This design comes from an exercise in tuning for small area, a short achievable clock period and few clock cycles per item on the open sky130 flow, not from production work.
Some runs may be left out. An edit can pass the tests and still lose a function that they never use.
No run shown here included a check of the RTL's function; only the layout flow was run.

==> flow/design.v, too long to show whole: its modules and the start of the top module <==
// module wallace_multi: 2145 lines
module wallace_multi (
    input clk,
    input rst,
    input [15:0] a,
    input [15:0] b,
    output reg [31:0] p,
    output reg done
);
  // ...
==> flow/run.sh <==
#!/bin/bash
# synth_recipe.tcl (not shown) runs the flow's synth.tcl, then flattens the netlist and writes it again
# the make line also repeats each setting of config.mk as NAME=value (left out here)
make -C /OpenROAD-flow-scripts/flow DESIGN_CONFIG=/design/flow/config.mk WORK_HOME=/design/flow/orfs CLKGATE_MAP_FILE= SYNTH_SCRIPT=/design/flow/synth_recipe.tcl finish
==> flow/config.mk <==
export PLATFORM = sky130hd
export DESIGN_NAME = wallace_multi
export DESIGN_NICKNAME = wallace_multi
export VERILOG_FILES = /design/flow/design.v
export SDC_FILE = /design/flow/constraint.sdc
export NUM_CORES = 4
export LEC_CHECK = 0
export CAP_MARGIN = 20
export CORE_MARGIN = 2
export CORE_UTILIZATION = 40
export SLEW_MARGIN = 20
==> flow/constraint.sdc <==
create_clock -name core_clock -period 4.0 [get_ports {clk}]
set_input_delay 0.8000 -clock core_clock [delete_from_list [all_inputs] [get_ports {clk}]]
set_output_delay 0.8000 -clock core_clock [all_outputs]
set_load 0.01 [all_outputs]
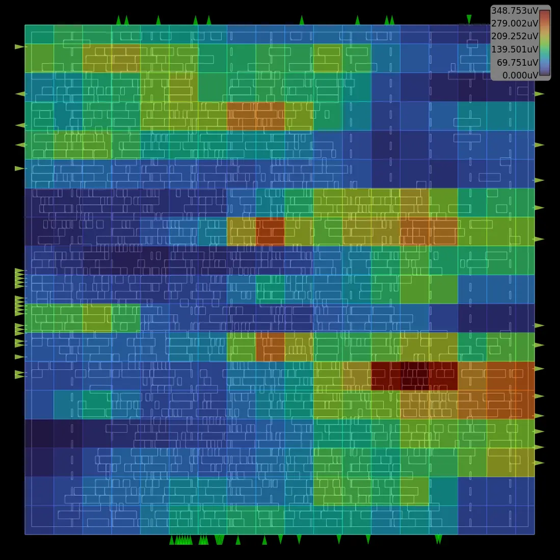
*IR drop map, run 1*

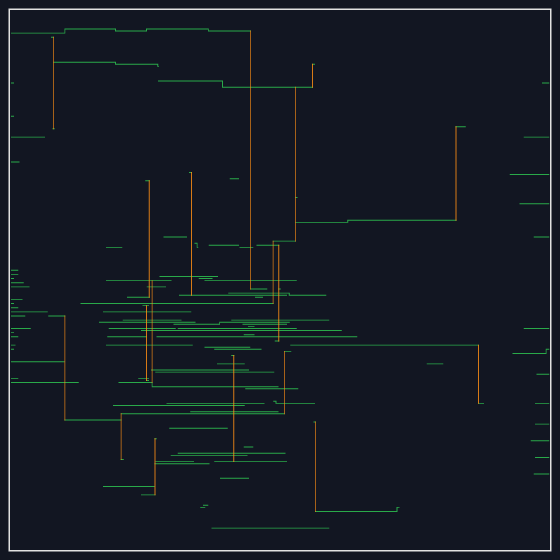
*Metal layers overlaid, run 1*
Two of the layers only.
Orange shows metal 4, wire length 561 um. Green shows metal 3, wire length 1,780 um.

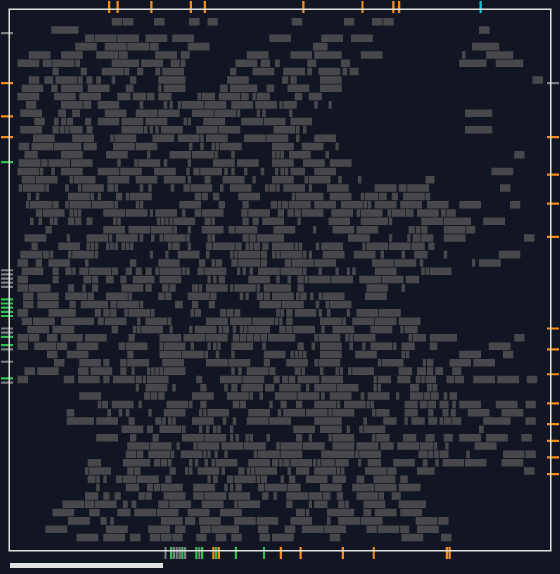
*Pin map, run 1*
The bar under the picture is 50 um long. Pins as bars across the die edge, other pins in gray.
Cyan shows rst, pins 1, direction input, edge top. Orange shows p, pins 32, direction output, edge 12 right, 9 top, 8 bottom, 3 left. Green shows b, pins 16, direction input, edge 9 left, 7 bottom.
All pins by edge: 23 left, 21 bottom, 13 right, 10 top.

==> flow_summary.yaml, run 1 <==
grt:
  grtUsageTotal: 0.1611
  antenna_found_initial: 0
  met2_usage: 0.2694
  grt_max_degree: 17
timing:
  slew_headroom: 0.5008
  min_period_ps: 3106
  max_freq_mhz: 321.9
  tightestPinTransition_ps: 747.8
  skew_ps: 14.28
floorplanning:
  fp-row-count: 63
  core_um2: 29480
  io_pins: 67
  start_util: 0.4039
synthesis:
  synth_cell_types: 37
  synth_cells: 1093
  yosys.area_share.xor_xnor: 0.01765
  ys_ff_latch: 210
  synthMuxAreaShare: 0
  avgSynthCellArea_um2: 10.89
  synthAdderAreaFrac: 0.3818
  synth_compound_area_frac: 0.03236
  yosys-top-cells-count: "inv_1 (239), dfxtp_1 (206), fa_1 (199), and2_1 (160), nand2_1 (106)"
  synth_ff_type: "dfxtp_1"
  syn_area_um2: 11910
  synth_top_family_by_area: "adder cells"
clock_tree:
  post_cts_buffers: 0
  clock_sinks: 210
setup_path:
  start_kind: "flip-flop"
  path_max_fanout: 5
  crit_type: "flip-flop to flip-flop"
  worstRegToRegCells: 11
detailed_routing:
  dr.pass1.iters: 4
  num_vias: 7005
  ant_nets: 0
run_status:
  outcome: "complete, no violations"
flow_run:
  maxCapViolations: 0
placement:
  pre_cts_ws_ps: 904.3
  place_area_um2: 12960
layout:
  final_core_util: 0.4652
  final_cell_mix: "inv_1 (239), dfxtp_1 (206), fa_1 (199)"
  finalInstanceArea_um2: 13710
  fin_nets: 1433
  diodes: 0
[run 1: critical path, stage by stage, from the launching register on]
cell and delay [ps]:
dfxtp_1 370, inv_1 80, fa_1 480, inv_1 40
ha_1 290, ha_1 380, nand3_1 120, o211a_1 250
o22ai_1 310, nor2_1 110, fa_1 550, inv_1 30
[run 1: metrics by stage]
stage | hold slack (ps) | instances
final | 324.1 | 1559
after floorplan | 309.6 | 1093
after global routing | 331.3 | 1559
after detailed placement | 312.1 | 1520
after CTS | 326.6 | 1559
after global placement | 309.7 | 1520
[run 1: cells by family (layout without fill, tap and decap cells)]
group,Yosys count,count (layout)
xor gates and xnor gates,24,24
other,1,1
AOI/OAI and AO/OA,56,56
and+or+nand+nor,286,286
DFF,210,210
buffers and inverters,272,348
adders and majority gates,244,244
[run 1: final cells by class]
type	count	share of cell area
well taps	390	0.03558
repair buffers	70	0.05036
inverters	239	0.06541
flip-flops and latches	210	0.3080
clock inverters	10	0.008211
clock buffers	29	0.04662
multi-input cells	611	0.4858
[run 1: metal layers]
layer / vias to the layer above / share of wire
met5: - / 0
met4: 0 / 0.024
met3: 44 / 0.076
met2: 185 / 0.46
met1: 3488 / 0.44
li1: 3288 / -
### Clock wires, drivers and flops, run 1

The bar under the picture is 50 um long.
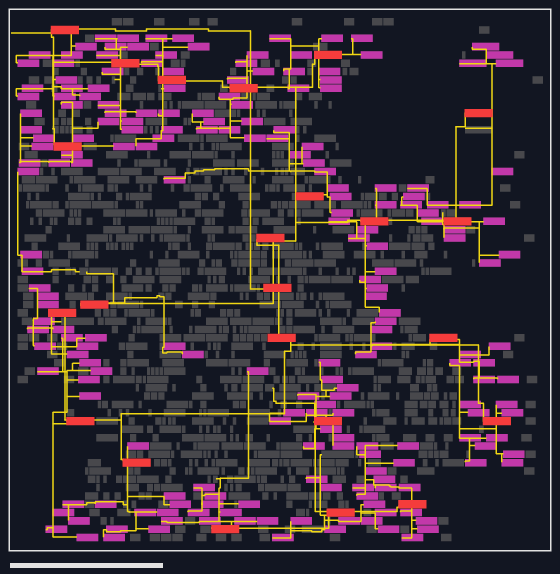

--- run 2 (changed files replaced; the others as in run 1) ---
==> flow/design.v <==
module wallace_multi (
    input clk,
    input rst,
    input [15:0] a,
    input [15:0] b,
    output reg [31:0] p,
    output reg done
);
    reg [15:0] a_r, b_r;
    always @(posedge clk) begin
        a_r <= ~a;
        b_r <= ~b;
    end
    wire c258;
    wire c260;
    wire c262;
    wire c264;
    wire c266;
    wire c268;
    wire c270;
    wire c272;
    wire c274;
    wire c276;
    wire c278;
    wire c280;
    wire c282;
    wire c284;
    wire c286;
    wire c288;
    wire c290;
    wire c292;
    wire c294;
    wire c296;
    wire c298;
    wire c300;
    wire c302;
    wire c304;
    wire c306;
    wire c308;
    wire c310;
    wire c314;
    wire c316;
    wire c318;
    wire c320;
    wire c322;
    wire c324;
    wire c326;
    wire c328;
    wire c332;
    wire c334;
    wire c336;
    wire c338;
    wire c340;
    wire c342;
    wire c344;
    wire c346;
    wire c351;
    wire c354;
    wire c356;
    wire c358;
    wire c360;
    wire c362;
    wire c364;
    wire c366;
    wire c368;
    wire c370;
    wire c375;
    wire c377;
    wire c379;
    wire c381;
    wire c383;
    wire c385;
    wire c387;
    wire c389;
    wire c391;
    wire c393;
    wire c395;
    wire c400;
    wire c402;
    wire c404;
    wire c406;
    wire c408;
    wire c410;
    wire c412;
    wire c414;
    wire c416;
    wire c418;
    wire c420;
    wire c422;
    wire c427;
    wire c429;
    wire c431;
    wire c433;
    wire c435;
    wire c437;
    wire c439;
    wire c441;
    wire c443;
    wire c445;
    wire c447;
    wire c449;
    wire c451;
    wire c456;
    wire c458;
    wire c460;
    wire c462;
    wire c464;
    wire c466;
    wire c468;
    wire c470;
    wire c472;
    wire c474;
    wire c476;
    wire c478;
    wire c480;
    wire c482;
    wire c487;
    wire c489;
    wire c491;
    wire c493;
    wire c495;
    wire c497;
    wire c499;
    wire c501;
    wire c503;
    wire c505;
    wire c507;
    wire c509;
    wire c511;
    wire c516;
    wire c520;
    wire c522;
    wire c524;
    wire c526;
    wire c528;
    wire c530;
    wire c532;
    wire c534;
    wire c536;
    wire c538;
    wire c540;
    wire c542;
    wire c544;
    wire c549;
    wire c551;
    wire c553;
    wire c555;
    wire c557;
    wire c559;
    wire c561;
    wire c563;
    wire c565;
    wire c567;
    wire c569;
    wire c571;
    wire c576;
    wire c579;
    wire c581;
    wire c583;
    wire c585;
    wire c587;
    wire c589;
    wire c591;
    wire c593;
    wire c595;
    wire c597;
    wire c602;
    wire c605;
    wire c607;
    wire c609;
    wire c611;
    wire c613;
    wire c615;
    wire c617;
    wire c619;
    wire c621;
    wire c626;
    wire c629;
    wire c631;
    wire c633;
    wire c635;
    wire c637;
    wire c639;
    wire c641;
    wire c643;
    wire c648;
    wire c651;
    wire c653;
    wire c655;
    wire c657;
    wire c659;
    wire c661;
    wire c663;
    wire c665;
    wire c669;
    wire c671;
    wire c673;
    wire c675;
    wire c677;
    wire c679;
    wire c681;
    wire c686;
    wire c688;
    wire c690;
    wire c692;
    wire c694;
    wire c696;
    wire c701;
    wire c703;
    wire c705;
    wire c707;
    wire c709;
    wire c714;
    wire c716;
    wire c718;
    wire c720;
    wire c722;
    wire c724;
    wire c726;
    wire c728;
    wire c730;
    wire c732;
    wire c734;
    wire n1;
    wire n2;
    wire n3;
    wire n4;
    wire n5;
    wire n6;
    wire n7;
    wire n8;
    wire n9;
    wire n10;
    wire n11;
    wire n12;
    wire n13;
    wire n14;
    wire n15;
    wire n16;
    wire n17;
    wire n18;
    wire n19;
    wire n20;
    wire n21;
    wire n22;
    wire n23;
    wire n24;
    wire n25;
    wire n26;
    wire n27;
    wire n28;
    wire n29;
    wire n30;
    wire n31;
    wire n32;
    wire n33;
    wire n34;
    wire n35;
    wire n36;
    wire n37;
    wire n38;
    wire n39;
    wire n40;
    wire n41;
    wire n42;
    wire n43;
    wire n44;
    wire n45;
    wire n46;
    wire n47;
    wire n48;
    wire n49;
    wire n50;
    wire n51;
    wire n52;
    wire n53;
    wire n54;
    wire n55;
    wire n56;
    wire n57;
    wire n58;
    wire n59;
    wire n60;
    wire n61;
    wire n62;
    wire n63;
    wire n64;
    wire n65;
    wire n66;
    wire n67;
    wire n68;
    wire n69;
    wire n70;
    wire n71;
    wire n72;
    wire n73;
    wire n74;
    wire n75;
    wire n76;
    wire n77;
    wire n78;
    wire n79;
    wire n80;
    wire n81;
    wire n82;
    wire n83;
    wire n84;
    wire n85;
    wire n86;
    wire n87;
    wire n88;
    wire n89;
    wire n90;
    wire n91;
    wire n92;
    wire n93;
    wire n94;
    wire n95;
    wire n96;
    wire n97;
    wire n98;
    wire n99;
    wire n100;
    wire n101;
    wire n102;
    wire n103;
    wire n104;
    wire n105;
    wire n106;
    wire n107;
    wire n108;
    wire n109;
    wire n110;
    wire n111;
    wire n112;
    wire n113;
    wire n114;
    wire n115;
    wire n116;
    wire n117;
    wire n118;
    wire n119;
    wire n120;
    wire n121;
    wire n122;
    wire n123;
    wire n124;
    wire n125;
    wire n126;
    wire n127;
    wire n128;
    wire n129;
    wire n130;
    wire n131;
    wire n132;
    wire n133;
    wire n134;
    wire n135;
    wire n136;
    wire n137;
    wire n138;
    wire n139;
    wire n140;
    wire n141;
    wire n142;
    wire n143;
    wire n144;
    wire n145;
    wire n146;
    wire n147;
    wire n148;
    wire n149;
    wire n150;
    wire n151;
    wire n152;
    wire n153;
    wire n154;
    wire n155;
    wire n156;
    wire n157;
    wire n158;
    wire n159;
    wire n160;
    wire n161;
    wire n162;
    wire n163;
    wire n164;
    wire n165;
    wire n166;
    wire n167;
    wire n168;
    wire n169;
    wire n170;
    wire n171;
    wire n172;
    wire n173;
    wire n174;
    wire n175;
    wire n176;
    wire n177;
    wire n178;
    wire n179;
    wire n180;
    wire n181;
    wire n182;
    wire n183;
    wire n184;
    wire n185;
    wire n186;
    wire n187;
    wire n188;
    wire n189;
    wire n190;
    wire n191;
    wire n192;
    wire n193;
    wire n194;
    wire n195;
    wire n196;
    wire n197;
    wire n198;
    wire n199;
    wire n200;
    wire n201;
    wire n202;
    wire n203;
    wire n204;
    wire n205;
    wire n206;
    wire n207;
    wire n208;
    wire n209;
    wire n210;
    wire n211;
    wire n212;
    wire n213;
    wire n214;
    wire n215;
    wire n216;
    wire n217;
    wire n218;
    wire n219;
    wire n220;
    wire n221;
    wire n222;
    wire n223;
    wire n224;
    wire n225;
    wire n226;
    wire n227;
    wire n228;
    wire n229;
    wire n230;
    wire n231;
    wire n232;
    wire n233;
    wire n234;
    wire n235;
    wire n236;
    wire n237;
    wire n238;
    wire n239;
    wire n240;
    wire n241;
    wire n242;
    wire n243;
    wire n244;
    wire n245;
    wire n246;
    wire n247;
    wire n248;
    wire n249;
    wire n250;
    wire n251;
    wire n252;
    wire n253;
    wire n254;
    wire n255;
    wire n256;
    wire n735;
    wire n736;
    wire n737;
    wire n738;
    wire n739;
    wire n740;
    wire n741;
    wire n742;
    wire n743;
    wire n744;
    wire n745;
    wire n746;
    wire n747;
    wire n748;
    wire n750;
    wire n751;
    wire n752;
    wire n753;
    wire n754;
    wire n755;
    wire n756;
    wire n757;
    wire n758;
    wire n759;
    wire n760;
    wire n761;
    wire n762;
    wire n763;
    wire n764;
    wire n765;
    wire n766;
    wire n767;
    wire n768;
    wire n769;
    wire n770;
    wire n771;
    wire n772;
    wire n773;
    wire n774;
    wire n775;
    wire n776;
    wire n777;
    wire n778;
    wire n779;
    wire n780;
    wire n781;
    wire n782;
    wire n783;
    wire n784;
    wire n785;
    wire n787;
    wire n788;
    wire n791;
    wire n792;
    wire n795;
    wire n796;
    wire n797;
    wire n798;
    wire n799;
    wire n800;
    wire n801;
    wire n802;
    wire n803;
    wire n804;
    wire n805;
    wire n809;
    wire n811;
    wire n812;
    wire n813;
    wire n814;
    wire n815;
    wire n816;
    wire n817;
    wire n818;
    wire n819;
    wire n820;
    wire n821;
    wire n822;
    wire n823;
    wire n824;
    wire n825;
    wire n826;
    wire n827;
    wire n828;
    wire n829;
    wire n830;
    wire n831;
    wire n834;
    wire n835;
    wire n836;
    wire n837;
    wire n838;
    wire n839;
    wire n840;
    wire n841;
    wire n843;
    wire n845;
    wire n846;
    wire n847;
    wire n848;
    wire n849;
    wire n850;
    wire n851;
    wire n852;
    wire n853;
    wire n854;
    wire n855;
    wire n856;
    wire n857;
    wire n858;
    wire n859;
    wire n860;
    wire n861;
    wire n862;
    wire n863;
    wire n864;
    wire n865;
    wire n868;
    wire n869;
    wire n870;
    wire n871;
    wire n872;
    wire n873;
    wire n877;
    wire n879;
    wire n880;
    wire n881;
    wire n882;
    wire n883;
    wire n884;
    wire n885;
    wire n886;
    wire n887;
    wire n888;
    wire n889;
    wire n893;
    wire n895;
    wire n898;
    wire n899;
    wire n902;
    wire n903;
    wire n906;
    wire n907;
    wire n908;
    wire n909;
    wire n910;
    wire n911;
    wire n912;
    wire n913;
    wire n914;
    wire n915;
    wire n916;
    wire n917;
    wire n918;
    wire n919;
    wire n920;
    wire n921;
    wire n922;
    wire n923;
    wire n924;
    wire n925;
    wire n926;
    wire n927;
    wire n928;
    wire n929;
    wire n932;
    wire n933;
    wire n936;
    wire n937;
    wire n940;
    wire n941;
    wire n944;
    wire n945;
    wire n948;
    wire n949;
    wire n952;
    wire n953;
    wire n956;
    wire n957;
    wire n958;
    wire n959;
    wire n960;
    wire n961;
    wire n965;
    wire n967;
    wire n968;
    wire n969;
    wire n970;
    wire n971;
    wire n972;
    wire n973;
    wire n974;
    wire n975;
    wire n976;
    wire n977;
    wire n978;
    wire n979;
    wire n980;
    wire n981;
    wire n982;
    wire n983;
    wire n984;
    wire n985;
    wire n986;
    wire n987;
    wire n988;
    wire n989;
    wire n990;
    wire n991;
    wire n992;
    wire n993;
    wire n994;
    wire n995;
    wire n997;
    wire n998;
    wire n999;
    wire n1000;
    wire n1001;
    wire n1002;
    wire n1003;
    wire n1004;
    wire n1005;
    wire n1006;
    wire n1007;
    wire n1010;
    wire n1013;
    wire n1015;
    wire n1016;
    wire n1018;
    wire n1020;
    wire n1022;
    wire n1023;
    wire n1025;
    wire n1027;
    wire n1029;
    wire n1031;
    wire n1033;
    wire n1035;
    reg r311;
    reg r312;
    reg r329;
    reg r330;
    reg r347;
    reg r348;
    reg r349;
    reg r352;
    reg r371;
    reg r372;
    reg r373;
    reg r396;
    reg r397;
    reg r398;
    reg r423;
    reg r424;
    reg r425;
    reg r452;
    reg r453;
    reg r454;
    reg r483;
    reg r484;
    reg r485;
    reg r512;
    reg r513;
    reg r514;
    reg r517;
    reg r518;
    reg r545;
    reg r546;
    reg r547;
    reg r572;
    reg r573;
    reg r574;
    reg r577;
    reg r598;
    reg r599;
    reg r600;
    reg r603;
    reg r622;
    reg r623;
    reg r624;
    reg r627;
    reg r644;
    reg r645;
    reg r646;
    reg r649;
    reg r666;
    reg r667;
    reg r682;
    reg r683;
    reg r684;
    reg r697;
    reg r698;
    reg r699;
    reg r710;
    reg r711;
    reg r712;
    reg r749;
    reg r786;
    reg r789;
    reg r790;
    reg r793;
    reg r794;
    reg r806;
    reg r807;
    reg r808;
    reg r810;
    reg r832;
    reg r833;
    reg r842;
    reg r844;
    reg r866;
    reg r867;
    reg r874;
    reg r875;
    reg r876;
    reg r878;
    reg r890;
    reg r891;
    reg r892;
    reg r894;
    reg r896;
    reg r897;
    reg r900;
    reg r901;
    reg r904;
    reg r905;
    reg r930;
    reg r931;
    reg r934;
    reg r935;
    reg r938;
    reg r939;
    reg r942;
    reg r943;
    reg r946;
    reg r947;
    reg r950;
    reg r951;
    reg r954;
    reg r955;
    reg r962;
    reg r963;
    reg r964;
    reg r966;
    reg r996;
    reg r1008;
    reg r1009;
    reg r1011;
    reg r1012;
    reg r1014;
    reg r1017;
    reg r1019;
    reg r1021;
    reg r1024;
    reg r1026;
    reg r1028;
    reg r1030;
    reg r1032;
    reg r1034;
    reg r1036;
    reg r1037;
    reg r1038;
    reg r1039;
    reg r1040;
    reg r1041;
    reg r1042;
    reg r1043;
    reg r1044;
    reg r1045;
    reg r1046;
    reg r1047;
    reg r1048;
    reg r1049;
    reg r1050;
    reg r1051;
    reg r1052;
    reg r1053;
    reg r1054;
    reg r1055;
    reg r1056;
    reg r1057;
    reg r1058;
    wire s257;
    wire s259;
    wire s261;
    wire s263;
    wire s265;
    wire s267;
    wire s269;
    wire s271;
    wire s273;
    wire s275;
    wire s277;
    wire s279;
    wire s281;
    wire s283;
    wire s285;
    wire s287;
    wire s289;
    wire s291;
    wire s293;
    wire s295;
    wire s297;
    wire s299;
    wire s301;
    wire s303;
    wire s305;
    wire s307;
    wire s309;
    wire s313;
    wire s315;
    wire s317;
    wire s319;
    wire s321;
    wire s323;
    wire s325;
    wire s327;
    wire s331;
    wire s333;
    wire s335;
    wire s337;
    wire s339;
    wire s341;
    wire s343;
    wire s345;
    wire s350;
    wire s353;
    wire s355;
    wire s357;
    wire s359;
    wire s361;
    wire s363;
    wire s365;
    wire s367;
    wire s369;
    wire s374;
    wire s376;
    wire s378;
    wire s380;
    wire s382;
    wire s384;
    wire s386;
    wire s388;
    wire s390;
    wire s392;
    wire s394;
    wire s399;
    wire s401;
    wire s403;
    wire s405;
    wire s407;
    wire s409;
    wire s411;
    wire s413;
    wire s415;
    wire s417;
    wire s419;
    wire s421;
    wire s426;
    wire s428;
    wire s430;
    wire s432;
    wire s434;
    wire s436;
    wire s438;
    wire s440;
    wire s442;
    wire s444;
    wire s446;
    wire s448;
    wire s450;
    wire s455;
    wire s457;
    wire s459;
    wire s461;
    wire s463;
    wire s465;
    wire s467;
    wire s469;
    wire s471;
    wire s473;
    wire s475;
    wire s477;
    wire s479;
    wire s481;
    wire s486;
    wire s488;
    wire s490;
    wire s492;
    wire s494;
    wire s496;
    wire s498;
    wire s500;
    wire s502;
    wire s504;
    wire s506;
    wire s508;
    wire s510;
    wire s515;
    wire s519;
    wire s521;
    wire s523;
    wire s525;
    wire s527;
    wire s529;
    wire s531;
    wire s533;
    wire s535;
    wire s537;
    wire s539;
    wire s541;
    wire s543;
    wire s548;
    wire s550;
    wire s552;
    wire s554;
    wire s556;
    wire s558;
    wire s560;
    wire s562;
    wire s564;
    wire s566;
    wire s568;
    wire s570;
    wire s575;
    wire s578;
    wire s580;
    wire s582;
    wire s584;
    wire s586;
    wire s588;
    wire s590;
    wire s592;
    wire s594;
    wire s596;
    wire s601;
    wire s604;
    wire s606;
    wire s608;
    wire s610;
    wire s612;
    wire s614;
    wire s616;
    wire s618;
    wire s620;
    wire s625;
    wire s628;
    wire s630;
    wire s632;
    wire s634;
    wire s636;
    wire s638;
    wire s640;
    wire s642;
    wire s647;
    wire s650;
    wire s652;
    wire s654;
    wire s656;
    wire s658;
    wire s660;
    wire s662;
    wire s664;
    wire s668;
    wire s670;
    wire s672;
    wire s674;
    wire s676;
    wire s678;
    wire s680;
    wire s685;
    wire s687;
    wire s689;
    wire s691;
    wire s693;
    wire s695;
    wire s700;
    wire s702;
    wire s704;
    wire s706;
    wire s708;
    wire s713;
    wire s715;
    wire s717;
    wire s719;
    wire s721;
    wire s723;
    wire s725;
    wire s727;
    wire s729;
    wire s731;
    wire s733;
    assign n1 = ~(a_r[0] | b_r[0]);
    assign n2 = ~(a_r[1] | b_r[0]);
    assign n3 = ~(a_r[2] | b_r[0]);
    assign n4 = ~(a_r[3] | b_r[0]);
    assign n5 = ~(a_r[4] | b_r[0]);
    assign n6 = ~(a_r[5] | b_r[0]);
    assign n7 = ~(a_r[6] | b_r[0]);
    assign n8 = ~(a_r[7] | b_r[0]);
    assign n9 = ~(a_r[8] | b_r[0]);
    assign n10 = ~(a_r[9] | b_r[0]);
    assign n11 = ~(a_r[10] | b_r[0]);
    assign n12 = ~(a_r[11] | b_r[0]);
    assign n13 = ~(a_r[12] | b_r[0]);
    assign n14 = ~(a_r[13] | b_r[0]);
    assign n15 = ~(a_r[14] | b_r[0]);
    assign n16 = ~(a_r[15] | b_r[0]);
    assign n17 = ~(a_r[0] | b_r[1]);
    assign n18 = ~(a_r[1] | b_r[1]);
    assign n19 = ~(a_r[2] | b_r[1]);
    assign n20 = ~(a_r[3] | b_r[1]);
    assign n21 = ~(a_r[4] | b_r[1]);
    assign n22 = ~(a_r[5] | b_r[1]);
    assign n23 = ~(a_r[6] | b_r[1]);
    assign n24 = ~(a_r[7] | b_r[1]);
    assign n25 = ~(a_r[8] | b_r[1]);
    assign n26 = ~(a_r[9] | b_r[1]);
    assign n27 = ~(a_r[10] | b_r[1]);
    assign n28 = ~(a_r[11] | b_r[1]);
    assign n29 = ~(a_r[12] | b_r[1]);
    assign n30 = ~(a_r[13] | b_r[1]);
    assign n31 = ~(a_r[14] | b_r[1]);
    assign n32 = ~(a_r[15] | b_r[1]);
    assign n33 = ~(a_r[0] | b_r[2]);
    assign n34 = ~(a_r[1] | b_r[2]);
    assign n35 = ~(a_r[2] | b_r[2]);
    assign n36 = ~(a_r[3] | b_r[2]);
    assign n37 = ~(a_r[4] | b_r[2]);
    assign n38 = ~(a_r[5] | b_r[2]);
    assign n39 = ~(a_r[6] | b_r[2]);
    assign n40 = ~(a_r[7] | b_r[2]);
    assign n41 = ~(a_r[8] | b_r[2]);
    assign n42 = ~(a_r[9] | b_r[2]);
    assign n43 = ~(a_r[10] | b_r[2]);
    assign n44 = ~(a_r[11] | b_r[2]);
    assign n45 = ~(a_r[12] | b_r[2]);
    assign n46 = ~(a_r[13] | b_r[2]);
    assign n47 = ~(a_r[14] | b_r[2]);
    assign n48 = ~(a_r[15] | b_r[2]);
    assign n49 = ~(a_r[0] | b_r[3]);
    assign n50 = ~(a_r[1] | b_r[3]);
    assign n51 = ~(a_r[2] | b_r[3]);
    assign n52 = ~(a_r[3] | b_r[3]);
    assign n53 = ~(a_r[4] | b_r[3]);
    assign n54 = ~(a_r[5] | b_r[3]);
    assign n55 = ~(a_r[6] | b_r[3]);
    assign n56 = ~(a_r[7] | b_r[3]);
    assign n57 = ~(a_r[8] | b_r[3]);
    assign n58 = ~(a_r[9] | b_r[3]);
    assign n59 = ~(a_r[10] | b_r[3]);
    assign n60 = ~(a_r[11] | b_r[3]);
    assign n61 = ~(a_r[12] | b_r[3]);
    assign n62 = ~(a_r[13] | b_r[3]);
    assign n63 = ~(a_r[14] | b_r[3]);
    assign n64 = ~(a_r[15] | b_r[3]);
    assign n65 = ~(a_r[0] | b_r[4]);
    assign n66 = ~(a_r[1] | b_r[4]);
    assign n67 = ~(a_r[2] | b_r[4]);
    assign n68 = ~(a_r[3] | b_r[4]);
    assign n69 = ~(a_r[4] | b_r[4]);
    assign n70 = ~(a_r[5] | b_r[4]);
    assign n71 = ~(a_r[6] | b_r[4]);
    assign n72 = ~(a_r[7] | b_r[4]);
    assign n73 = ~(a_r[8] | b_r[4]);
    assign n74 = ~(a_r[9] | b_r[4]);
    assign n75 = ~(a_r[10] | b_r[4]);
    assign n76 = ~(a_r[11] | b_r[4]);
    assign n77 = ~(a_r[12] | b_r[4]);
    assign n78 = ~(a_r[13] | b_r[4]);
    assign n79 = ~(a_r[14] | b_r[4]);
    assign n80 = ~(a_r[15] | b_r[4]);
    assign n81 = ~(a_r[0] | b_r[5]);
    assign n82 = ~(a_r[1] | b_r[5]);
    assign n83 = ~(a_r[2] | b_r[5]);
    assign n84 = ~(a_r[3] | b_r[5]);
    assign n85 = ~(a_r[4] | b_r[5]);
    assign n86 = ~(a_r[5] | b_r[5]);
    assign n87 = ~(a_r[6] | b_r[5]);
    assign n88 = ~(a_r[7] | b_r[5]);
    assign n89 = ~(a_r[8] | b_r[5]);
    assign n90 = ~(a_r[9] | b_r[5]);
    assign n91 = ~(a_r[10] | b_r[5]);
    assign n92 = ~(a_r[11] | b_r[5]);
    assign n93 = ~(a_r[12] | b_r[5]);
    assign n94 = ~(a_r[13] | b_r[5]);
    assign n95 = ~(a_r[14] | b_r[5]);
    assign n96 = ~(a_r[15] | b_r[5]);
    assign n97 = ~(a_r[0] | b_r[6]);
    assign n98 = ~(a_r[1] | b_r[6]);
    assign n99 = ~(a_r[2] | b_r[6]);
    assign n100 = ~(a_r[3] | b_r[6]);
    assign n101 = ~(a_r[4] | b_r[6]);
    assign n102 = ~(a_r[5] | b_r[6]);
    assign n103 = ~(a_r[6] | b_r[6]);
    assign n104 = ~(a_r[7] | b_r[6]);
    assign n105 = ~(a_r[8] | b_r[6]);
    assign n106 = ~(a_r[9] | b_r[6]);
    assign n107 = ~(a_r[10] | b_r[6]);
    assign n108 = ~(a_r[11] | b_r[6]);
    assign n109 = ~(a_r[12] | b_r[6]);
    assign n110 = ~(a_r[13] | b_r[6]);
    assign n111 = ~(a_r[14] | b_r[6]);
    assign n112 = ~(a_r[15] | b_r[6]);
    assign n113 = ~(a_r[0] | b_r[7]);
    assign n114 = ~(a_r[1] | b_r[7]);
    assign n115 = ~(a_r[2] | b_r[7]);
    assign n116 = ~(a_r[3] | b_r[7]);
    assign n117 = ~(a_r[4] | b_r[7]);
    assign n118 = ~(a_r[5] | b_r[7]);
    assign n119 = ~(a_r[6] | b_r[7]);
    assign n120 = ~(a_r[7] | b_r[7]);
    assign n121 = ~(a_r[8] | b_r[7]);
    assign n122 = ~(a_r[9] | b_r[7]);
    assign n123 = ~(a_r[10] | b_r[7]);
    assign n124 = ~(a_r[11] | b_r[7]);
    assign n125 = ~(a_r[12] | b_r[7]);
    assign n126 = ~(a_r[13] | b_r[7]);
    assign n127 = ~(a_r[14] | b_r[7]);
    assign n128 = ~(a_r[15] | b_r[7]);
    assign n129 = ~(a_r[0] | b_r[8]);
    assign n130 = ~(a_r[1] | b_r[8]);
    assign n131 = ~(a_r[2] | b_r[8]);
    assign n132 = ~(a_r[3] | b_r[8]);
    assign n133 = ~(a_r[4] | b_r[8]);
    assign n134 = ~(a_r[5] | b_r[8]);
    assign n135 = ~(a_r[6] | b_r[8]);
    assign n136 = ~(a_r[7] | b_r[8]);
    assign n137 = ~(a_r[8] | b_r[8]);
    assign n138 = ~(a_r[9] | b_r[8]);
    assign n139 = ~(a_r[10] | b_r[8]);
    assign n140 = ~(a_r[11] | b_r[8]);
    assign n141 = ~(a_r[12] | b_r[8]);
    assign n142 = ~(a_r[13] | b_r[8]);
    assign n143 = ~(a_r[14] | b_r[8]);
    assign n144 = ~(a_r[15] | b_r[8]);
    assign n145 = ~(a_r[0] | b_r[9]);
    assign n146 = ~(a_r[1] | b_r[9]);
    assign n147 = ~(a_r[2] | b_r[9]);
    assign n148 = ~(a_r[3] | b_r[9]);
    assign n149 = ~(a_r[4] | b_r[9]);
    assign n150 = ~(a_r[5] | b_r[9]);
    assign n151 = ~(a_r[6] | b_r[9]);
    assign n152 = ~(a_r[7] | b_r[9]);
    assign n153 = ~(a_r[8] | b_r[9]);
    assign n154 = ~(a_r[9] | b_r[9]);
    assign n155 = ~(a_r[10] | b_r[9]);
    assign n156 = ~(a_r[11] | b_r[9]);
    assign n157 = ~(a_r[12] | b_r[9]);
    assign n158 = ~(a_r[13] | b_r[9]);
    assign n159 = ~(a_r[14] | b_r[9]);
    assign n160 = ~(a_r[15] | b_r[9]);
    assign n161 = ~(a_r[0] | b_r[10]);
    assign n162 = ~(a_r[1] | b_r[10]);
    assign n163 = ~(a_r[2] | b_r[10]);
    assign n164 = ~(a_r[3] | b_r[10]);
    assign n165 = ~(a_r[4] | b_r[10]);
    assign n166 = ~(a_r[5] | b_r[10]);
    assign n167 = ~(a_r[6] | b_r[10]);
    assign n168 = ~(a_r[7] | b_r[10]);
    assign n169 = ~(a_r[8] | b_r[10]);
    assign n170 = ~(a_r[9] | b_r[10]);
    assign n171 = ~(a_r[10] | b_r[10]);
    assign n172 = ~(a_r[11] | b_r[10]);
    assign n173 = ~(a_r[12] | b_r[10]);
    assign n174 = ~(a_r[13] | b_r[10]);
    assign n175 = ~(a_r[14] | b_r[10]);
    assign n176 = ~(a_r[15] | b_r[10]);
    assign n177 = ~(a_r[0] | b_r[11]);
    assign n178 = ~(a_r[1] | b_r[11]);
    assign n179 = ~(a_r[2] | b_r[11]);
    assign n180 = ~(a_r[3] | b_r[11]);
    assign n181 = ~(a_r[4] | b_r[11]);
    assign n182 = ~(a_r[5] | b_r[11]);
    assign n183 = ~(a_r[6] | b_r[11]);
    assign n184 = ~(a_r[7] | b_r[11]);
    assign n185 = ~(a_r[8] | b_r[11]);
    assign n186 = ~(a_r[9] | b_r[11]);
    assign n187 = ~(a_r[10] | b_r[11]);
    assign n188 = ~(a_r[11] | b_r[11]);
    assign n189 = ~(a_r[12] | b_r[11]);
    assign n190 = ~(a_r[13] | b_r[11]);
    assign n191 = ~(a_r[14] | b_r[11]);
    assign n192 = ~(a_r[15] | b_r[11]);
    assign n193 = ~(a_r[0] | b_r[12]);
    assign n194 = ~(a_r[1] | b_r[12]);
    assign n195 = ~(a_r[2] | b_r[12]);
    assign n196 = ~(a_r[3] | b_r[12]);
    assign n197 = ~(a_r[4] | b_r[12]);
    assign n198 = ~(a_r[5] | b_r[12]);
    assign n199 = ~(a_r[6] | b_r[12]);
    assign n200 = ~(a_r[7] | b_r[12]);
    assign n201 = ~(a_r[8] | b_r[12]);
    assign n202 = ~(a_r[9] | b_r[12]);
    assign n203 = ~(a_r[10] | b_r[12]);
    assign n204 = ~(a_r[11] | b_r[12]);
    assign n205 = ~(a_r[12] | b_r[12]);
    assign n206 = ~(a_r[13] | b_r[12]);
    assign n207 = ~(a_r[14] | b_r[12]);
    assign n208 = ~(a_r[15] | b_r[12]);
    assign n209 = ~(a_r[0] | b_r[13]);
    assign n210 = ~(a_r[1] | b_r[13]);
    assign n211 = ~(a_r[2] | b_r[13]);
    assign n212 = ~(a_r[3] | b_r[13]);
    assign n213 = ~(a_r[4] | b_r[13]);
    assign n214 = ~(a_r[5] | b_r[13]);
    assign n215 = ~(a_r[6] | b_r[13]);
    assign n216 = ~(a_r[7] | b_r[13]);
    assign n217 = ~(a_r[8] | b_r[13]);
    assign n218 = ~(a_r[9] | b_r[13]);
    assign n219 = ~(a_r[10] | b_r[13]);
    assign n220 = ~(a_r[11] | b_r[13]);
    assign n221 = ~(a_r[12] | b_r[13]);
    assign n222 = ~(a_r[13] | b_r[13]);
    assign n223 = ~(a_r[14] | b_r[13]);
    assign n224 = ~(a_r[15] | b_r[13]);
    assign n225 = ~(a_r[0] | b_r[14]);
    assign n226 = ~(a_r[1] | b_r[14]);
    assign n227 = ~(a_r[2] | b_r[14]);
    assign n228 = ~(a_r[3] | b_r[14]);
    assign n229 = ~(a_r[4] | b_r[14]);
    assign n230 = ~(a_r[5] | b_r[14]);
    assign n231 = ~(a_r[6] | b_r[14]);
    assign n232 = ~(a_r[7] | b_r[14]);
    assign n233 = ~(a_r[8] | b_r[14]);
    assign n234 = ~(a_r[9] | b_r[14]);
    assign n235 = ~(a_r[10] | b_r[14]);
    assign n236 = ~(a_r[11] | b_r[14]);
    assign n237 = ~(a_r[12] | b_r[14]);
    assign n238 = ~(a_r[13] | b_r[14]);
    assign n239 = ~(a_r[14] | b_r[14]);
    assign n240 = ~(a_r[15] | b_r[14]);
    assign n241 = ~(a_r[0] | b_r[15]);
    assign n242 = ~(a_r[1] | b_r[15]);
    assign n243 = ~(a_r[2] | b_r[15]);
    assign n244 = ~(a_r[3] | b_r[15]);
    assign n245 = ~(a_r[4] | b_r[15]);
    assign n246 = ~(a_r[5] | b_r[15]);
    assign n247 = ~(a_r[6] | b_r[15]);
    assign n248 = ~(a_r[7] | b_r[15]);
    assign n249 = ~(a_r[8] | b_r[15]);
    assign n250 = ~(a_r[9] | b_r[15]);
    assign n251 = ~(a_r[10] | b_r[15]);
    assign n252 = ~(a_r[11] | b_r[15]);
    assign n253 = ~(a_r[12] | b_r[15]);
    assign n254 = ~(a_r[13] | b_r[15]);
    assign n255 = ~(a_r[14] | b_r[15]);
    assign n256 = ~(a_r[15] | b_r[15]);
    mha us257 (.a(n3), .b(n18), .s(s257), .co(c258));
    mfa us259 (.a(n4), .b(n19), .c(n34), .s(s259), .co(c260));
    mha us261 (.a(n49), .b(c258), .s(s261), .co(c262));
    mfa us263 (.a(n5), .b(n20), .c(n35), .s(s263), .co(c264));
    mfa us265 (.a(n50), .b(n65), .c(c260), .s(s265), .co(c266));
    mha us267 (.a(s263), .b(c262), .s(s267), .co(c268));
    mfa us269 (.a(n6), .b(n21), .c(n36), .s(s269), .co(c270));
    mfa us271 (.a(n51), .b(n66), .c(n81), .s(s271), .co(c272));
    mfa us273 (.a(c264), .b(s269), .c(s271), .s(s273), .co(c274));
    mha us275 (.a(c268), .b(c266), .s(s275), .co(c276));
    mfa us277 (.a(n7), .b(n22), .c(n37), .s(s277), .co(c278));
    mfa us279 (.a(n52), .b(n67), .c(n82), .s(s279), .co(c280));
    mfa us281 (.a(n97), .b(c270), .c(c272), .s(s281), .co(c282));
    mfa us283 (.a(s277), .b(s279), .c(c274), .s(s283), .co(c284));
    mha us285 (.a(s281), .b(c276), .s(s285), .co(c286));
    mfa us287 (.a(n8), .b(n23), .c(n38), .s(s287), .co(c288));
    mfa us289 (.a(n53), .b(n68), .c(n83), .s(s289), .co(c290));
    mfa us291 (.a(n98), .b(n113), .c(c278), .s(s291), .co(c292));
    mfa us293 (.a(c280), .b(s287), .c(s289), .s(s293), .co(c294));
    mfa us295 (.a(c282), .b(s291), .c(s293), .s(s295), .co(c296));
    mha us297 (.a(c284), .b(c286), .s(s297), .co(c298));
    mfa us299 (.a(n9), .b(n24), .c(n39), .s(s299), .co(c300));
    mfa us301 (.a(n54), .b(n69), .c(n84), .s(s301), .co(c302));
    mfa us303 (.a(n99), .b(n114), .c(n129), .s(s303), .co(c304));
    mfa us305 (.a(c288), .b(c290), .c(s299), .s(s305), .co(c306));
    mfa us307 (.a(s301), .b(s303), .c(c292), .s(s307), .co(c308));
    mfa us309 (.a(c294), .b(s305), .c(s307), .s(s309), .co(c310));
    mfa us315 (.a(n10), .b(n25), .c(n40), .s(s315), .co(c316));
    mfa us317 (.a(n55), .b(n70), .c(n85), .s(s317), .co(c318));
    mfa us319 (.a(n100), .b(n115), .c(n130), .s(s319), .co(c320));
    mfa us321 (.a(n145), .b(c300), .c(c302), .s(s321), .co(c322));
    mfa us323 (.a(c304), .b(s315), .c(s317), .s(s323), .co(c324));
    mfa us325 (.a(s319), .b(c306), .c(s321), .s(s325), .co(c326));
    mfa us327 (.a(s323), .b(c308), .c(s325), .s(s327), .co(c328));
    mfa us333 (.a(n11), .b(n26), .c(n41), .s(s333), .co(c334));
    mfa us335 (.a(n56), .b(n71), .c(n86), .s(s335), .co(c336));
    mfa us337 (.a(n101), .b(n116), .c(n131), .s(s337), .co(c338));
    mfa us339 (.a(n146), .b(n161), .c(c316), .s(s339), .co(c340));
    mfa us341 (.a(c318), .b(c320), .c(s333), .s(s341), .co(c342));
    mfa us343 (.a(s335), .b(s337), .c(c322), .s(s343), .co(c344));
    mfa us345 (.a(c324), .b(s339), .c(s341), .s(s345), .co(c346));
    mfa us355 (.a(n12), .b(n27), .c(n42), .s(s355), .co(c356));
    mfa us357 (.a(n57), .b(n72), .c(n87), .s(s357), .co(c358));
    mfa us359 (.a(n102), .b(n117), .c(n132), .s(s359), .co(c360));
    mfa us361 (.a(n147), .b(n162), .c(n177), .s(s361), .co(c362));
    mfa us363 (.a(c334), .b(c336), .c(c338), .s(s363), .co(c364));
    mfa us365 (.a(s355), .b(s357), .c(s359), .s(s365), .co(c366));
    mfa us367 (.a(s361), .b(c340), .c(c342), .s(s367), .co(c368));
    mfa us369 (.a(s363), .b(s365), .c(c344), .s(s369), .co(c370));
    mfa us378 (.a(n13), .b(n28), .c(n43), .s(s378), .co(c379));
    mfa us380 (.a(n58), .b(n73), .c(n88), .s(s380), .co(c381));
    mfa us382 (.a(n103), .b(n118), .c(n133), .s(s382), .co(c383));
    mfa us384 (.a(n148), .b(n163), .c(n178), .s(s384), .co(c385));
    mfa us386 (.a(n193), .b(c356), .c(c358), .s(s386), .co(c387));
    mfa us388 (.a(c360), .b(c362), .c(s378), .s(s388), .co(c389));
    mfa us390 (.a(s380), .b(s382), .c(s384), .s(s390), .co(c391));
    mfa us392 (.a(c364), .b(c366), .c(s386), .s(s392), .co(c393));
    mfa us394 (.a(s388), .b(s390), .c(c368), .s(s394), .co(c395));
    mfa us403 (.a(n14), .b(n29), .c(n44), .s(s403), .co(c404));
    mfa us405 (.a(n59), .b(n74), .c(n89), .s(s405), .co(c406));
    mfa us407 (.a(n104), .b(n119), .c(n134), .s(s407), .co(c408));
    mfa us409 (.a(n149), .b(n164), .c(n179), .s(s409), .co(c410));
    mfa us411 (.a(n194), .b(n209), .c(c379), .s(s411), .co(c412));
    mfa us413 (.a(c381), .b(c383), .c(c385), .s(s413), .co(c414));
    mfa us415 (.a(s403), .b(s405), .c(s407), .s(s415), .co(c416));
    mfa us417 (.a(s409), .b(c387), .c(c389), .s(s417), .co(c418));
    mfa us419 (.a(c391), .b(s411), .c(s413), .s(s419), .co(c420));
    mfa us421 (.a(s415), .b(c393), .c(s417), .s(s421), .co(c422));
    mfa us430 (.a(n15), .b(n30), .c(n45), .s(s430), .co(c431));
    mfa us432 (.a(n60), .b(n75), .c(n90), .s(s432), .co(c433));
    mfa us434 (.a(n105), .b(n120), .c(n135), .s(s434), .co(c435));
    mfa us436 (.a(n150), .b(n165), .c(n180), .s(s436), .co(c437));
    mfa us438 (.a(n195), .b(n210), .c(n225), .s(s438), .co(c439));
    mfa us440 (.a(c404), .b(c406), .c(c408), .s(s440), .co(c441));
    mfa us442 (.a(c410), .b(s430), .c(s432), .s(s442), .co(c443));
    mfa us444 (.a(s434), .b(s436), .c(s438), .s(s444), .co(c445));
    mfa us446 (.a(c412), .b(c414), .c(c416), .s(s446), .co(c447));
    mfa us448 (.a(s440), .b(s442), .c(s444), .s(s448), .co(c449));
    mfa us450 (.a(c418), .b(c420), .c(s446), .s(s450), .co(c451));
    mfa us459 (.a(n16), .b(n31), .c(n46), .s(s459), .co(c460));
    mfa us461 (.a(n61), .b(n76), .c(n91), .s(s461), .co(c462));
    mfa us463 (.a(n106), .b(n121), .c(n136), .s(s463), .co(c464));
    mfa us465 (.a(n151), .b(n166), .c(n181), .s(s465), .co(c466));
    mfa us467 (.a(n196), .b(n211), .c(n226), .s(s467), .co(c468));
    mfa us469 (.a(n241), .b(c431), .c(c433), .s(s469), .co(c470));
    mfa us471 (.a(c435), .b(c437), .c(c439), .s(s471), .co(c472));
    mfa us473 (.a(s459), .b(s461), .c(s463), .s(s473), .co(c474));
    mfa us475 (.a(s465), .b(s467), .c(c441), .s(s475), .co(c476));
    mfa us477 (.a(c443), .b(c445), .c(s469), .s(s477), .co(c478));
    mfa us479 (.a(s471), .b(s473), .c(c447), .s(s479), .co(c480));
    mfa us481 (.a(s475), .b(s477), .c(c449), .s(s481), .co(c482));
    mfa us490 (.a(n32), .b(n47), .c(n62), .s(s490), .co(c491));
    mfa us492 (.a(n77), .b(n92), .c(n107), .s(s492), .co(c493));
    mfa us494 (.a(n122), .b(n137), .c(n152), .s(s494), .co(c495));
    mfa us496 (.a(n167), .b(n182), .c(n197), .s(s496), .co(c497));
    mfa us498 (.a(n212), .b(n227), .c(n242), .s(s498), .co(c499));
    mfa us500 (.a(c460), .b(c462), .c(c464), .s(s500), .co(c501));
    mfa us502 (.a(c466), .b(c468), .c(s490), .s(s502), .co(c503));
    mfa us504 (.a(s492), .b(s494), .c(s496), .s(s504), .co(c505));
    mfa us506 (.a(s498), .b(c470), .c(c472), .s(s506), .co(c507));
    mfa us508 (.a(c474), .b(s500), .c(s502), .s(s508), .co(c509));
    mfa us510 (.a(s504), .b(c476), .c(c478), .s(s510), .co(c511));
    mfa us523 (.a(n48), .b(n63), .c(n78), .s(s523), .co(c524));
    mfa us525 (.a(n93), .b(n108), .c(n123), .s(s525), .co(c526));
    mfa us527 (.a(n138), .b(n153), .c(n168), .s(s527), .co(c528));
    mfa us529 (.a(n183), .b(n198), .c(n213), .s(s529), .co(c530));
    mfa us531 (.a(n228), .b(n243), .c(c491), .s(s531), .co(c532));
    mfa us533 (.a(c493), .b(c495), .c(c497), .s(s533), .co(c534));
    mfa us535 (.a(c499), .b(s523), .c(s525), .s(s535), .co(c536));
    mfa us537 (.a(s527), .b(s529), .c(c501), .s(s537), .co(c538));
    mfa us539 (.a(c503), .b(c505), .c(s531), .s(s539), .co(c540));
    mfa us541 (.a(s533), .b(s535), .c(c507), .s(s541), .co(c542));
    mfa us543 (.a(s537), .b(s539), .c(c509), .s(s543), .co(c544));
    mfa us552 (.a(n64), .b(n79), .c(n94), .s(s552), .co(c553));
    mfa us554 (.a(n109), .b(n124), .c(n139), .s(s554), .co(c555));
    mfa us556 (.a(n154), .b(n169), .c(n184), .s(s556), .co(c557));
    mfa us558 (.a(n199), .b(n214), .c(n229), .s(s558), .co(c559));
    mfa us560 (.a(n244), .b(c524), .c(c526), .s(s560), .co(c561));
    mfa us562 (.a(c528), .b(c530), .c(s552), .s(s562), .co(c563));
    mfa us564 (.a(s554), .b(s556), .c(s558), .s(s564), .co(c565));
    mfa us566 (.a(c532), .b(c534), .c(c536), .s(s566), .co(c567));
    mfa us568 (.a(s560), .b(s562), .c(s564), .s(s568), .co(c569));
    mfa us570 (.a(c538), .b(c540), .c(s566), .s(s570), .co(c571));
    mfa us580 (.a(n80), .b(n95), .c(n110), .s(s580), .co(c581));
    mfa us582 (.a(n125), .b(n140), .c(n155), .s(s582), .co(c583));
    mfa us584 (.a(n170), .b(n185), .c(n200), .s(s584), .co(c585));
    mfa us586 (.a(n215), .b(n230), .c(n245), .s(s586), .co(c587));
    mfa us588 (.a(c553), .b(c555), .c(c557), .s(s588), .co(c589));
    mfa us590 (.a(c559), .b(s580), .c(s582), .s(s590), .co(c591));
    mfa us592 (.a(s584), .b(s586), .c(c561), .s(s592), .co(c593));
    mfa us594 (.a(c563), .b(c565), .c(s588), .s(s594), .co(c595));
    mfa us596 (.a(s590), .b(c567), .c(s592), .s(s596), .co(c597));
    mfa us606 (.a(n96), .b(n111), .c(n126), .s(s606), .co(c607));
    mfa us608 (.a(n141), .b(n156), .c(n171), .s(s608), .co(c609));
    mfa us610 (.a(n186), .b(n201), .c(n216), .s(s610), .co(c611));
    mfa us612 (.a(n231), .b(n246), .c(c581), .s(s612), .co(c613));
    mfa us614 (.a(c583), .b(c585), .c(c587), .s(s614), .co(c615));
    mfa us616 (.a(s606), .b(s608), .c(s610), .s(s616), .co(c617));
    mfa us618 (.a(c589), .b(c591), .c(s612), .s(s618), .co(c619));
    mfa us620 (.a(s614), .b(s616), .c(c593), .s(s620), .co(c621));
    mfa us630 (.a(n112), .b(n127), .c(n142), .s(s630), .co(c631));
    mfa us632 (.a(n157), .b(n172), .c(n187), .s(s632), .co(c633));
    mfa us634 (.a(n202), .b(n217), .c(n232), .s(s634), .co(c635));
    mfa us636 (.a(n247), .b(c607), .c(c609), .s(s636), .co(c637));
    mfa us638 (.a(c611), .b(s630), .c(s632), .s(s638), .co(c639));
    mfa us640 (.a(s634), .b(c613), .c(c615), .s(s640), .co(c641));
    mfa us642 (.a(c617), .b(s636), .c(s638), .s(s642), .co(c643));
    mfa us652 (.a(n128), .b(n143), .c(n158), .s(s652), .co(c653));
    mfa us654 (.a(n173), .b(n188), .c(n203), .s(s654), .co(c655));
    mfa us656 (.a(n218), .b(n233), .c(n248), .s(s656), .co(c657));
    mfa us658 (.a(c631), .b(c633), .c(c635), .s(s658), .co(c659));
    mfa us660 (.a(s652), .b(s654), .c(s656), .s(s660), .co(c661));
    mfa us662 (.a(c637), .b(c639), .c(s658), .s(s662), .co(c663));
    mfa us664 (.a(s660), .b(c641), .c(s662), .s(s664), .co(c665));
    mfa us670 (.a(n144), .b(n159), .c(n174), .s(s670), .co(c671));
    mfa us672 (.a(n189), .b(n204), .c(n219), .s(s672), .co(c673));
    mfa us674 (.a(n234), .b(n249), .c(c653), .s(s674), .co(c675));
    mfa us676 (.a(c655), .b(c657), .c(s670), .s(s676), .co(c677));
    mfa us678 (.a(s672), .b(c659), .c(c661), .s(s678), .co(c679));
    mfa us680 (.a(s674), .b(s676), .c(c663), .s(s680), .co(c681));
    mfa us687 (.a(n160), .b(n175), .c(n190), .s(s687), .co(c688));
    mfa us689 (.a(n205), .b(n220), .c(n235), .s(s689), .co(c690));
    mfa us691 (.a(n250), .b(c671), .c(c673), .s(s691), .co(c692));
    mfa us693 (.a(s687), .b(s689), .c(c675), .s(s693), .co(c694));
    mfa us695 (.a(c677), .b(s691), .c(c679), .s(s695), .co(c696));
    mfa us702 (.a(n176), .b(n191), .c(n206), .s(s702), .co(c703));
    mfa us704 (.a(n221), .b(n236), .c(n251), .s(s704), .co(c705));
    mfa us706 (.a(c688), .b(c690), .c(s702), .s(s706), .co(c707));
    mfa us708 (.a(s704), .b(c692), .c(s706), .s(s708), .co(c709));
    mfa us715 (.a(n192), .b(n207), .c(n222), .s(s715), .co(c716));
    mfa us717 (.a(n237), .b(n252), .c(c703), .s(s717), .co(c718));
    mfa us719 (.a(c705), .b(s715), .c(c707), .s(s719), .co(c720));
    mfa us721 (.a(s717), .b(s719), .c(c709), .s(s721), .co(c722));
    mfa us723 (.a(n208), .b(n223), .c(n238), .s(s723), .co(c724));
    mfa us725 (.a(n253), .b(c716), .c(s723), .s(s725), .co(c726));
    mfa us727 (.a(c718), .b(s725), .c(c720), .s(s727), .co(c728));
    mfa us729 (.a(n224), .b(n239), .c(n254), .s(s729), .co(c730));
    mfa us731 (.a(c724), .b(s729), .c(c726), .s(s731), .co(c732));
    mfa us733 (.a(n240), .b(n255), .c(c730), .s(s733), .co(c734));
    assign n735 = n2 & n17;
    assign n736 = n2 ^ n17;
    assign n737 = n33 & s257;
    assign n738 = n33 ^ s257;
    assign n739 = s259 & s261;
    assign n740 = s259 ^ s261;
    assign n741 = s265 & s267;
    assign n742 = s265 ^ s267;
    assign n743 = s273 & s275;
    assign n744 = s273 ^ s275;
    assign n745 = s283 & s285;
    assign n746 = s283 ^ s285;
    assign n747 = s295 & s297;
    assign n748 = s295 ^ s297;
    assign n797 = c732 & s733;
    assign n798 = c732 ^ s733;
    assign n799 = n256 & c734;
    assign n800 = n256 ^ c734;
    assign n801 = n736 & n1;
    assign n802 = n739 | (n740 & n737);
    assign n803 = n740 & n738;
    assign n804 = n743 | (n744 & n741);
    assign n805 = n744 & n742;
    assign n836 = n737 | (n738 & n735);
    assign n837 = n738 & n801;
    assign n838 = n802 | (n803 & n735);
    assign n839 = n803 & n801;
    assign n840 = n745 | (n746 & n804);
    assign n841 = n746 & n805;
    assign n870 = n741 | (n742 & n838);
    assign n871 = n742 & n839;
    assign n872 = n804 | (n805 & n838);
    assign n873 = n805 & n839;
    assign n992 = n738 ^ n735;
    assign n993 = n740 ^ n836;
    assign n994 = n742 ^ n838;
    assign n995 = n744 ^ n870;
    always @(posedge clk) begin
        r311 <= c296;
        r312 <= c298;
        r329 <= c310;
        r330 <= s327;
        r347 <= c326;
        r348 <= s343;
        r349 <= s345;
        r352 <= c328;
        r371 <= s367;
        r372 <= c346;
        r373 <= s369;
        r396 <= s392;
        r397 <= c370;
        r398 <= s394;
        r423 <= s419;
        r424 <= c395;
        r425 <= s421;
        r452 <= s448;
        r453 <= c422;
        r454 <= s450;
        r483 <= s479;
        r484 <= c451;
        r485 <= s481;
        r512 <= s506;
        r513 <= s508;
        r514 <= c480;
        r517 <= s510;
        r518 <= c482;
        r545 <= c511;
        r546 <= s541;
        r547 <= s543;
        r572 <= s568;
        r573 <= c542;
        r574 <= c544;
        r577 <= s570;
        r598 <= s594;
        r599 <= c569;
        r600 <= c571;
        r603 <= s596;
        r622 <= c595;
        r623 <= s618;
        r624 <= s620;
        r627 <= c597;
        r644 <= c619;
        r645 <= s640;
        r646 <= s642;
        r649 <= c621;
        r666 <= c643;
        r667 <= s664;
        r682 <= s678;
        r683 <= s680;
        r684 <= c665;
        r697 <= s693;
        r698 <= c681;
        r699 <= s695;
        r710 <= c694;
        r711 <= s708;
        r712 <= c696;
        r749 <= s309;
        r786 <= s721;
        r789 <= c722;
        r790 <= s727;
        r793 <= c728;
        r794 <= s731;
        r806 <= n747;
        r807 <= n748;
        r808 <= n745;
        r810 <= n746;
        r832 <= n797;
        r833 <= n798;
        r842 <= n804;
        r844 <= n805;
        r866 <= n799;
        r867 <= n800;
        r874 <= n840;
        r875 <= n841;
        r876 <= n838;
        r878 <= n839;
        r996 <= n872;
        r1036 <= n1;
        r1038 <= n736;
        r1040 <= n992;
        r1042 <= n993;
        r1044 <= n994;
        r1046 <= n995;
    end
    mha us313 (.a(r311), .b(r312), .s(s313), .co(c314));
    mha us331 (.a(r329), .b(r330), .s(s331), .co(c332));
    mfa us350 (.a(r347), .b(r348), .c(r349), .s(s350), .co(c351));
    mha us353 (.a(r352), .b(c332), .s(s353), .co(c354));
    mfa us374 (.a(r371), .b(r372), .c(r373), .s(s374), .co(c375));
    mha us376 (.a(c351), .b(s374), .s(s376), .co(c377));
    mfa us399 (.a(r396), .b(r397), .c(r398), .s(s399), .co(c400));
    mha us401 (.a(c375), .b(s399), .s(s401), .co(c402));
    mfa us426 (.a(r423), .b(r424), .c(r425), .s(s426), .co(c427));
    mha us428 (.a(c400), .b(s426), .s(s428), .co(c429));
    mfa us455 (.a(r452), .b(r453), .c(r454), .s(s455), .co(c456));
    mha us457 (.a(c427), .b(s455), .s(s457), .co(c458));
    mfa us486 (.a(r483), .b(r484), .c(r485), .s(s486), .co(c487));
    mha us488 (.a(c456), .b(s486), .s(s488), .co(c489));
    mfa us515 (.a(r512), .b(r513), .c(r514), .s(s515), .co(c516));
    mfa us519 (.a(r517), .b(r518), .c(c487), .s(s519), .co(c520));
    mha us521 (.a(s515), .b(c489), .s(s521), .co(c522));
    mfa us548 (.a(r545), .b(r546), .c(r547), .s(s548), .co(c549));
    mfa us550 (.a(c516), .b(s548), .c(c520), .s(s550), .co(c551));
    mfa us575 (.a(r572), .b(r573), .c(r574), .s(s575), .co(c576));
    mfa us578 (.a(r577), .b(c549), .c(s575), .s(s578), .co(c579));
    mfa us601 (.a(r598), .b(r599), .c(r600), .s(s601), .co(c602));
    mfa us604 (.a(r603), .b(c576), .c(s601), .s(s604), .co(c605));
    mfa us625 (.a(r622), .b(r623), .c(r624), .s(s625), .co(c626));
    mfa us628 (.a(r627), .b(c602), .c(s625), .s(s628), .co(c629));
    mfa us647 (.a(r644), .b(r645), .c(r646), .s(s647), .co(c648));
    mfa us650 (.a(r649), .b(c626), .c(s647), .s(s650), .co(c651));
    mfa us668 (.a(r666), .b(r667), .c(c648), .s(s668), .co(c669));
    mfa us685 (.a(r682), .b(r683), .c(r684), .s(s685), .co(c686));
    mfa us700 (.a(r697), .b(r698), .c(r699), .s(s700), .co(c701));
    mfa us713 (.a(r710), .b(r711), .c(r712), .s(s713), .co(c714));
    assign n750 = r749 & s313;
    assign n751 = r749 ^ s313;
    assign n752 = c314 & s331;
    assign n753 = c314 ^ s331;
    assign n754 = s350 & s353;
    assign n755 = s350 ^ s353;
    assign n756 = c354 & s376;
    assign n757 = c354 ^ s376;
    assign n758 = c377 & s401;
    assign n759 = c377 ^ s401;
    assign n760 = c402 & s428;
    assign n761 = c402 ^ s428;
    assign n762 = c429 & s457;
    assign n763 = c429 ^ s457;
    assign n764 = c458 & s488;
    assign n765 = c458 ^ s488;
    assign n766 = s519 & s521;
    assign n767 = s519 ^ s521;
    assign n768 = c522 & s550;
    assign n769 = c522 ^ s550;
    assign n770 = c551 & s578;
    assign n771 = c551 ^ s578;
    assign n772 = c579 & s604;
    assign n773 = c579 ^ s604;
    assign n774 = c605 & s628;
    assign n775 = c605 ^ s628;
    assign n776 = c629 & s650;
    assign n777 = c629 ^ s650;
    assign n778 = c651 & s668;
    assign n779 = c651 ^ s668;
    assign n780 = c669 & s685;
    assign n781 = c669 ^ s685;
    assign n782 = c686 & s700;
    assign n783 = c686 ^ s700;
    assign n784 = c701 & s713;
    assign n785 = c701 ^ s713;
    assign n787 = c714 & r786;
    assign n788 = c714 ^ r786;
    assign n791 = r789 & r790;
    assign n792 = r789 ^ r790;
    assign n795 = r793 & r794;
    assign n796 = r793 ^ r794;
    assign n809 = r806 | (r807 & r808);
    assign n811 = r807 & r810;
    assign n812 = n752 | (n753 & n750);
    assign n813 = n753 & n751;
    assign n814 = n756 | (n757 & n754);
    assign n815 = n757 & n755;
    assign n816 = n760 | (n761 & n758);
    assign n817 = n761 & n759;
    assign n818 = n764 | (n765 & n762);
    assign n819 = n765 & n763;
    assign n820 = n768 | (n769 & n766);
    assign n821 = n769 & n767;
    assign n822 = n772 | (n773 & n770);
    assign n823 = n773 & n771;
    assign n824 = n776 | (n777 & n774);
    assign n825 = n777 & n775;
    assign n826 = n780 | (n781 & n778);
    assign n827 = n781 & n779;
    assign n828 = n784 | (n785 & n782);
    assign n829 = n785 & n783;
    assign n830 = n791 | (n792 & n787);
    assign n831 = n792 & n788;
    assign n834 = r832 | (r833 & n795);
    assign n835 = r833 & n796;
    assign n843 = n809 | (n811 & r842);
    assign n845 = n811 & r844;
    assign n846 = n754 | (n755 & n812);
    assign n847 = n755 & n813;
    assign n848 = n814 | (n815 & n812);
    assign n849 = n815 & n813;
    assign n850 = n762 | (n763 & n816);
    assign n851 = n763 & n817;
    assign n852 = n818 | (n819 & n816);
    assign n853 = n819 & n817;
    assign n854 = n770 | (n771 & n820);
    assign n855 = n771 & n821;
    assign n856 = n822 | (n823 & n820);
    assign n857 = n823 & n821;
    assign n858 = n778 | (n779 & n824);
    assign n859 = n779 & n825;
    assign n860 = n826 | (n827 & n824);
    assign n861 = n827 & n825;
    assign n862 = n787 | (n788 & n828);
    assign n863 = n788 & n829;
    assign n864 = n830 | (n831 & n828);
    assign n865 = n831 & n829;
    assign n868 = r866 | (r867 & n834);
    assign n869 = r867 & n835;
    assign n877 = r874 | (r875 & r876);
    assign n879 = r875 & r878;
    assign n880 = n843 | (n845 & r876);
    assign n881 = n845 & r878;
    assign n882 = n758 | (n759 & n848);
    assign n883 = n759 & n849;
    assign n884 = n816 | (n817 & n848);
    assign n885 = n817 & n849;
    assign n886 = n850 | (n851 & n848);
    assign n887 = n851 & n849;
    assign n888 = n852 | (n853 & n848);
    assign n889 = n853 & n849;
    assign n908 = n795 | (n796 & n864);
    assign n909 = n796 & n865;
    assign n910 = n834 | (n835 & n864);
    assign n911 = n835 & n865;
    assign n912 = n868 | (n869 & n864);
    assign n913 = n869 & n865;
    assign n914 = n750 | (n751 & n880);
    assign n915 = n751 & n881;
    assign n916 = n812 | (n813 & n880);
    assign n917 = n813 & n881;
    assign n918 = n846 | (n847 & n880);
    assign n919 = n847 & n881;
    assign n920 = n848 | (n849 & n880);
    assign n921 = n849 & n881;
    assign n922 = n882 | (n883 & n880);
    assign n923 = n883 & n881;
    assign n924 = n884 | (n885 & n880);
    assign n925 = n885 & n881;
    assign n926 = n886 | (n887 & n880);
    assign n927 = n887 & n881;
    assign n928 = n888 | (n889 & n880);
    assign n929 = n889 & n881;
    assign n958 = n766 | (n767 & n928);
    assign n959 = n767 & n929;
    assign n960 = n820 | (n821 & n928);
    assign n961 = n821 & n929;
    assign n997 = r810 ^ r996;
    assign n998 = r807 ^ n877;
    assign n999 = n751 ^ n880;
    assign n1000 = n753 ^ n914;
    assign n1001 = n755 ^ n916;
    assign n1002 = n757 ^ n918;
    assign n1003 = n759 ^ n920;
    assign n1004 = n761 ^ n922;
    assign n1005 = n763 ^ n924;
    assign n1006 = n765 ^ n926;
    assign n1007 = n767 ^ n928;
    always @(posedge clk) begin
        r890 <= n774;
        r891 <= n775;
        r892 <= n856;
        r894 <= n857;
        r896 <= n824;
        r897 <= n825;
        r900 <= n858;
        r901 <= n859;
        r904 <= n860;
        r905 <= n861;
        r930 <= n782;
        r931 <= n783;
        r934 <= n828;
        r935 <= n829;
        r938 <= n862;
        r939 <= n863;
        r942 <= n864;
        r943 <= n865;
        r946 <= n908;
        r947 <= n909;
        r950 <= n910;
        r951 <= n911;
        r954 <= n912;
        r955 <= n913;
        r962 <= n854;
        r963 <= n855;
        r964 <= n928;
        r966 <= n929;
        r1008 <= n769;
        r1009 <= n958;
        r1011 <= n771;
        r1012 <= n960;
        r1014 <= n773;
        r1017 <= n777;
        r1019 <= n779;
        r1021 <= n781;
        r1024 <= n785;
        r1026 <= n788;
        r1028 <= n792;
        r1030 <= n796;
        r1032 <= r833;
        r1034 <= r867;
        r1037 <= r1036;
        r1039 <= r1038;
        r1041 <= r1040;
        r1043 <= r1042;
        r1045 <= r1044;
        r1047 <= r1046;
        r1048 <= n997;
        r1049 <= n998;
        r1050 <= n999;
        r1051 <= n1000;
        r1052 <= n1001;
        r1053 <= n1002;
        r1054 <= n1003;
        r1055 <= n1004;
        r1056 <= n1005;
        r1057 <= n1006;
        r1058 <= n1007;
    end
    assign n893 = r890 | (r891 & r892);
    assign n895 = r891 & r894;
    assign n898 = r896 | (r897 & r892);
    assign n899 = r897 & r894;
    assign n902 = r900 | (r901 & r892);
    assign n903 = r901 & r894;
    assign n906 = r904 | (r905 & r892);
    assign n907 = r905 & r894;
    assign n932 = r930 | (r931 & n906);
    assign n933 = r931 & n907;
    assign n936 = r934 | (r935 & n906);
    assign n937 = r935 & n907;
    assign n940 = r938 | (r939 & n906);
    assign n941 = r939 & n907;
    assign n944 = r942 | (r943 & n906);
    assign n945 = r943 & n907;
    assign n948 = r946 | (r947 & n906);
    assign n949 = r947 & n907;
    assign n952 = r950 | (r951 & n906);
    assign n953 = r951 & n907;
    assign n956 = r954 | (r955 & n906);
    assign n957 = r955 & n907;
    assign n965 = r962 | (r963 & r964);
    assign n967 = r963 & r966;
    assign n968 = r892 | (r894 & r964);
    assign n969 = r894 & r966;
    assign n970 = n893 | (n895 & r964);
    assign n971 = n895 & r966;
    assign n972 = n898 | (n899 & r964);
    assign n973 = n899 & r966;
    assign n974 = n902 | (n903 & r964);
    assign n975 = n903 & r966;
    assign n976 = n906 | (n907 & r964);
    assign n977 = n907 & r966;
    assign n978 = n932 | (n933 & r964);
    assign n979 = n933 & r966;
    assign n980 = n936 | (n937 & r964);
    assign n981 = n937 & r966;
    assign n982 = n940 | (n941 & r964);
    assign n983 = n941 & r966;
    assign n984 = n944 | (n945 & r964);
    assign n985 = n945 & r966;
    assign n986 = n948 | (n949 & r964);
    assign n987 = n949 & r966;
    assign n988 = n952 | (n953 & r964);
    assign n989 = n953 & r966;
    assign n990 = n956 | (n957 & r964);
    assign n991 = n957 & r966;
    assign n1010 = r1008 ^ r1009;
    assign n1013 = r1011 ^ r1012;
    assign n1015 = r1014 ^ n965;
    assign n1016 = r891 ^ n968;
    assign n1018 = r1017 ^ n970;
    assign n1020 = r1019 ^ n972;
    assign n1022 = r1021 ^ n974;
    assign n1023 = r931 ^ n976;
    assign n1025 = r1024 ^ n978;
    assign n1027 = r1026 ^ n980;
    assign n1029 = r1028 ^ n982;
    assign n1031 = r1030 ^ n984;
    assign n1033 = r1032 ^ n986;
    assign n1035 = r1034 ^ n988;
    always @(posedge clk) p <= {n990, n1035, n1033, n1031, n1029, n1027, n1025, n1023, n1022, n1020, n1018, n1016, n1015, n1013, n1010, r1058, r1057, r1056, r1055, r1054, r1053, r1052, r1051, r1050, r1049, r1048, r1047, r1045, r1043, r1041, r1039, r1037};
    reg [2:0] v;
    always @(posedge clk or negedge rst) begin
        if (!rst) begin
            v <= 3'b0;
            done <= 1'b0;
        end else begin
            v <= {v[1:0], 1'b1};
            done <= v[2];
        end
    end
endmodule
module mfa (input a, input b, input c, output s, output co);
    assign s = a ^ b ^ c;
    assign co = (a & b) | (a & c) | (b & c);
endmodule
module mha (input a, input b, output s, output co);
    assign s = a ^ b;
    assign co = a & b;
endmodule
==> flow/config.mk <==
export PLATFORM = sky130hd
export DESIGN_NAME = wallace_multi
export DESIGN_NICKNAME = wallace_multi
export VERILOG_FILES = /design/flow/design.v
export SDC_FILE = /design/flow/constraint.sdc
export NUM_CORES = 4
export LEC_CHECK = 0
export CAP_MARGIN = 20
export CORE_MARGIN = 2
export CORE_UTILIZATION = 40
export SLEW_MARGIN = 20
export SYNTH_HIERARCHICAL = 1
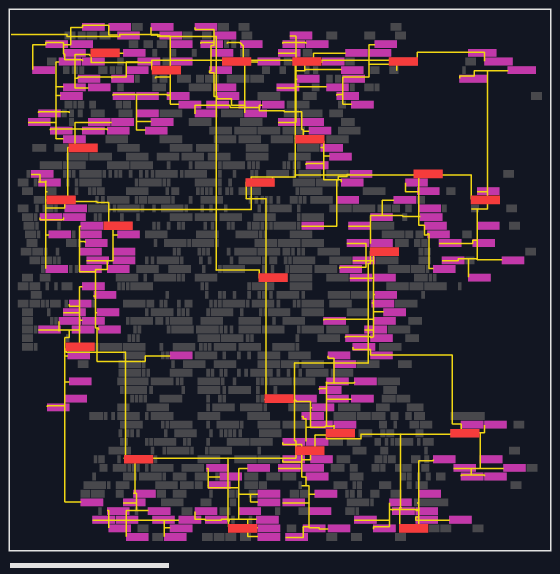
*Clock wires, drivers and flops, run 2*
The bar under the picture is 50 um long.
Magenta shows flip-flops, count 210. Red shows clock drivers, count 22. Yellow shows clock wires, length 2,600 um.
Position of the flops: all over the die.

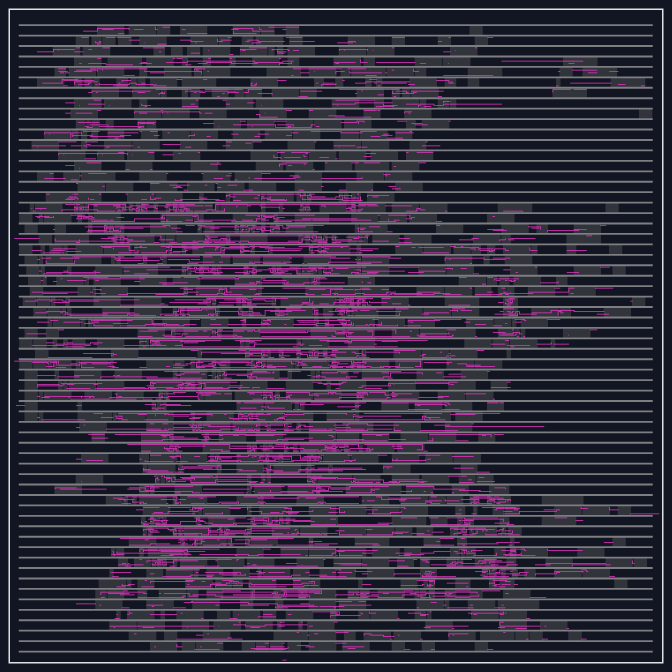
*The metal 1 layer, run 2*
Supply wires on this layer in gray.
1,123 nets have wire on it. The wires run mostly horizontal.

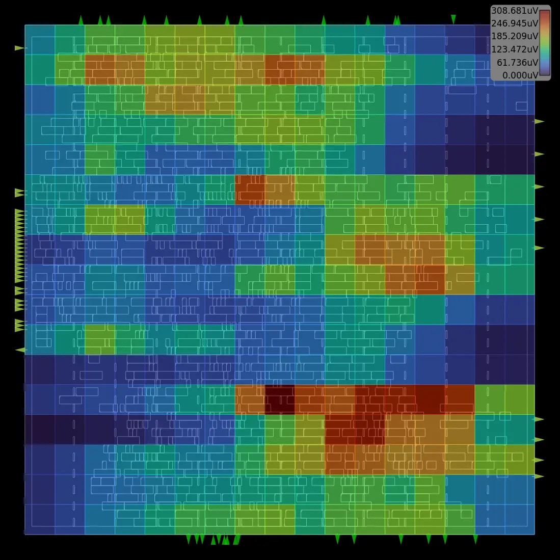
*IR drop map, run 2*

==> run 2 against run 1 <==
Sequential cell count unchanged. Critical path depth down 6. Non-clock buffer count up 8. Synthesized cell count down 14%. Clock-buffer cell count down 2. Cell count down 15%. Utilization up 0.37 points. Via count down 7.9%. Fmax up 1.2%. Hold slack about the same. Critical path type unchanged.
==> flow_summary.yaml, run 2 <==
floorplanning:
  io_pins: 67
  start_util: 0.4083
  core_um2: 26950
  fp-row-count: 60
placement:
  place_area_um2: 11930
  dp.cells: 1294
  pre_cts_ws_ps: 950.7
setup_path:
  worstRegToRegCells: 5
  crit_type: "flip-flop to flip-flop"
  path_max_fanout: 16
  start_kind: "flip-flop"
  critPathRequiredTime_ps: 4390
synthesis:
  synth_ff_type: "dfxtp_1"
  synth_top_family_by_area: "adder cells"
  synthAdderAreaFrac: 0.4132
  synthMuxAreaShare: 0
  synth_cells: 939
  ys_ff_latch: 210
  avgSynthCellArea_um2: 11.72
  yosys-top-cells-count: "nor2_1 (259), dfxtp_1 (206), fa_1 (199), clkbuf_1 (62), inv_1 (46)"
  syn_area_um2: 11000
  synth_cell_types: 42
detailed_routing:
  wl_per_cell_um: 16.09
  ant_nets: 0
  num_vias: 6451
  wl_met1_mm: 9.533
  routed-wl-met3_mm: 1.952
  met2_length_mm: 9.639
  top_layer: "met4"
  dr.pass1.iters: 4
layout:
  instances_no_fill: 1332
  diodes: 0
  final_cell_mix: "nor2_1 (259), dfxtp_1 (206), fa_1 (199)"
  final_core_util: 0.4689
  fin_nets: 1255
  finalInstanceArea_um2: 12640
hold_path:
  hold_class: "flip-flop to flip-flop"
timing:
  finalHoldWorstSlack_ps: 323.9
  skew_ps: 7.003
  slew_headroom: 0.4880
  min_period_ps: 3070
  tightestPinTransition_ps: 767.0
  max_freq_mhz: 325.7
grt:
  grt-ovfl-total: 0
  grt_max_degree: 17
  met2_usage: 0.2500
  grtUsageTotal: 0.1587
  met3_usage: 0.04605
  antenna_found_initial: 0
run_status:
  outcome: "complete, no violations"
clock_tree:
  clock_sinks: 210
  post_cts_buffers: 0
flow_run:
  maxCapViolations: 0
-- run 2: changes by cell type after synthesis, moves of 2 or more --
| cell | change |
|---|---|
| a21oi_1 | -2 |
| o21a_1 | +2 |
| a21o_1 | +3 |
| nor2_1 | +256 |
| nand2_1 | -103 |
| inv_1 | -193 |
| clkbuf_1 | +29 |
| and2_1 | -152 |
| or2_2 | +2 |
| nor3_1 | +2 |
-- run 2: cell families (layout without fill, tap and decap cells) --
logic type               after synthesis  in the layout
AND/OR/NAND/NOR                      291            291
adder cells (fa/ha/maj)              244            244
flip-flops                           210            210
buffers and inverters                110            162
AO/OA/AOI/OAI                         60             60
XOR/XNOR                              23             23
other                                  1              1
-- run 2: layout make-up --
type,count,area share
Clock inverter,11,0.009999
Timing Repair Buffer,78,0.05940
Multi-Input combinational cell,619,0.5031
Inverter,46,0.01366
Sequential cell,210,0.3342
Tap cell,341,0.03376
Clock buffer,27,0.04584
-- run 2: worst max-delay path, cell delays in order, from the launching register on --
cell and delay (ps):
dfxtp_1 820, nor2_1 160, fa_1 540, fa_1 430, fa_1 580, fa_1 420
### Metal layers overlaid, run 2

Two of the layers only.
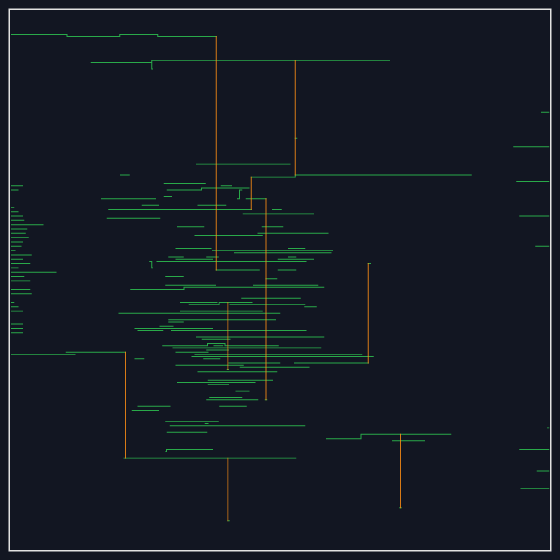

==> run 3: changes to the inputs <==
--- a/flow/config.mk
+++ b/flow/config.mk
@@ -9,4 +9,5 @@
 export CORE_MARGIN = 2
 export CORE_UTILIZATION = 40
+export SETUP_SLACK_MARGIN = 1.5
 export SLEW_MARGIN = 20
 export SYNTH_HIERARCHICAL = 1
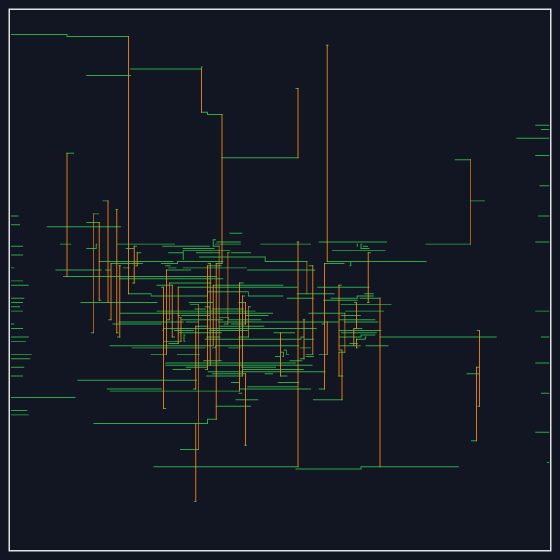
*Metal layers overlaid, run 3*
Two of the layers only.
Green shows metal 3, wire length 2,190 um. Orange shows metal 4, wire length 1,360 um.
GRT Total Usage: 0.1846
final wirelength: 26.59 mm
vias: 7,356

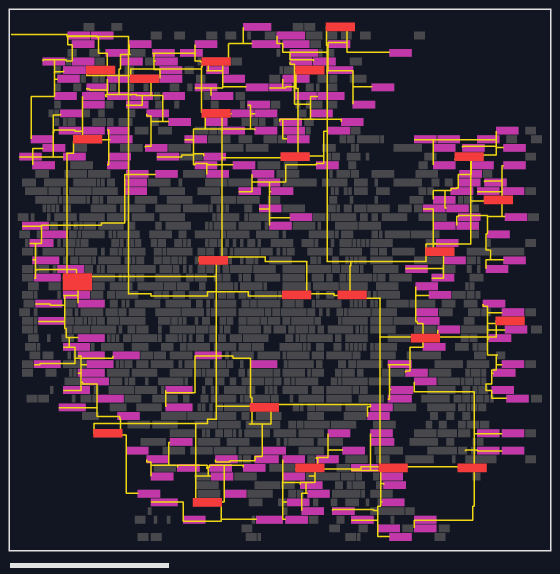
*Clock wires, drivers and flops, run 3*
The bar under the picture is 50 um long.
Magenta shows flip-flops, count 210. Yellow shows clock wires, length 2,730 um. Red shows clock drivers, count 24.
Position of the flops: all over the die.

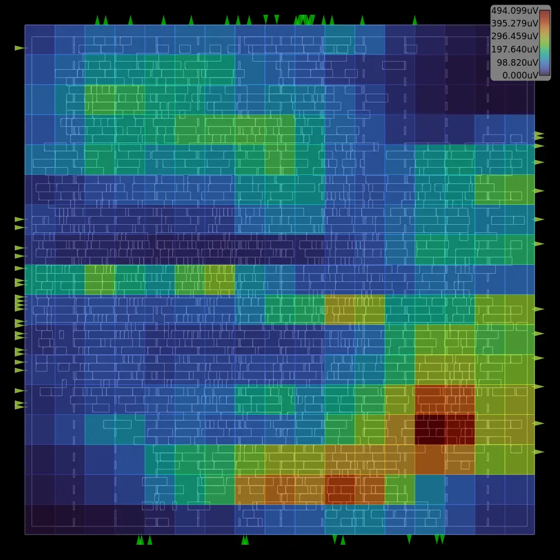
*IR drop map, run 3*

==> run 3 against run 2 <==
Critical path depth increased by 4. Critical path type unchanged. Synthesized area unchanged. Global-route usage rose by 2.6 points. Via count is 14% higher.
==> flow_summary.yaml, run 3 <==
run_status:
  outcome: "complete, no violations"
grt:
  grt-ovfl-total: 0
  grt_max_degree: 17
  antenna_found_initial: 1
floorplanning:
  fp-row-count: 60
  start_util: 0.4083
  io_pins: 67
setup_path:
  crit_type: "flip-flop to flip-flop"
  cpPeakStageDelay_ps: 580
  path_max_fanout: 4
  cp.buffers_inverters: 1
  cp.depth: 9
  critPathRequiredTime_ps: 4460
  path_cells: "fa_1 > ha_4 > ha_4 > a21o_1 > a221oi_4 > o32ai_4 > nor2_2 > fa_1 > inv_1"
flow_run:
  maxCapViolations: 0
detailed_routing:
  wl_met1_mm: 9.882
  dr.pass1.iters: 5
  wl_per_cell_um: 18.03
  top_layer: "met4"
  routed-wl-met3_mm: 2.191
clock_tree:
  clock_sinks: 210
synthesis:
  yosys-top-cells-count: "nor2_1 (259), dfxtp_1 (206), fa_1 (199), clkbuf_1 (62), inv_1 (46)"
  ys_ff_latch: 210
layout:
  fin_nets: 1393
  final_cell_mix: "nor2_1 (179), dfxtp_1 (169), fa_1 (114)"
placement:
  pre_cts_ws_ps: 952.0
  place_area_um2: 12170
  dp.cells: 1289
timing:
  finalHoldWorstSlack_ps: 323.9
  min_period_ps: 2644
  skew_ps: 29.54
hold_path:
  hold_class: "flip-flop to flip-flop"
run 3: final cells by class:
class / count / area [um^2] / area share
Antenna cell: 1 / 2.502 / 0.0001656
Clock buffer: 28 / 635.6 / 0.04206
Clock inverter: 16 / 257.7 / 0.01706
Inverter: 46 / 172.7 / 0.01143
Multi-Input combinational cell: 619 / 7143 / 0.4727
Sequential cell: 210 / 4348 / 0.2877
Tap cell: 341 / 426.7 / 0.02824
Timing Repair Buffer: 214 / 2125 / 0.1406
run 3: kinds of logic after synthesis:
group	after synthesis	synth area share
compound gates	60	0.04025
xor+xnor	23	0.01831
fa+ha+maj	244	0.4132
buf+inv	110	0.03832
flops	210	0.3839
other cells	1	0.0003408
simple gates	291	0.1057
run 3: what timing repair did:
| item | 4_1_cts | 5_1_grt |
|---|---|---|
| gates resized for setup | 180 | 73 |
| hold buffers | 0 | 0 |
| setup endpoints to repair | 77 | 37 |
| hold endpoints to repair | 0 | 0 |
| buffers inserted | 94 | 45 |
| gates cloned | 0 | 2 |
| pin swaps | 35 | 48 |
### Pin map, run 3

The bar under the picture is 50 um long. Pins as bars across the die edge, other pins in gray.
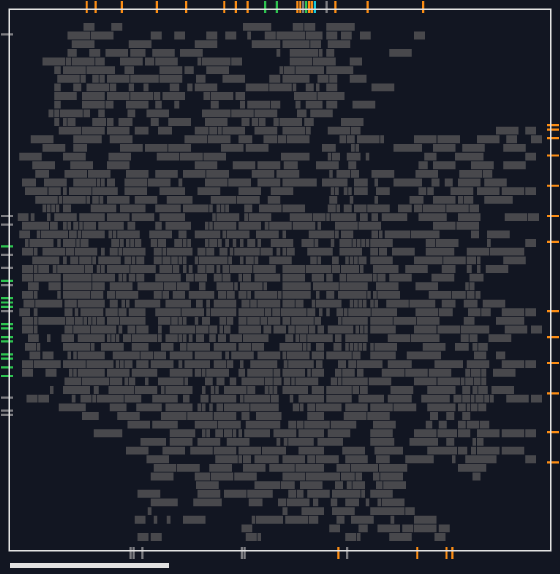

==> run 4: too many edits to list; what changed since run 3 <==
flow/design.v: 1943 -> 1651 lines; modules unchanged: 2
  wallace_multi: edited, 1935 -> 1643 lines
--- a/flow/config.mk
+++ b/flow/config.mk
@@ -9,5 +9,4 @@
 export CORE_MARGIN = 2
 export CORE_UTILIZATION = 40
-export SETUP_SLACK_MARGIN = 1.5
 export SLEW_MARGIN = 20
 export SYNTH_HIERARCHICAL = 1
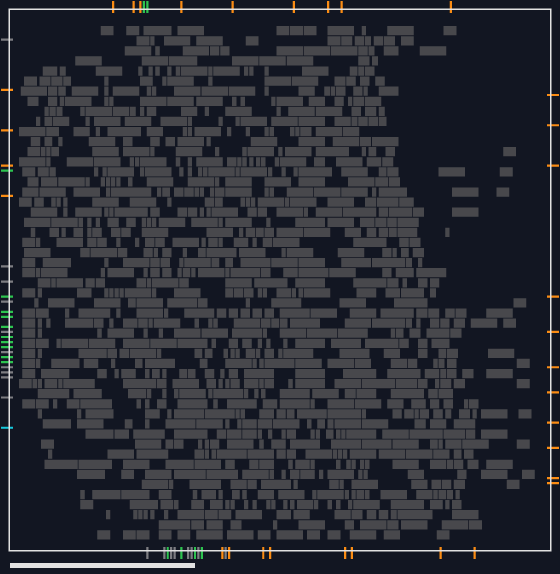
*Pin map, run 4*
The bar under the picture is 50 um long. Pins as bars across the die edge, other pins in gray.
Cyan shows rst, pins 1, direction input, edge left. Orange shows p, pins 32, direction output, edge 11 right, 9 top, 8 bottom, 4 left. Green shows b, pins 16, direction input, edge 10 left, 4 bottom, 2 top.
All pins by edge: 25 left, 20 bottom, 11 top, 11 right.

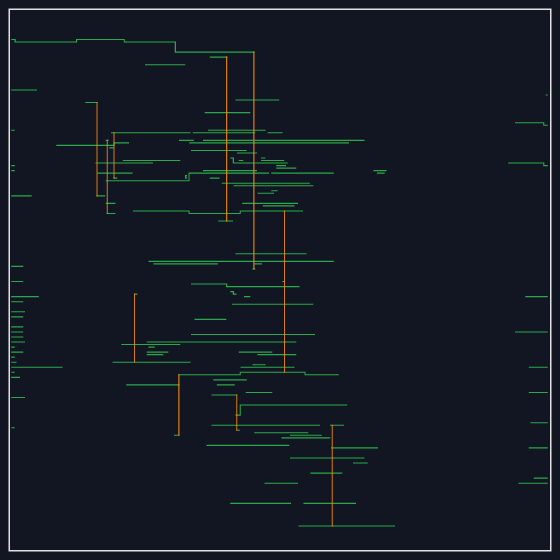
*Metal layers overlaid, run 4*
Two of the layers only.
Orange shows metal 4, wire length 275 um. Green shows metal 3, wire length 1,350 um.

==> run 4 against run 3 <==
The layout now fails its checks (negative setup slack). Wire length is 17% lower. Design area shrank 27%. Synthesized cell count shrank 15%. Global-route usage up 3.6 points.
==> flow_summary.yaml, run 4 <==
layout:
  finalInstanceArea_um2: 11060
  fin_nets: 1244
  final_cell_mix: "nor2_1 (233), fa_1 (158), buf_4 (128)"
  final_core_util: 0.5648
  diodes: 0
synthesis:
  synthMuxAreaShare: 0
  synthAdderAreaFrac: 0.5664
  synth_compound_area_frac: 0.04021
  syn_area_um2: 8028
  yosys-top-cells-count: "nor2_1 (269), fa_1 (199), dfxtp_1 (64), clkbuf_1 (62)"
  synth_top_family_by_area: "adder cells"
  synth_ff_type: "dfxtp_1"
  yosys.area_share.xor_xnor: 0.01964
  avgSynthCellArea_um2: 10.06
  synth_cells: 798
  synth_cell_types: 41
  synthSimpleGateAreaFrac: 0.1574
setup_path:
  cp.buffers_inverters: 1
  crit_type: "flip-flop to flip-flop"
  worstRegToRegCells: 17
  path_max_fanout: 7
  cpPeakStageDelay_ps: 590
  cp.depth: 17
  start_kind: "flip-flop"
  critPathRequiredTime_ps: 4290
  critical-path-top-delay-family: "adder cells"
  slowest_stage: "fa_1"
  path_cells: "buf_12 > nor2_4 > fa_1 > fa_2 > fa_2 > fa_1 > fa_1 > ha_2 > ha_4 > ha_4 > and3_4 > nand2b_4 > a211o_4 > a31oi_4 > nor2_4 > or3_1 > nand3_1"
timing:
  max_freq_mhz: 201.9
  skew_ps: 10.97
  worst_slack_ps: -952.4
  tns_ps: -14450
  finalHoldWorstSlack_ps: 347.3
  min_period_ps: 4952
  setup_violations: 22
floorplanning:
  io_pins: 67
  fp-row-count: 51
  start_util: 0.4098
  die_y_um: 145.7
clock_tree:
  numCtsBuffers: 9
  clock_sinks: 66
detailed_routing:
  ant_nets: 0
  wl_per_cell_um: 17.94
  wl_mm: 22.17
  viasPerCell: 5.026
  dr.pass1.iters: 5
  drt_drc_violations_left: 0
grt:
  grt_max_degree: 14
  grt-ovfl-total: 0
  grtUsageTotal: 0.2208
run_status:
  outcome: "finished with violations"
  violations: "negative setup slack"
placement:
  dp.cells: 1204
  place_area_um2: 10080
  pre_cts_ws_ps: -1132
hold_path:
  hold_class: "flip-flop to flip-flop"
flow_run:
  maxCapViolations: 0
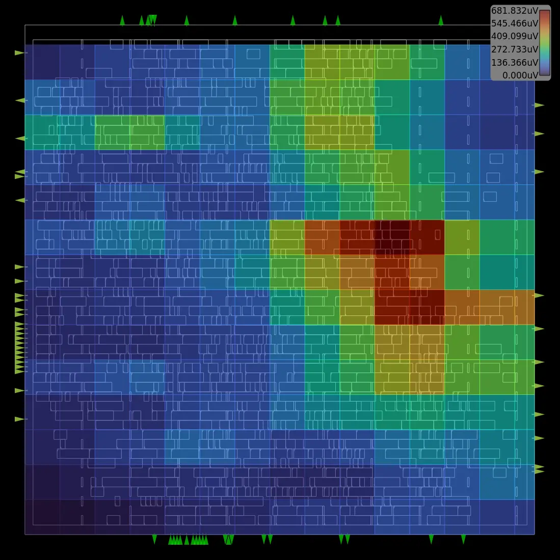
*IR drop map, run 4*

## run 4: changes by cell type after synthesis, moves of 4 or more
cell / delta
nor2b_1: +4
nand3_1: +5
nand2_1: +7
dfxtp_1: -142
o21ai_0: +7
and2_1: -6
a21o_1: -16
nor2_1: +10
and3_1: -6
## run 4: area by class of cell
type	count	area, um^2
Sequential cell	66	1389
Multi-Input combinational cell	625	6902
Tap cell	265	331.6
Timing Repair Buffer	219	1964
Fill cell	1706	8526
Clock inverter	6	70.07
Inverter	45	168.9
Clock buffer	10	239.0
## run 4: routing by layer
metal	vias up	part of all wire	global-route usage
met4	0	0.012	0.06029
met2	210	0.48	0.3547
met3	22	0.061	0.03730
met1	3195	0.45	0.3118
met5	-	0	0
li1	2785	-	-
## run 4: timing repair
| item | 4_1_cts | 5_1_grt |
|---|---|---|
| setup endpoints to repair | 24 | 23 |
| gates resized for setup | 108 | 50 |
| hold buffers | 0 | 0 |
| pin swaps | 46 | 26 |
| setup buffers | 12 | 6 |
### The metal 1 layer, run 4

Supply wires on this layer in gray.
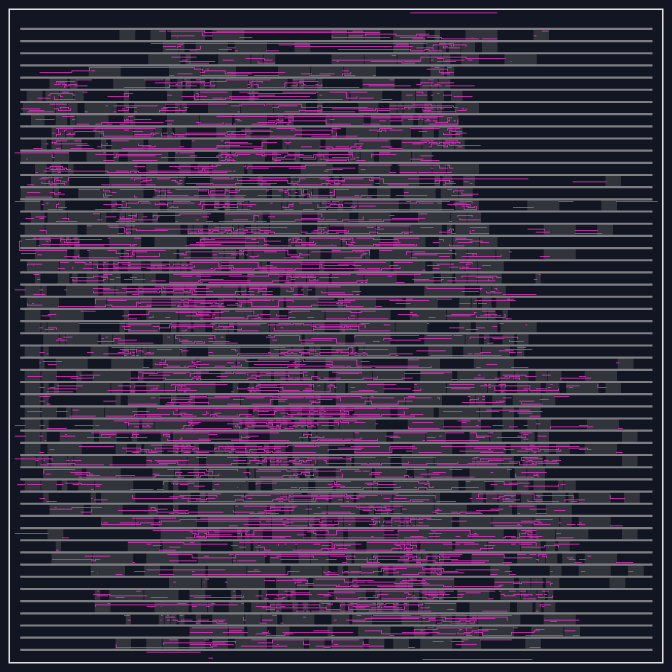

==> run 5: too many edits to list; what changed since run 4 <==
flow/design.v: 1651 -> 1785 lines; modules unchanged: 2
  wallace_multi: edited, 1643 -> 1777 lines
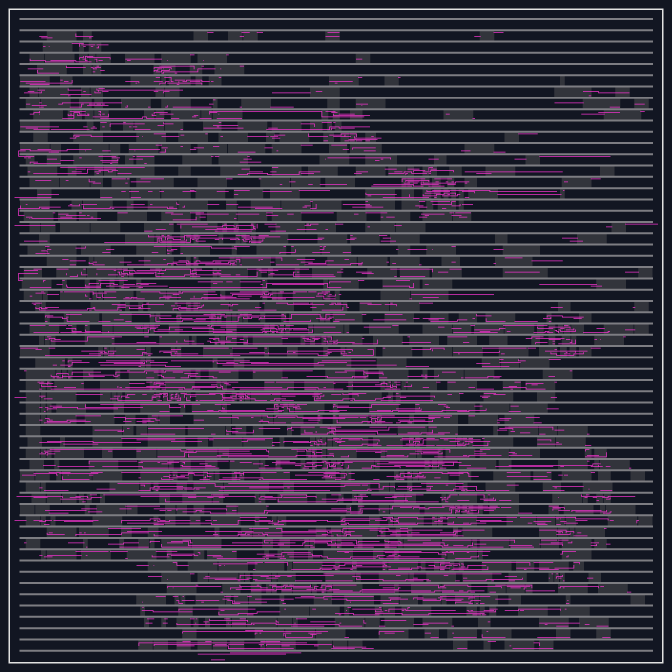
*The metal 1 layer, run 5*
Supply wires on this layer in gray.
1,063 nets have wire on it. The layer carries 9,150 um of wire. The longest straight run is 42.8 um. The layer holds 42% of the routed length. The wires run mostly horizontal.

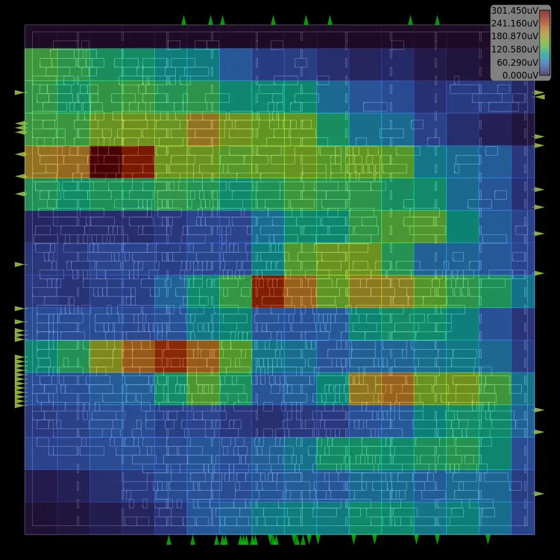
*IR drop map, run 5*

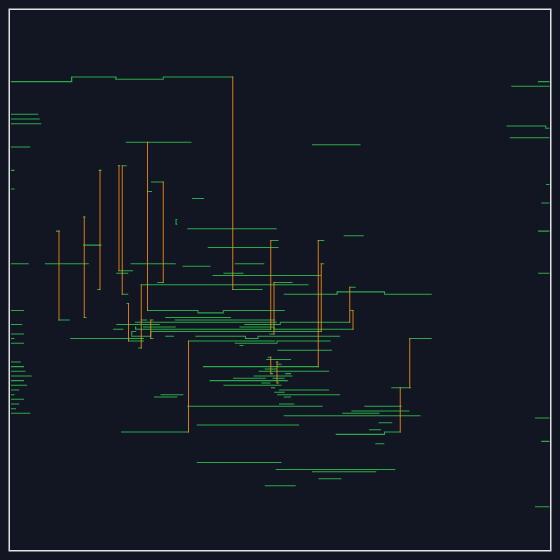
*Metal layers overlaid, run 5*
Two of the layers only.
Orange shows metal 4, wire length 510 um. Green shows metal 3, wire length 1,470 um.

==> run 5 against run 4 <==
Now clean on timing, DRC and antenna. Clock skew about the same. Critical endpoint is now r772$_DFF_P_. Cell count increased by 2.5%. Register-to-register slack improved by 1100 ps.
==> flow_summary.yaml, run 5 <==
setup_path:
  worstRegToRegCells: 8
  crit_type: "flip-flop to flip-flop"
  slowest_stage: "fa_1"
  path_cells: "nor2_1 > fa_1 > fa_1 > fa_1 > fa_1 > fa_1 > ha_1 > ha_1"
  crit_top_cell: "fa_1"
  cp.depth: 8
detailed_routing:
  wl_mm: 21.88
  drt_drc_violations_left: 0
  num_vias: 6174
  viasPerCell: 4.873
  dr.pass1.iters: 6
layout:
  final_core_util: 0.4832
  instances_no_fill: 1267
  diodes: 0
  fin_nets: 1212
  finalInstanceArea_um2: 11240
  final_cell_mix: "nor2_1 (262), fa_1 (199), dfxtp_1 (129)"
synthesis:
  synth_cells: 859
  synthAdderAreaFrac: 0.4831
  ys_ff_latch: 132
  yosys.area_share.xor_xnor: 0.02053
  synthMuxAreaShare: 0
  synth_top_family_by_area: "adder cells"
  synth_compound_area_frac: 0.04199
  yosys-top-cells-count: "nor2_1 (262), fa_1 (199), dfxtp_1 (129), clkbuf_1 (63), inv_1 (47)"
timing:
  worst_slack_ps: 114.9
  tns_ps: 0
  setup_violations: 0
  max_freq_mhz: 257.4
  slew_headroom: 0.6068
  tightestPinTransition_ps: 589.8
  finalHoldWorstSlack_ps: 326.5
grt:
  grtUsageTotal: 0.1954
  grt_max_degree: 17
placement:
  place_area_um2: 10650
  pre_cts_ws_ps: 178.9
  dp.cells: 1235
clock_tree:
  cts-hold-fix-buffers: 0
  numCtsBuffers: 17
  cts.repair.resized: 0
  clock_sinks: 132
run_status:
  outcome: "complete, no violations"
floorplanning:
  fp-row-count: 56
  core_um2: 23260
run 5: cell families after synthesis:
family | after synthesis
simple gates | 297
fa+ha+maj | 243
flops | 132
buf+inv | 111
compound gates | 53
xor+xnor | 22
other cells | 1
run 5: layout make-up:
| cell class | count | area [um^2] |
|---|---|---|
| flip-flops and latches | 132 | 2658 |
| multi-input cells | 616 | 6305 |
| well taps | 319 | 399.1 |
| fillers | 2188 | 12020 |
| inverters | 47 | 176.4 |
| clock inverters | 13 | 148.9 |
| repair buffers | 121 | 1111 |
| clock buffers | 19 | 442.9 |
run 5: routing by layer:
metal  vias to the layer above  wire length [um]  GRT usage
met1                      3134              9148     0.2474
met5                         -                 0          0
met4                         0               510    0.06407
met3                        46              1467    0.05094
met2                       217             10750     0.3273
li1                       2777                 -          -
### Pin map, run 5

The bar under the picture is 50 um long. Pins as bars across the die edge, other pins in gray.
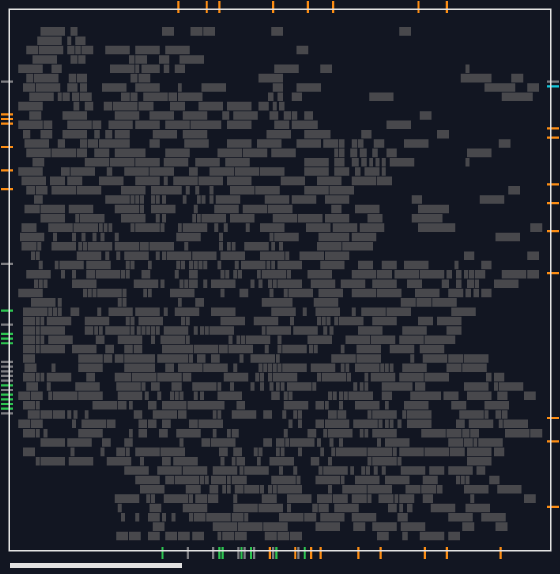

## Run 6: large edit since run 5, in outline
flow/design.v: 1785 -> 1532 lines; modules unchanged: 2
  wallace_multi: edited, 1777 -> 1524 lines
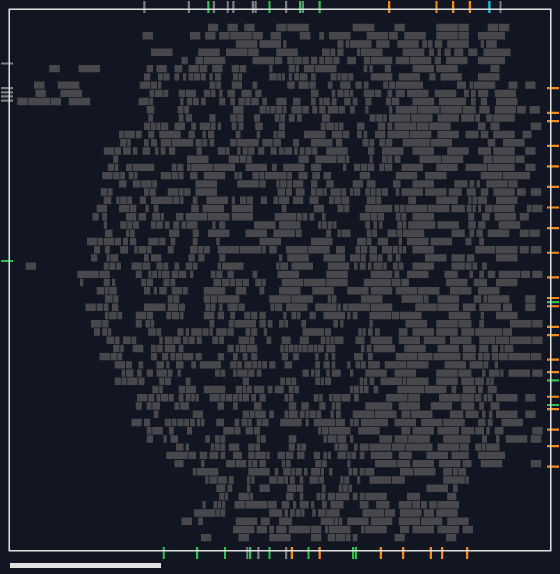
*Pin map, run 6*
The bar under the picture is 50 um long. Pins as bars across the die edge, other pins in gray.
Green shows b, pins 16, direction input, edge 8 bottom, 4 top, 3 right, 1 left. Cyan shows rst, pins 1, direction input, edge top. Orange shows p, pins 32, direction output, edge 21 right, 7 bottom, 4 top.
All pins by edge: 24 right, 19 top, 18 bottom, 6 left.

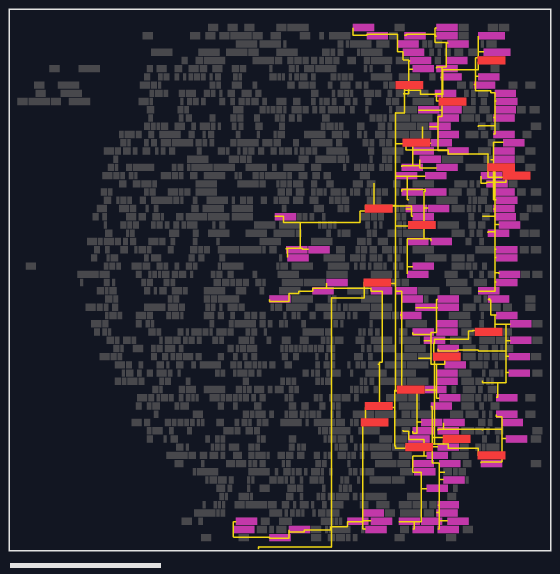
*Clock wires, drivers and flops, run 6*
The bar under the picture is 50 um long.
Magenta shows flip-flops, count 124. Red shows clock drivers, count 17. Yellow shows clock wires, length 1,490 um.
There are 18 routed clock nets.

==> run 6 against run 5 <==
Cell count up 45%. Sequential share of layout area down 5.6 points. Non-clock buffer count up 15. Hold slack worse by 3.4 ps. Critical path type is now input pin to flip-flop. Critical endpoint is now r558$_DFF_P_.
==> flow_summary.yaml, run 6 <==
setup_path:
  path_max_fanout: 15
  worstRegToRegCells: 9
  path_cells: "clkdlybuf4s50_1 > xor2_1 > and2_1 > a221oi_1 > fa_1 > fa_1 > ha_1 > ha_1"
  critPathRequiredTime_ps: 4300
  crit_type: "input pin to flip-flop"
  start_kind: "input pin"
  cpPeakStageDelay_ps: 580
layout:
  seq_cells: 124
  fin_nets: 1632
  multiInputGateArea_um2: 8713
  multi_input_comb_cells: 1131
  final-clk-cell-share: 0.04091
  n_all_inverters: 28
  seq_area_frac: 0.1803
  diodes: 0
  final_cell_mix: "a21oi_1 (216), nand2_1 (130), dfxtp_1 (122)"
  multi_input_area_share: 0.6303
  finalInstanceArea_um2: 13820
  final_core_util: 0.4639
  clock_buffers: 18
placement:
  place_area_um2: 13260
  dp.cells: 1809
  pre_cts_ws_ps: 43.18
detailed_routing:
  ant_nets: 0
  wl_per_cell_um: 17.30
  viasPerCell: 5.624
  wl_mm: 31.85
  drt_drc_violations_left: 0
  num_vias: 10350
clock_tree:
  clock_sinks: 124
  cts-hold-fix-buffers: 0
synthesis:
  synth_cells: 1478
  synth_compound_area_frac: 0.2373
  synthMuxAreaShare: 0
  yosys-top-cells-count: "a21oi_1 (216), nand2_1 (130), dfxtp_1 (122), clkbuf_1 (120), fa_1 (115)"
  avgSynthCellArea_um2: 8.242
  yosys.area_share.xor_xnor: 0.02948
  synthSimpleGateAreaFrac: 0.1432
  synth_top_family_by_area: "adder cells"
  synth_cell_types: 52
  ys_ff_latch: 124
  synthAdderAreaFrac: 0.3051
grt:
  met2_usage: 0.3071
  met1_usage: 0.3083
  busiest_layer: "met1"
  grt-ovfl-total: 0
timing:
  worst_slack_ps: 472.4
  skew_ps: 6.113
  finalHoldWorstSlack_ps: 323.1
hold_path:
  hold_class: "flip-flop to flip-flop"
run_status:
  outcome: "complete, no violations"
floorplanning:
  core_um2: 29800
  fp-row-count: 63
  num_tap_cells: 390
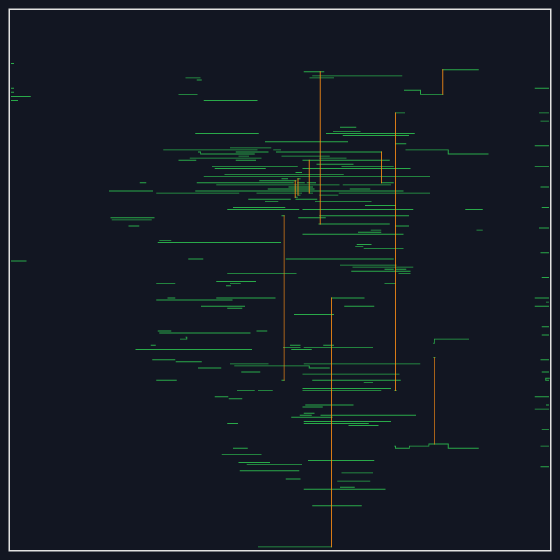
*Metal layers overlaid, run 6*
Two of the layers only.
Orange shows metal 4, wire length 348 um. Green shows metal 3, wire length 2,400 um.

==> run 6: changes by cell type after synthesis, sizes merged, moves of 47 or more <==
| cell | previous run | this run |
|---|---|---|
| nor2b | 6 | 83 |
| a21oi | 18 | 217 |
| nor2 | 262 | 71 |
| clkbuf | 63 | 120 |
| buf | 1 | 75 |
| nand2 | 6 | 130 |
| fa | 199 | 115 |
| o31ai | 1 | 48 |
| maj3 | 0 | 85 |
| o22ai | 0 | 98 |
==> run 6: critical path: cells and delay by family <==
kind / cells / cell delay, ps
adder cells (fa/ha/maj): 4 / 1560
buffers and inverters: 1 / 580
AND/OR/NAND/NOR: 1 / 500
AO/OA/AOI/OAI: 1 / 200
XOR/XNOR: 1 / 190
==> run 6: layer usage <==
metal	up-vias	share of wire
met5	-	0
met4	0	0.011
met3	24	0.075
met2	369	0.43
met1	4903	0.48
li1	5058	-
### The metal 1 layer, run 6

Supply wires on this layer in gray.
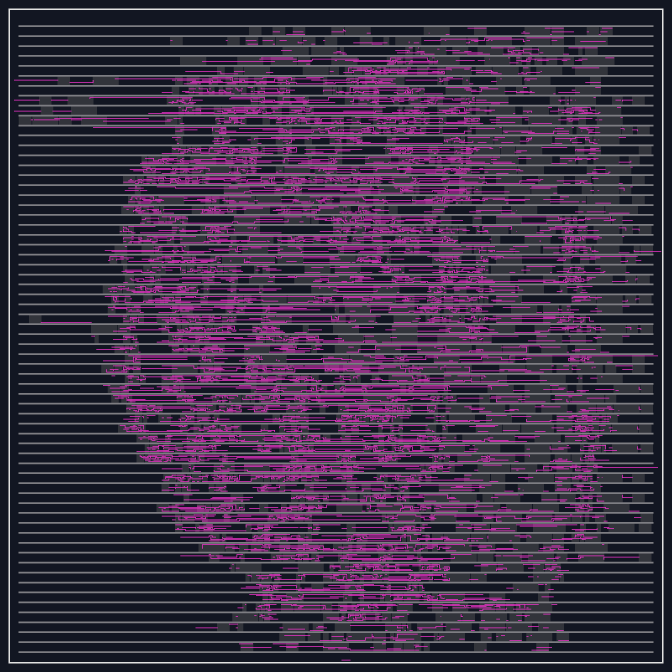

--- run 7: outline of the changes from run 6 ---
flow/design.v: 1532 -> 1618 lines; modules unchanged: 2
  wallace_multi: edited, 1524 -> 1610 lines
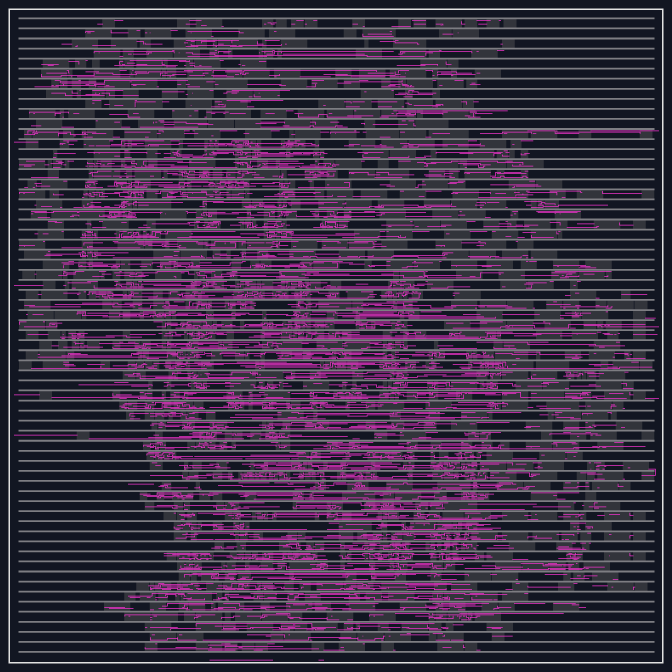
*The metal 1 layer, run 7*
Supply wires on this layer in gray.
The longest straight run is 59.3 um. The layer carries 14,900 um of wire. The layer holds 46% of the routed length. The wires run mostly horizontal. 1,393 nets have wire on it.

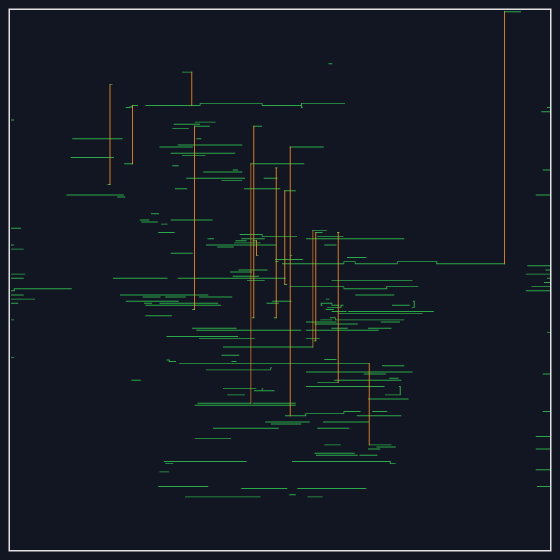
*Metal layers overlaid, run 7*
Two of the layers only.
Orange shows metal 4, wire length 666 um. Green shows metal 3, wire length 1,920 um.

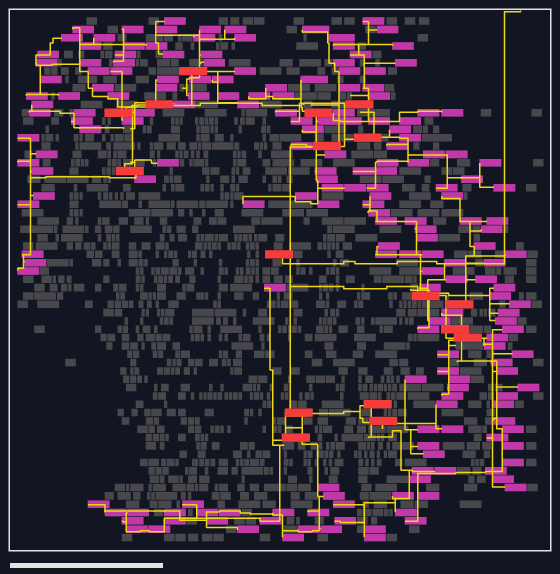
*Clock wires, drivers and flops, run 7*
The bar under the picture is 50 um long.
Yellow shows clock wires, length 2,440 um. Red shows clock drivers, count 17. Magenta shows flip-flops, count 198.
Position of the flops: all over the die. There are 18 routed clock nets.
Worst-Skew Late Latency: 440 ps
clk_skew: 11.40 ps

==> run 7 against run 6 <==
Utilization is 0.51 points higher. Critical path type unchanged. Still clean. Die area is 2.4% lower. Synthesized cell count is 12% lower. Sequential share of layout area is 11 points higher. Largest cell class unchanged.
==> flow_summary.yaml, run 7 <==
setup_path:
  path_cells: "clkdlybuf4s50_1 > buf_4 > nand2_1 > nand2_1 > a21oi_1 > nor2_1 > a221oi_1 > fa_1 > fa_1"
  critPathRequiredTime_ps: 4310
  path_max_fanout: 13
  cp.buffers_inverters: 2
  crit_type: "input pin to flip-flop"
synthesis:
  syn_area_um2: 11880
  synthMuxAreaShare: 0.01179
  synth_cells: 1297
  avgSynthCellArea_um2: 9.161
flow_run:
  maxCapViolations: 0
layout:
  nFillCells: 2814
  diodes: 0
  final_core_util: 0.4691
  instances_no_fill: 1744
placement:
  place_area_um2: 13250
  dp.cells: 1712
run_status:
  outcome: "complete, no violations"
timing:
  setup_violations: 0
  max_freq_mhz: 288.9
  tns_ps: 0
  slew_headroom: 0.3455
hold_path:
  hold_class: "flip-flop to flip-flop"
grt:
  grtUsageTotal: 0.2168
  grt_max_degree: 37
  grt-ovfl-total: 0
floorplanning:
  io_pins: 67
detailed_routing:
  wl_mm: 32.38
  top_layer: "met4"
  ant_nets: 0
  drt_drc_violations_left: 0
  met2_length_mm: 14.88
clock_tree:
  numCtsBuffers: 17
  cts-hold-fix-buffers: 0
==> run 7: changes by cell type in the layout (fill, tap and decap cells not counted), sizes merged, moves of 41 or more <==
cell	delta
nor2	+43
o22ai	-84
nand2	+85
o31ai	-41
a221oi	+67
maj3	-79
a21oi	-99
nor2b	-70
dfxtp	+73
==> run 7: cell type report <==
| cell class | instances | area, um^2 | area share |
|---|---|---|---|
| Tap cell | 390 | 488.0 | 0.03529 |
| Multi-Input combinational cell | 937 | 7268 | 0.5256 |
| Sequential cell | 198 | 3979 | 0.2877 |
| Inverter | 36 | 135.1 | 0.009772 |
| Timing Repair Buffer | 151 | 1386 | 0.1003 |
| Clock buffer | 18 | 429.2 | 0.03104 |
| Clock inverter | 14 | 142.6 | 0.01031 |
==> run 7: metal layers <==
metal / vias up / global-route usage
met5: - / 0
met4: 0 / 0.06336
met3: 32 / 0.03252
met2: 354 / 0.3399
met1: 4594 / 0.3106
li1: 4491 / -
### Pin map, run 7

The bar under the picture is 50 um long. Pins as bars across the die edge, other pins in gray.
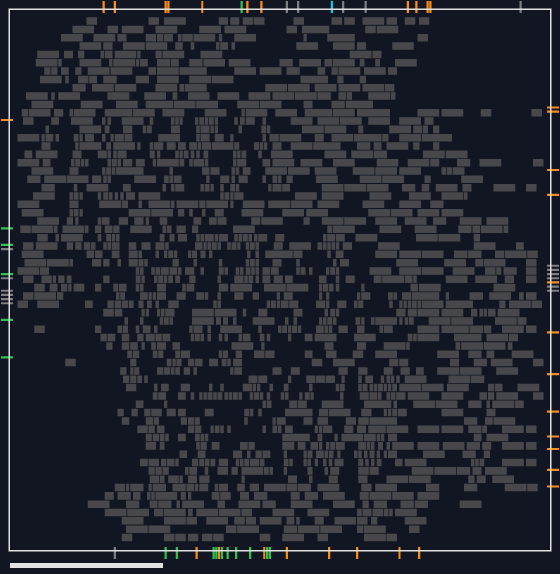

==> run 8: too many edits to list; what changed since run 7 <==
flow/design.v: 1618 -> 1623 lines; modules unchanged: 2
  wallace_multi: edited, 1610 -> 1604 lines
  mbs: new, 5 lines
  ma22o: new, 3 lines
  mxor: new, 3 lines
==> module mxor as of run 8 <==
module mxor (input a, input b, output y);
    assign y = a ^ b;
endmodule
==> module ma22o as of run 8 <==
module ma22o (input a, input b, input c, input d, output y);
    assign y = (a & b) | (c & d);
endmodule
==> module mbs as of run 8 <==
module mbs (input one, input a1, input two, input a0, input neg, output x);
    wire m;
    ma22o u0 (.a(one), .b(a1), .c(two), .d(a0), .y(m));
    mxor u1 (.a(m), .b(neg), .y(x));
endmodule
==> flow/flow/run.sh (new file) <==
#!/bin/bash
set -euo pipefail
export BUFFER_PORTS_ARGS="-buffer_cell sky130_fd_sc_hd__buf_2"
bash standard.sh finish > orfs_make.log 2>&1
==> flow/standard.sh (new file) <==
#!/bin/bash
# synth_recipe.tcl (not shown) runs the flow's synth.tcl, then flattens the netlist and writes it again
# the make line also repeats each setting of config.mk as NAME=value (left out here)
make -C /OpenROAD-flow-scripts/flow DESIGN_CONFIG=/design/flow/config.mk WORK_HOME=/design/flow/orfs CLKGATE_MAP_FILE= SYNTH_SCRIPT=/design/flow/synth_recipe.tcl "${@:-finish}"
--- a/flow/config.mk
+++ b/flow/config.mk
@@ -9,4 +9,5 @@
 export CORE_MARGIN = 2
 export CORE_UTILIZATION = 40
+export SETUP_SLACK_MARGIN = 1.2
 export SLEW_MARGIN = 20
 export SYNTH_HIERARCHICAL = 1
removed: flow/run.sh
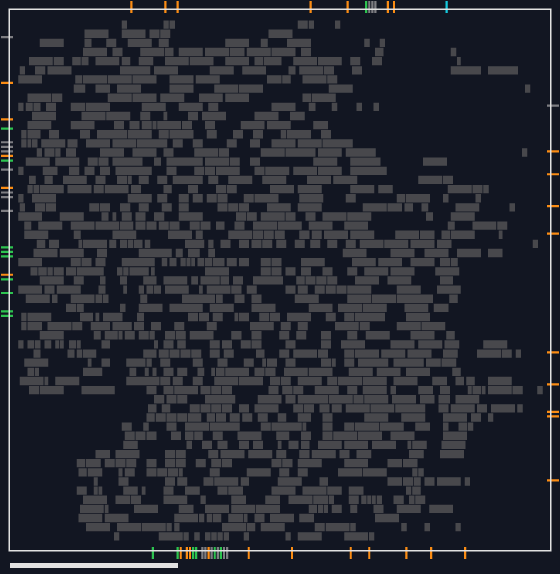
*Pin map, run 8*
The bar under the picture is 50 um long. Pins as bars across the die edge, other pins in gray.
Green shows b, pins 16, direction input, edge 9 left, 6 bottom, 1 top. Cyan shows rst, pins 1, direction input, edge top. Orange shows p, pins 32, direction output, edge 11 bottom, 9 right, 7 top, 5 left.
All pins by edge: 23 bottom, 22 left, 12 top, 10 right.
Die Width: 160.8 um
Die Ht: 160.8 um

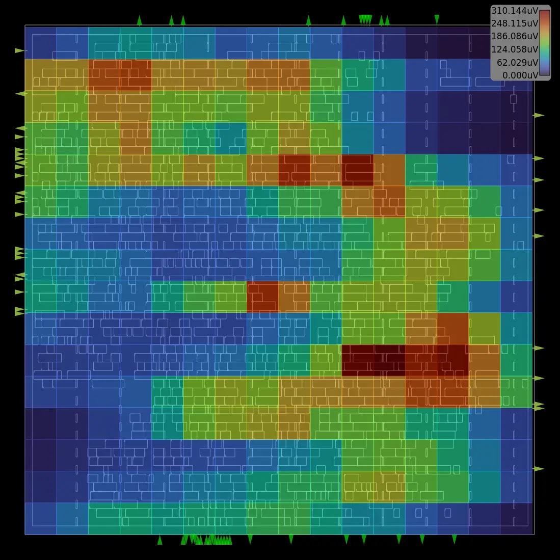
*IR drop map, run 8*

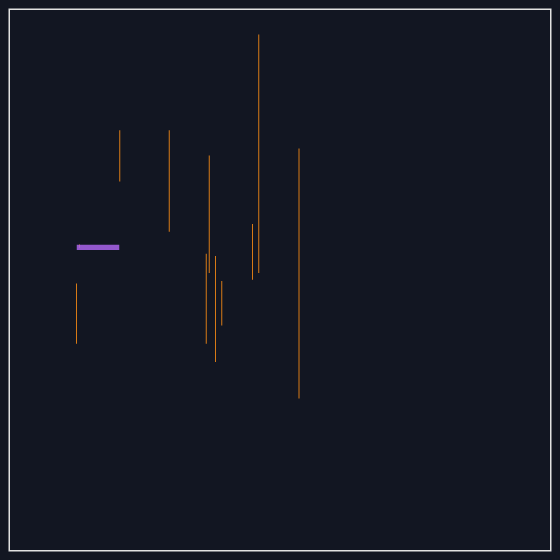
*Metal layers overlaid, run 8*
Two of the layers only.
Orange shows metal 4, wire length 330 um. Purple shows metal 5, wire length 11.0 um.
vias: 6,406
final wirelength: 23.55 mm
GRT Total Usage: 0.1907
wire per inst: 19.24 um

==> run 8 against run 7 <==
Still clean on timing, DRC and antenna. Wire length down 27%. Register-to-register slack about the same. First-iteration DRC count down 61%. Clock skew is 4.2 ps lower. Sequential cell count shrank 36. Fmax up 23%. Global-route usage decreased by 2.6 points. Cell count decreased by 30%. Clock-buffer cell count is 1 lower. Synthesized cell count is 37% lower. Die area decreased by 17%. Critical endpoint is now p[28].
==> flow_summary.yaml, run 8 <==
timing:
  slew_headroom: 0.6215
  setup_violations: 0
  tightestPinTransition_ps: 567.2
  finalHoldWorstSlack_ps: 152.9
  skew_ps: 7.251
  worst_slack_ps: 1178
  tns_ps: 0
grt:
  grt-ovfl-total: 0
  busiest_layer: "met2"
  met3_usage: 0.03926
  grt_max_degree: 36
  antenna_found_initial: 3
floorplanning:
  start_util: 0.4053
  fp-row-count: 57
  core_um2: 24250
  io_pins: 67
layout:
  final_core_util: 0.4713
  final_cell_mix: "dfxtp_1 (160), xor2_1 (128), a22o_1 (120)"
  instances_no_fill: 1224
detailed_routing:
  drt_drc_violations_left: 0
  dr.pass1.iters: 5
  met2_length_mm: 11.38
  wl_met1_mm: 10.50
  routed-wl-met3_mm: 1.335
  top_layer: "met5"
synthesis:
  avgSynthCellArea_um2: 12.04
  ys_ff_latch: 162
  syn_area_um2: 9828
  synth_cell_types: 33
  synth_cells: 816
setup_path:
  start_kind: "flip-flop"
  worstRegToRegCells: 7
  path_max_fanout: 8
  critPathRequiredTime_ps: 3200
  crit_type: "flip-flop to output port"
flow_run:
  maxCapViolations: 0
placement:
  pre_cts_ws_ps: 715.2
  place_area_um2: 10590
  dp.cells: 1179
clock_tree:
  numCtsBuffers: 17
  clock_sinks: 162
  clkLatencyLatePin_ps: 430
  cts-hold-fix-buffers: 0
run_status:
  outcome: "complete, no violations"
[run 8: cell count changes after synthesis, moves of 20 or more]
cell      change
nor2_1      -111
buf_2        -23
a21oi_1      -97
clkbuf_1     -73
xor2_1      +116
buf_4        +32
a22o_1      +106
nand2_1     -194
buf_1        -20
a221oi_1     -93
dfxtp_1      -35
[run 8: critical path: stages (launching register included)]
cell,delay (ps)
dfxtp_1,310
and2_1,150
a311o_2,420
a21o_4,280
a21oi_2,150
xnor2_1,130
buf_2,150
[run 8: cell families after synthesis]
kind of cell,count (synthesis),share of synthesized area
compound gates,193,0.1560
xor+xnor,164,0.1461
fa+ha+maj,159,0.2887
buf+inv,66,0.03819
flops,162,0.3310
other cells,1,0.0003816
simple gates,71,0.03959
[run 8: what timing repair did]
action,CTS,global route
endpoints found under the setup margin,12,35
gates cloned,1,2
pin swaps,14,6
endpoints found under the hold margin,0,0
setup buffers,3,5
resized for setup,4,13
[run 8: cell type report]
type	instances	area, um^2	area share
multi-input cells	591	6496	0.5684
flip-flops and latches	162	3253	0.2846
clock inverters	15	219.0	0.01916
repair buffers	90	535.5	0.04686
inverters	23	88.84	0.007773
clock buffers	17	425.4	0.03722
well taps	324	405.4	0.03547
diodes	2	5.005	0.0004379

==> layout pictures side by side <==
The metal 1 layer.
Supply wires on this layer in gray.
panel A
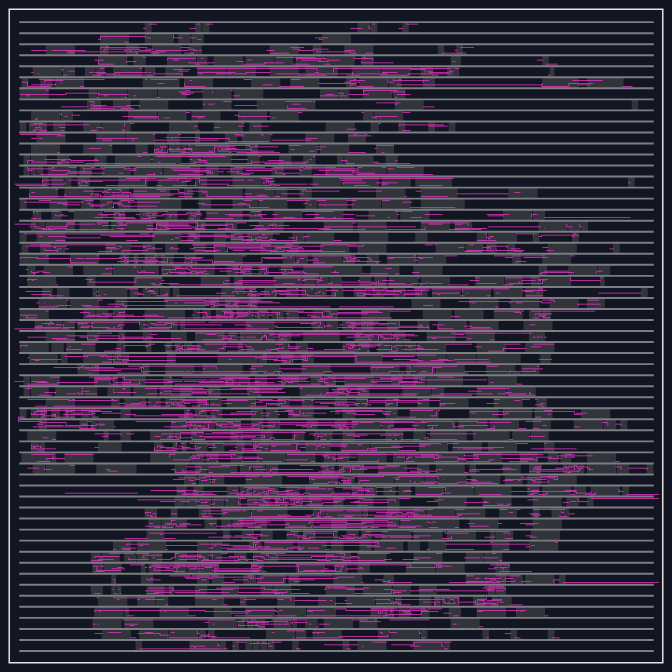
panel B
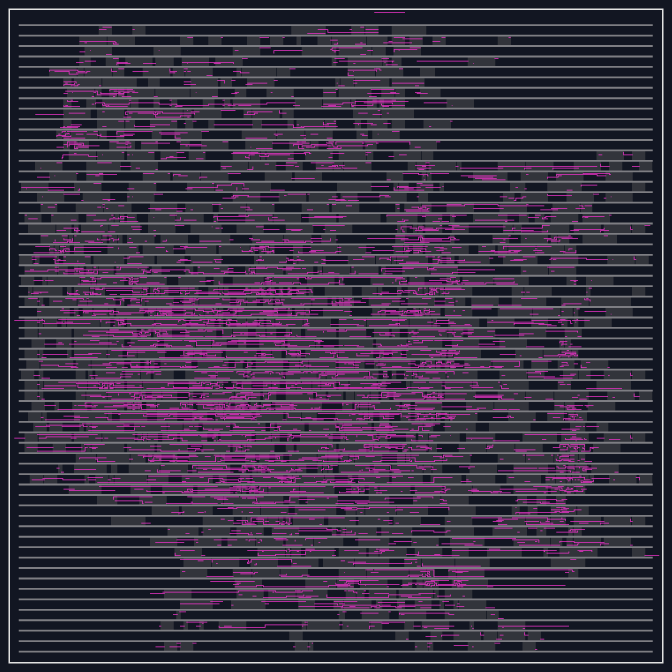
Panel A comes from run 8.
Panel B comes from run 3.

[port drivers added, routing unchanged]
The flow's constraints put no driver on any port. The routed layouts listed below were extracted and timed again, unchanged, in two steps. Step 1: set_driving_cell puts a clkbuf_16 on clk and a buf_2 on each other input, an assumption about the parent block. Step 2 adds t to the input delays and takes it off the output delays; t is the mean of the earliest and latest rising clock arrival at the registers after step 1. Input paths then give back, and output paths get back, about the clock's delay inside the block. Slacks: ideal / step 1 / step 2; pairs: ideal / step 1.
run | t (ns) | setup WS [ns] | worst hold slack (ns) | worst setup path at the end | worst register clock-pin slew, ns
run 1 | 0.562 | 0.894 / 0.894 / 0.894 | 0.324 / 0.324 / 0.324 | register to register | 0.07 / 0.07
run 2 | 0.558 | 0.930 / 0.930 / 0.930 | 0.324 / 0.324 / 0.324 | register to register | 0.06 / 0.06
run 3 | 0.577 | 1.356 / 1.356 / 1.356 | 0.324 / 0.324 / 0.324 | register to register | 0.07 / 0.07
run 4 | 0.389 | -0.952 / -0.952 / -0.952 | 0.347 / 0.347 / 0.347 | register to register | 0.07 / 0.07
run 5 | 0.463 | 0.115 / 0.115 / 0.115 | 0.327 / 0.327 / 0.327 | register to register | 0.06 / 0.06
run 6 | 0.459 | 0.472 / 0.481 / 0.022 | 0.323 / 0.323 / 0.323 | input to register | 0.06 / 0.06
run 7 | 0.484 | 0.538 / 0.568 / 0.084 | 0.326 / 0.326 / 0.326 | input to register | 0.08 / 0.08
run 8 | 0.468 | 1.178 / 1.130 / 0.749 | 0.153 / 0.130 / 0.330 | input to register | 0.07 / 0.07
The setup slack of run 7, which loses most, moves by +0.030 ns with the drivers and by -0.454 ns with both steps.
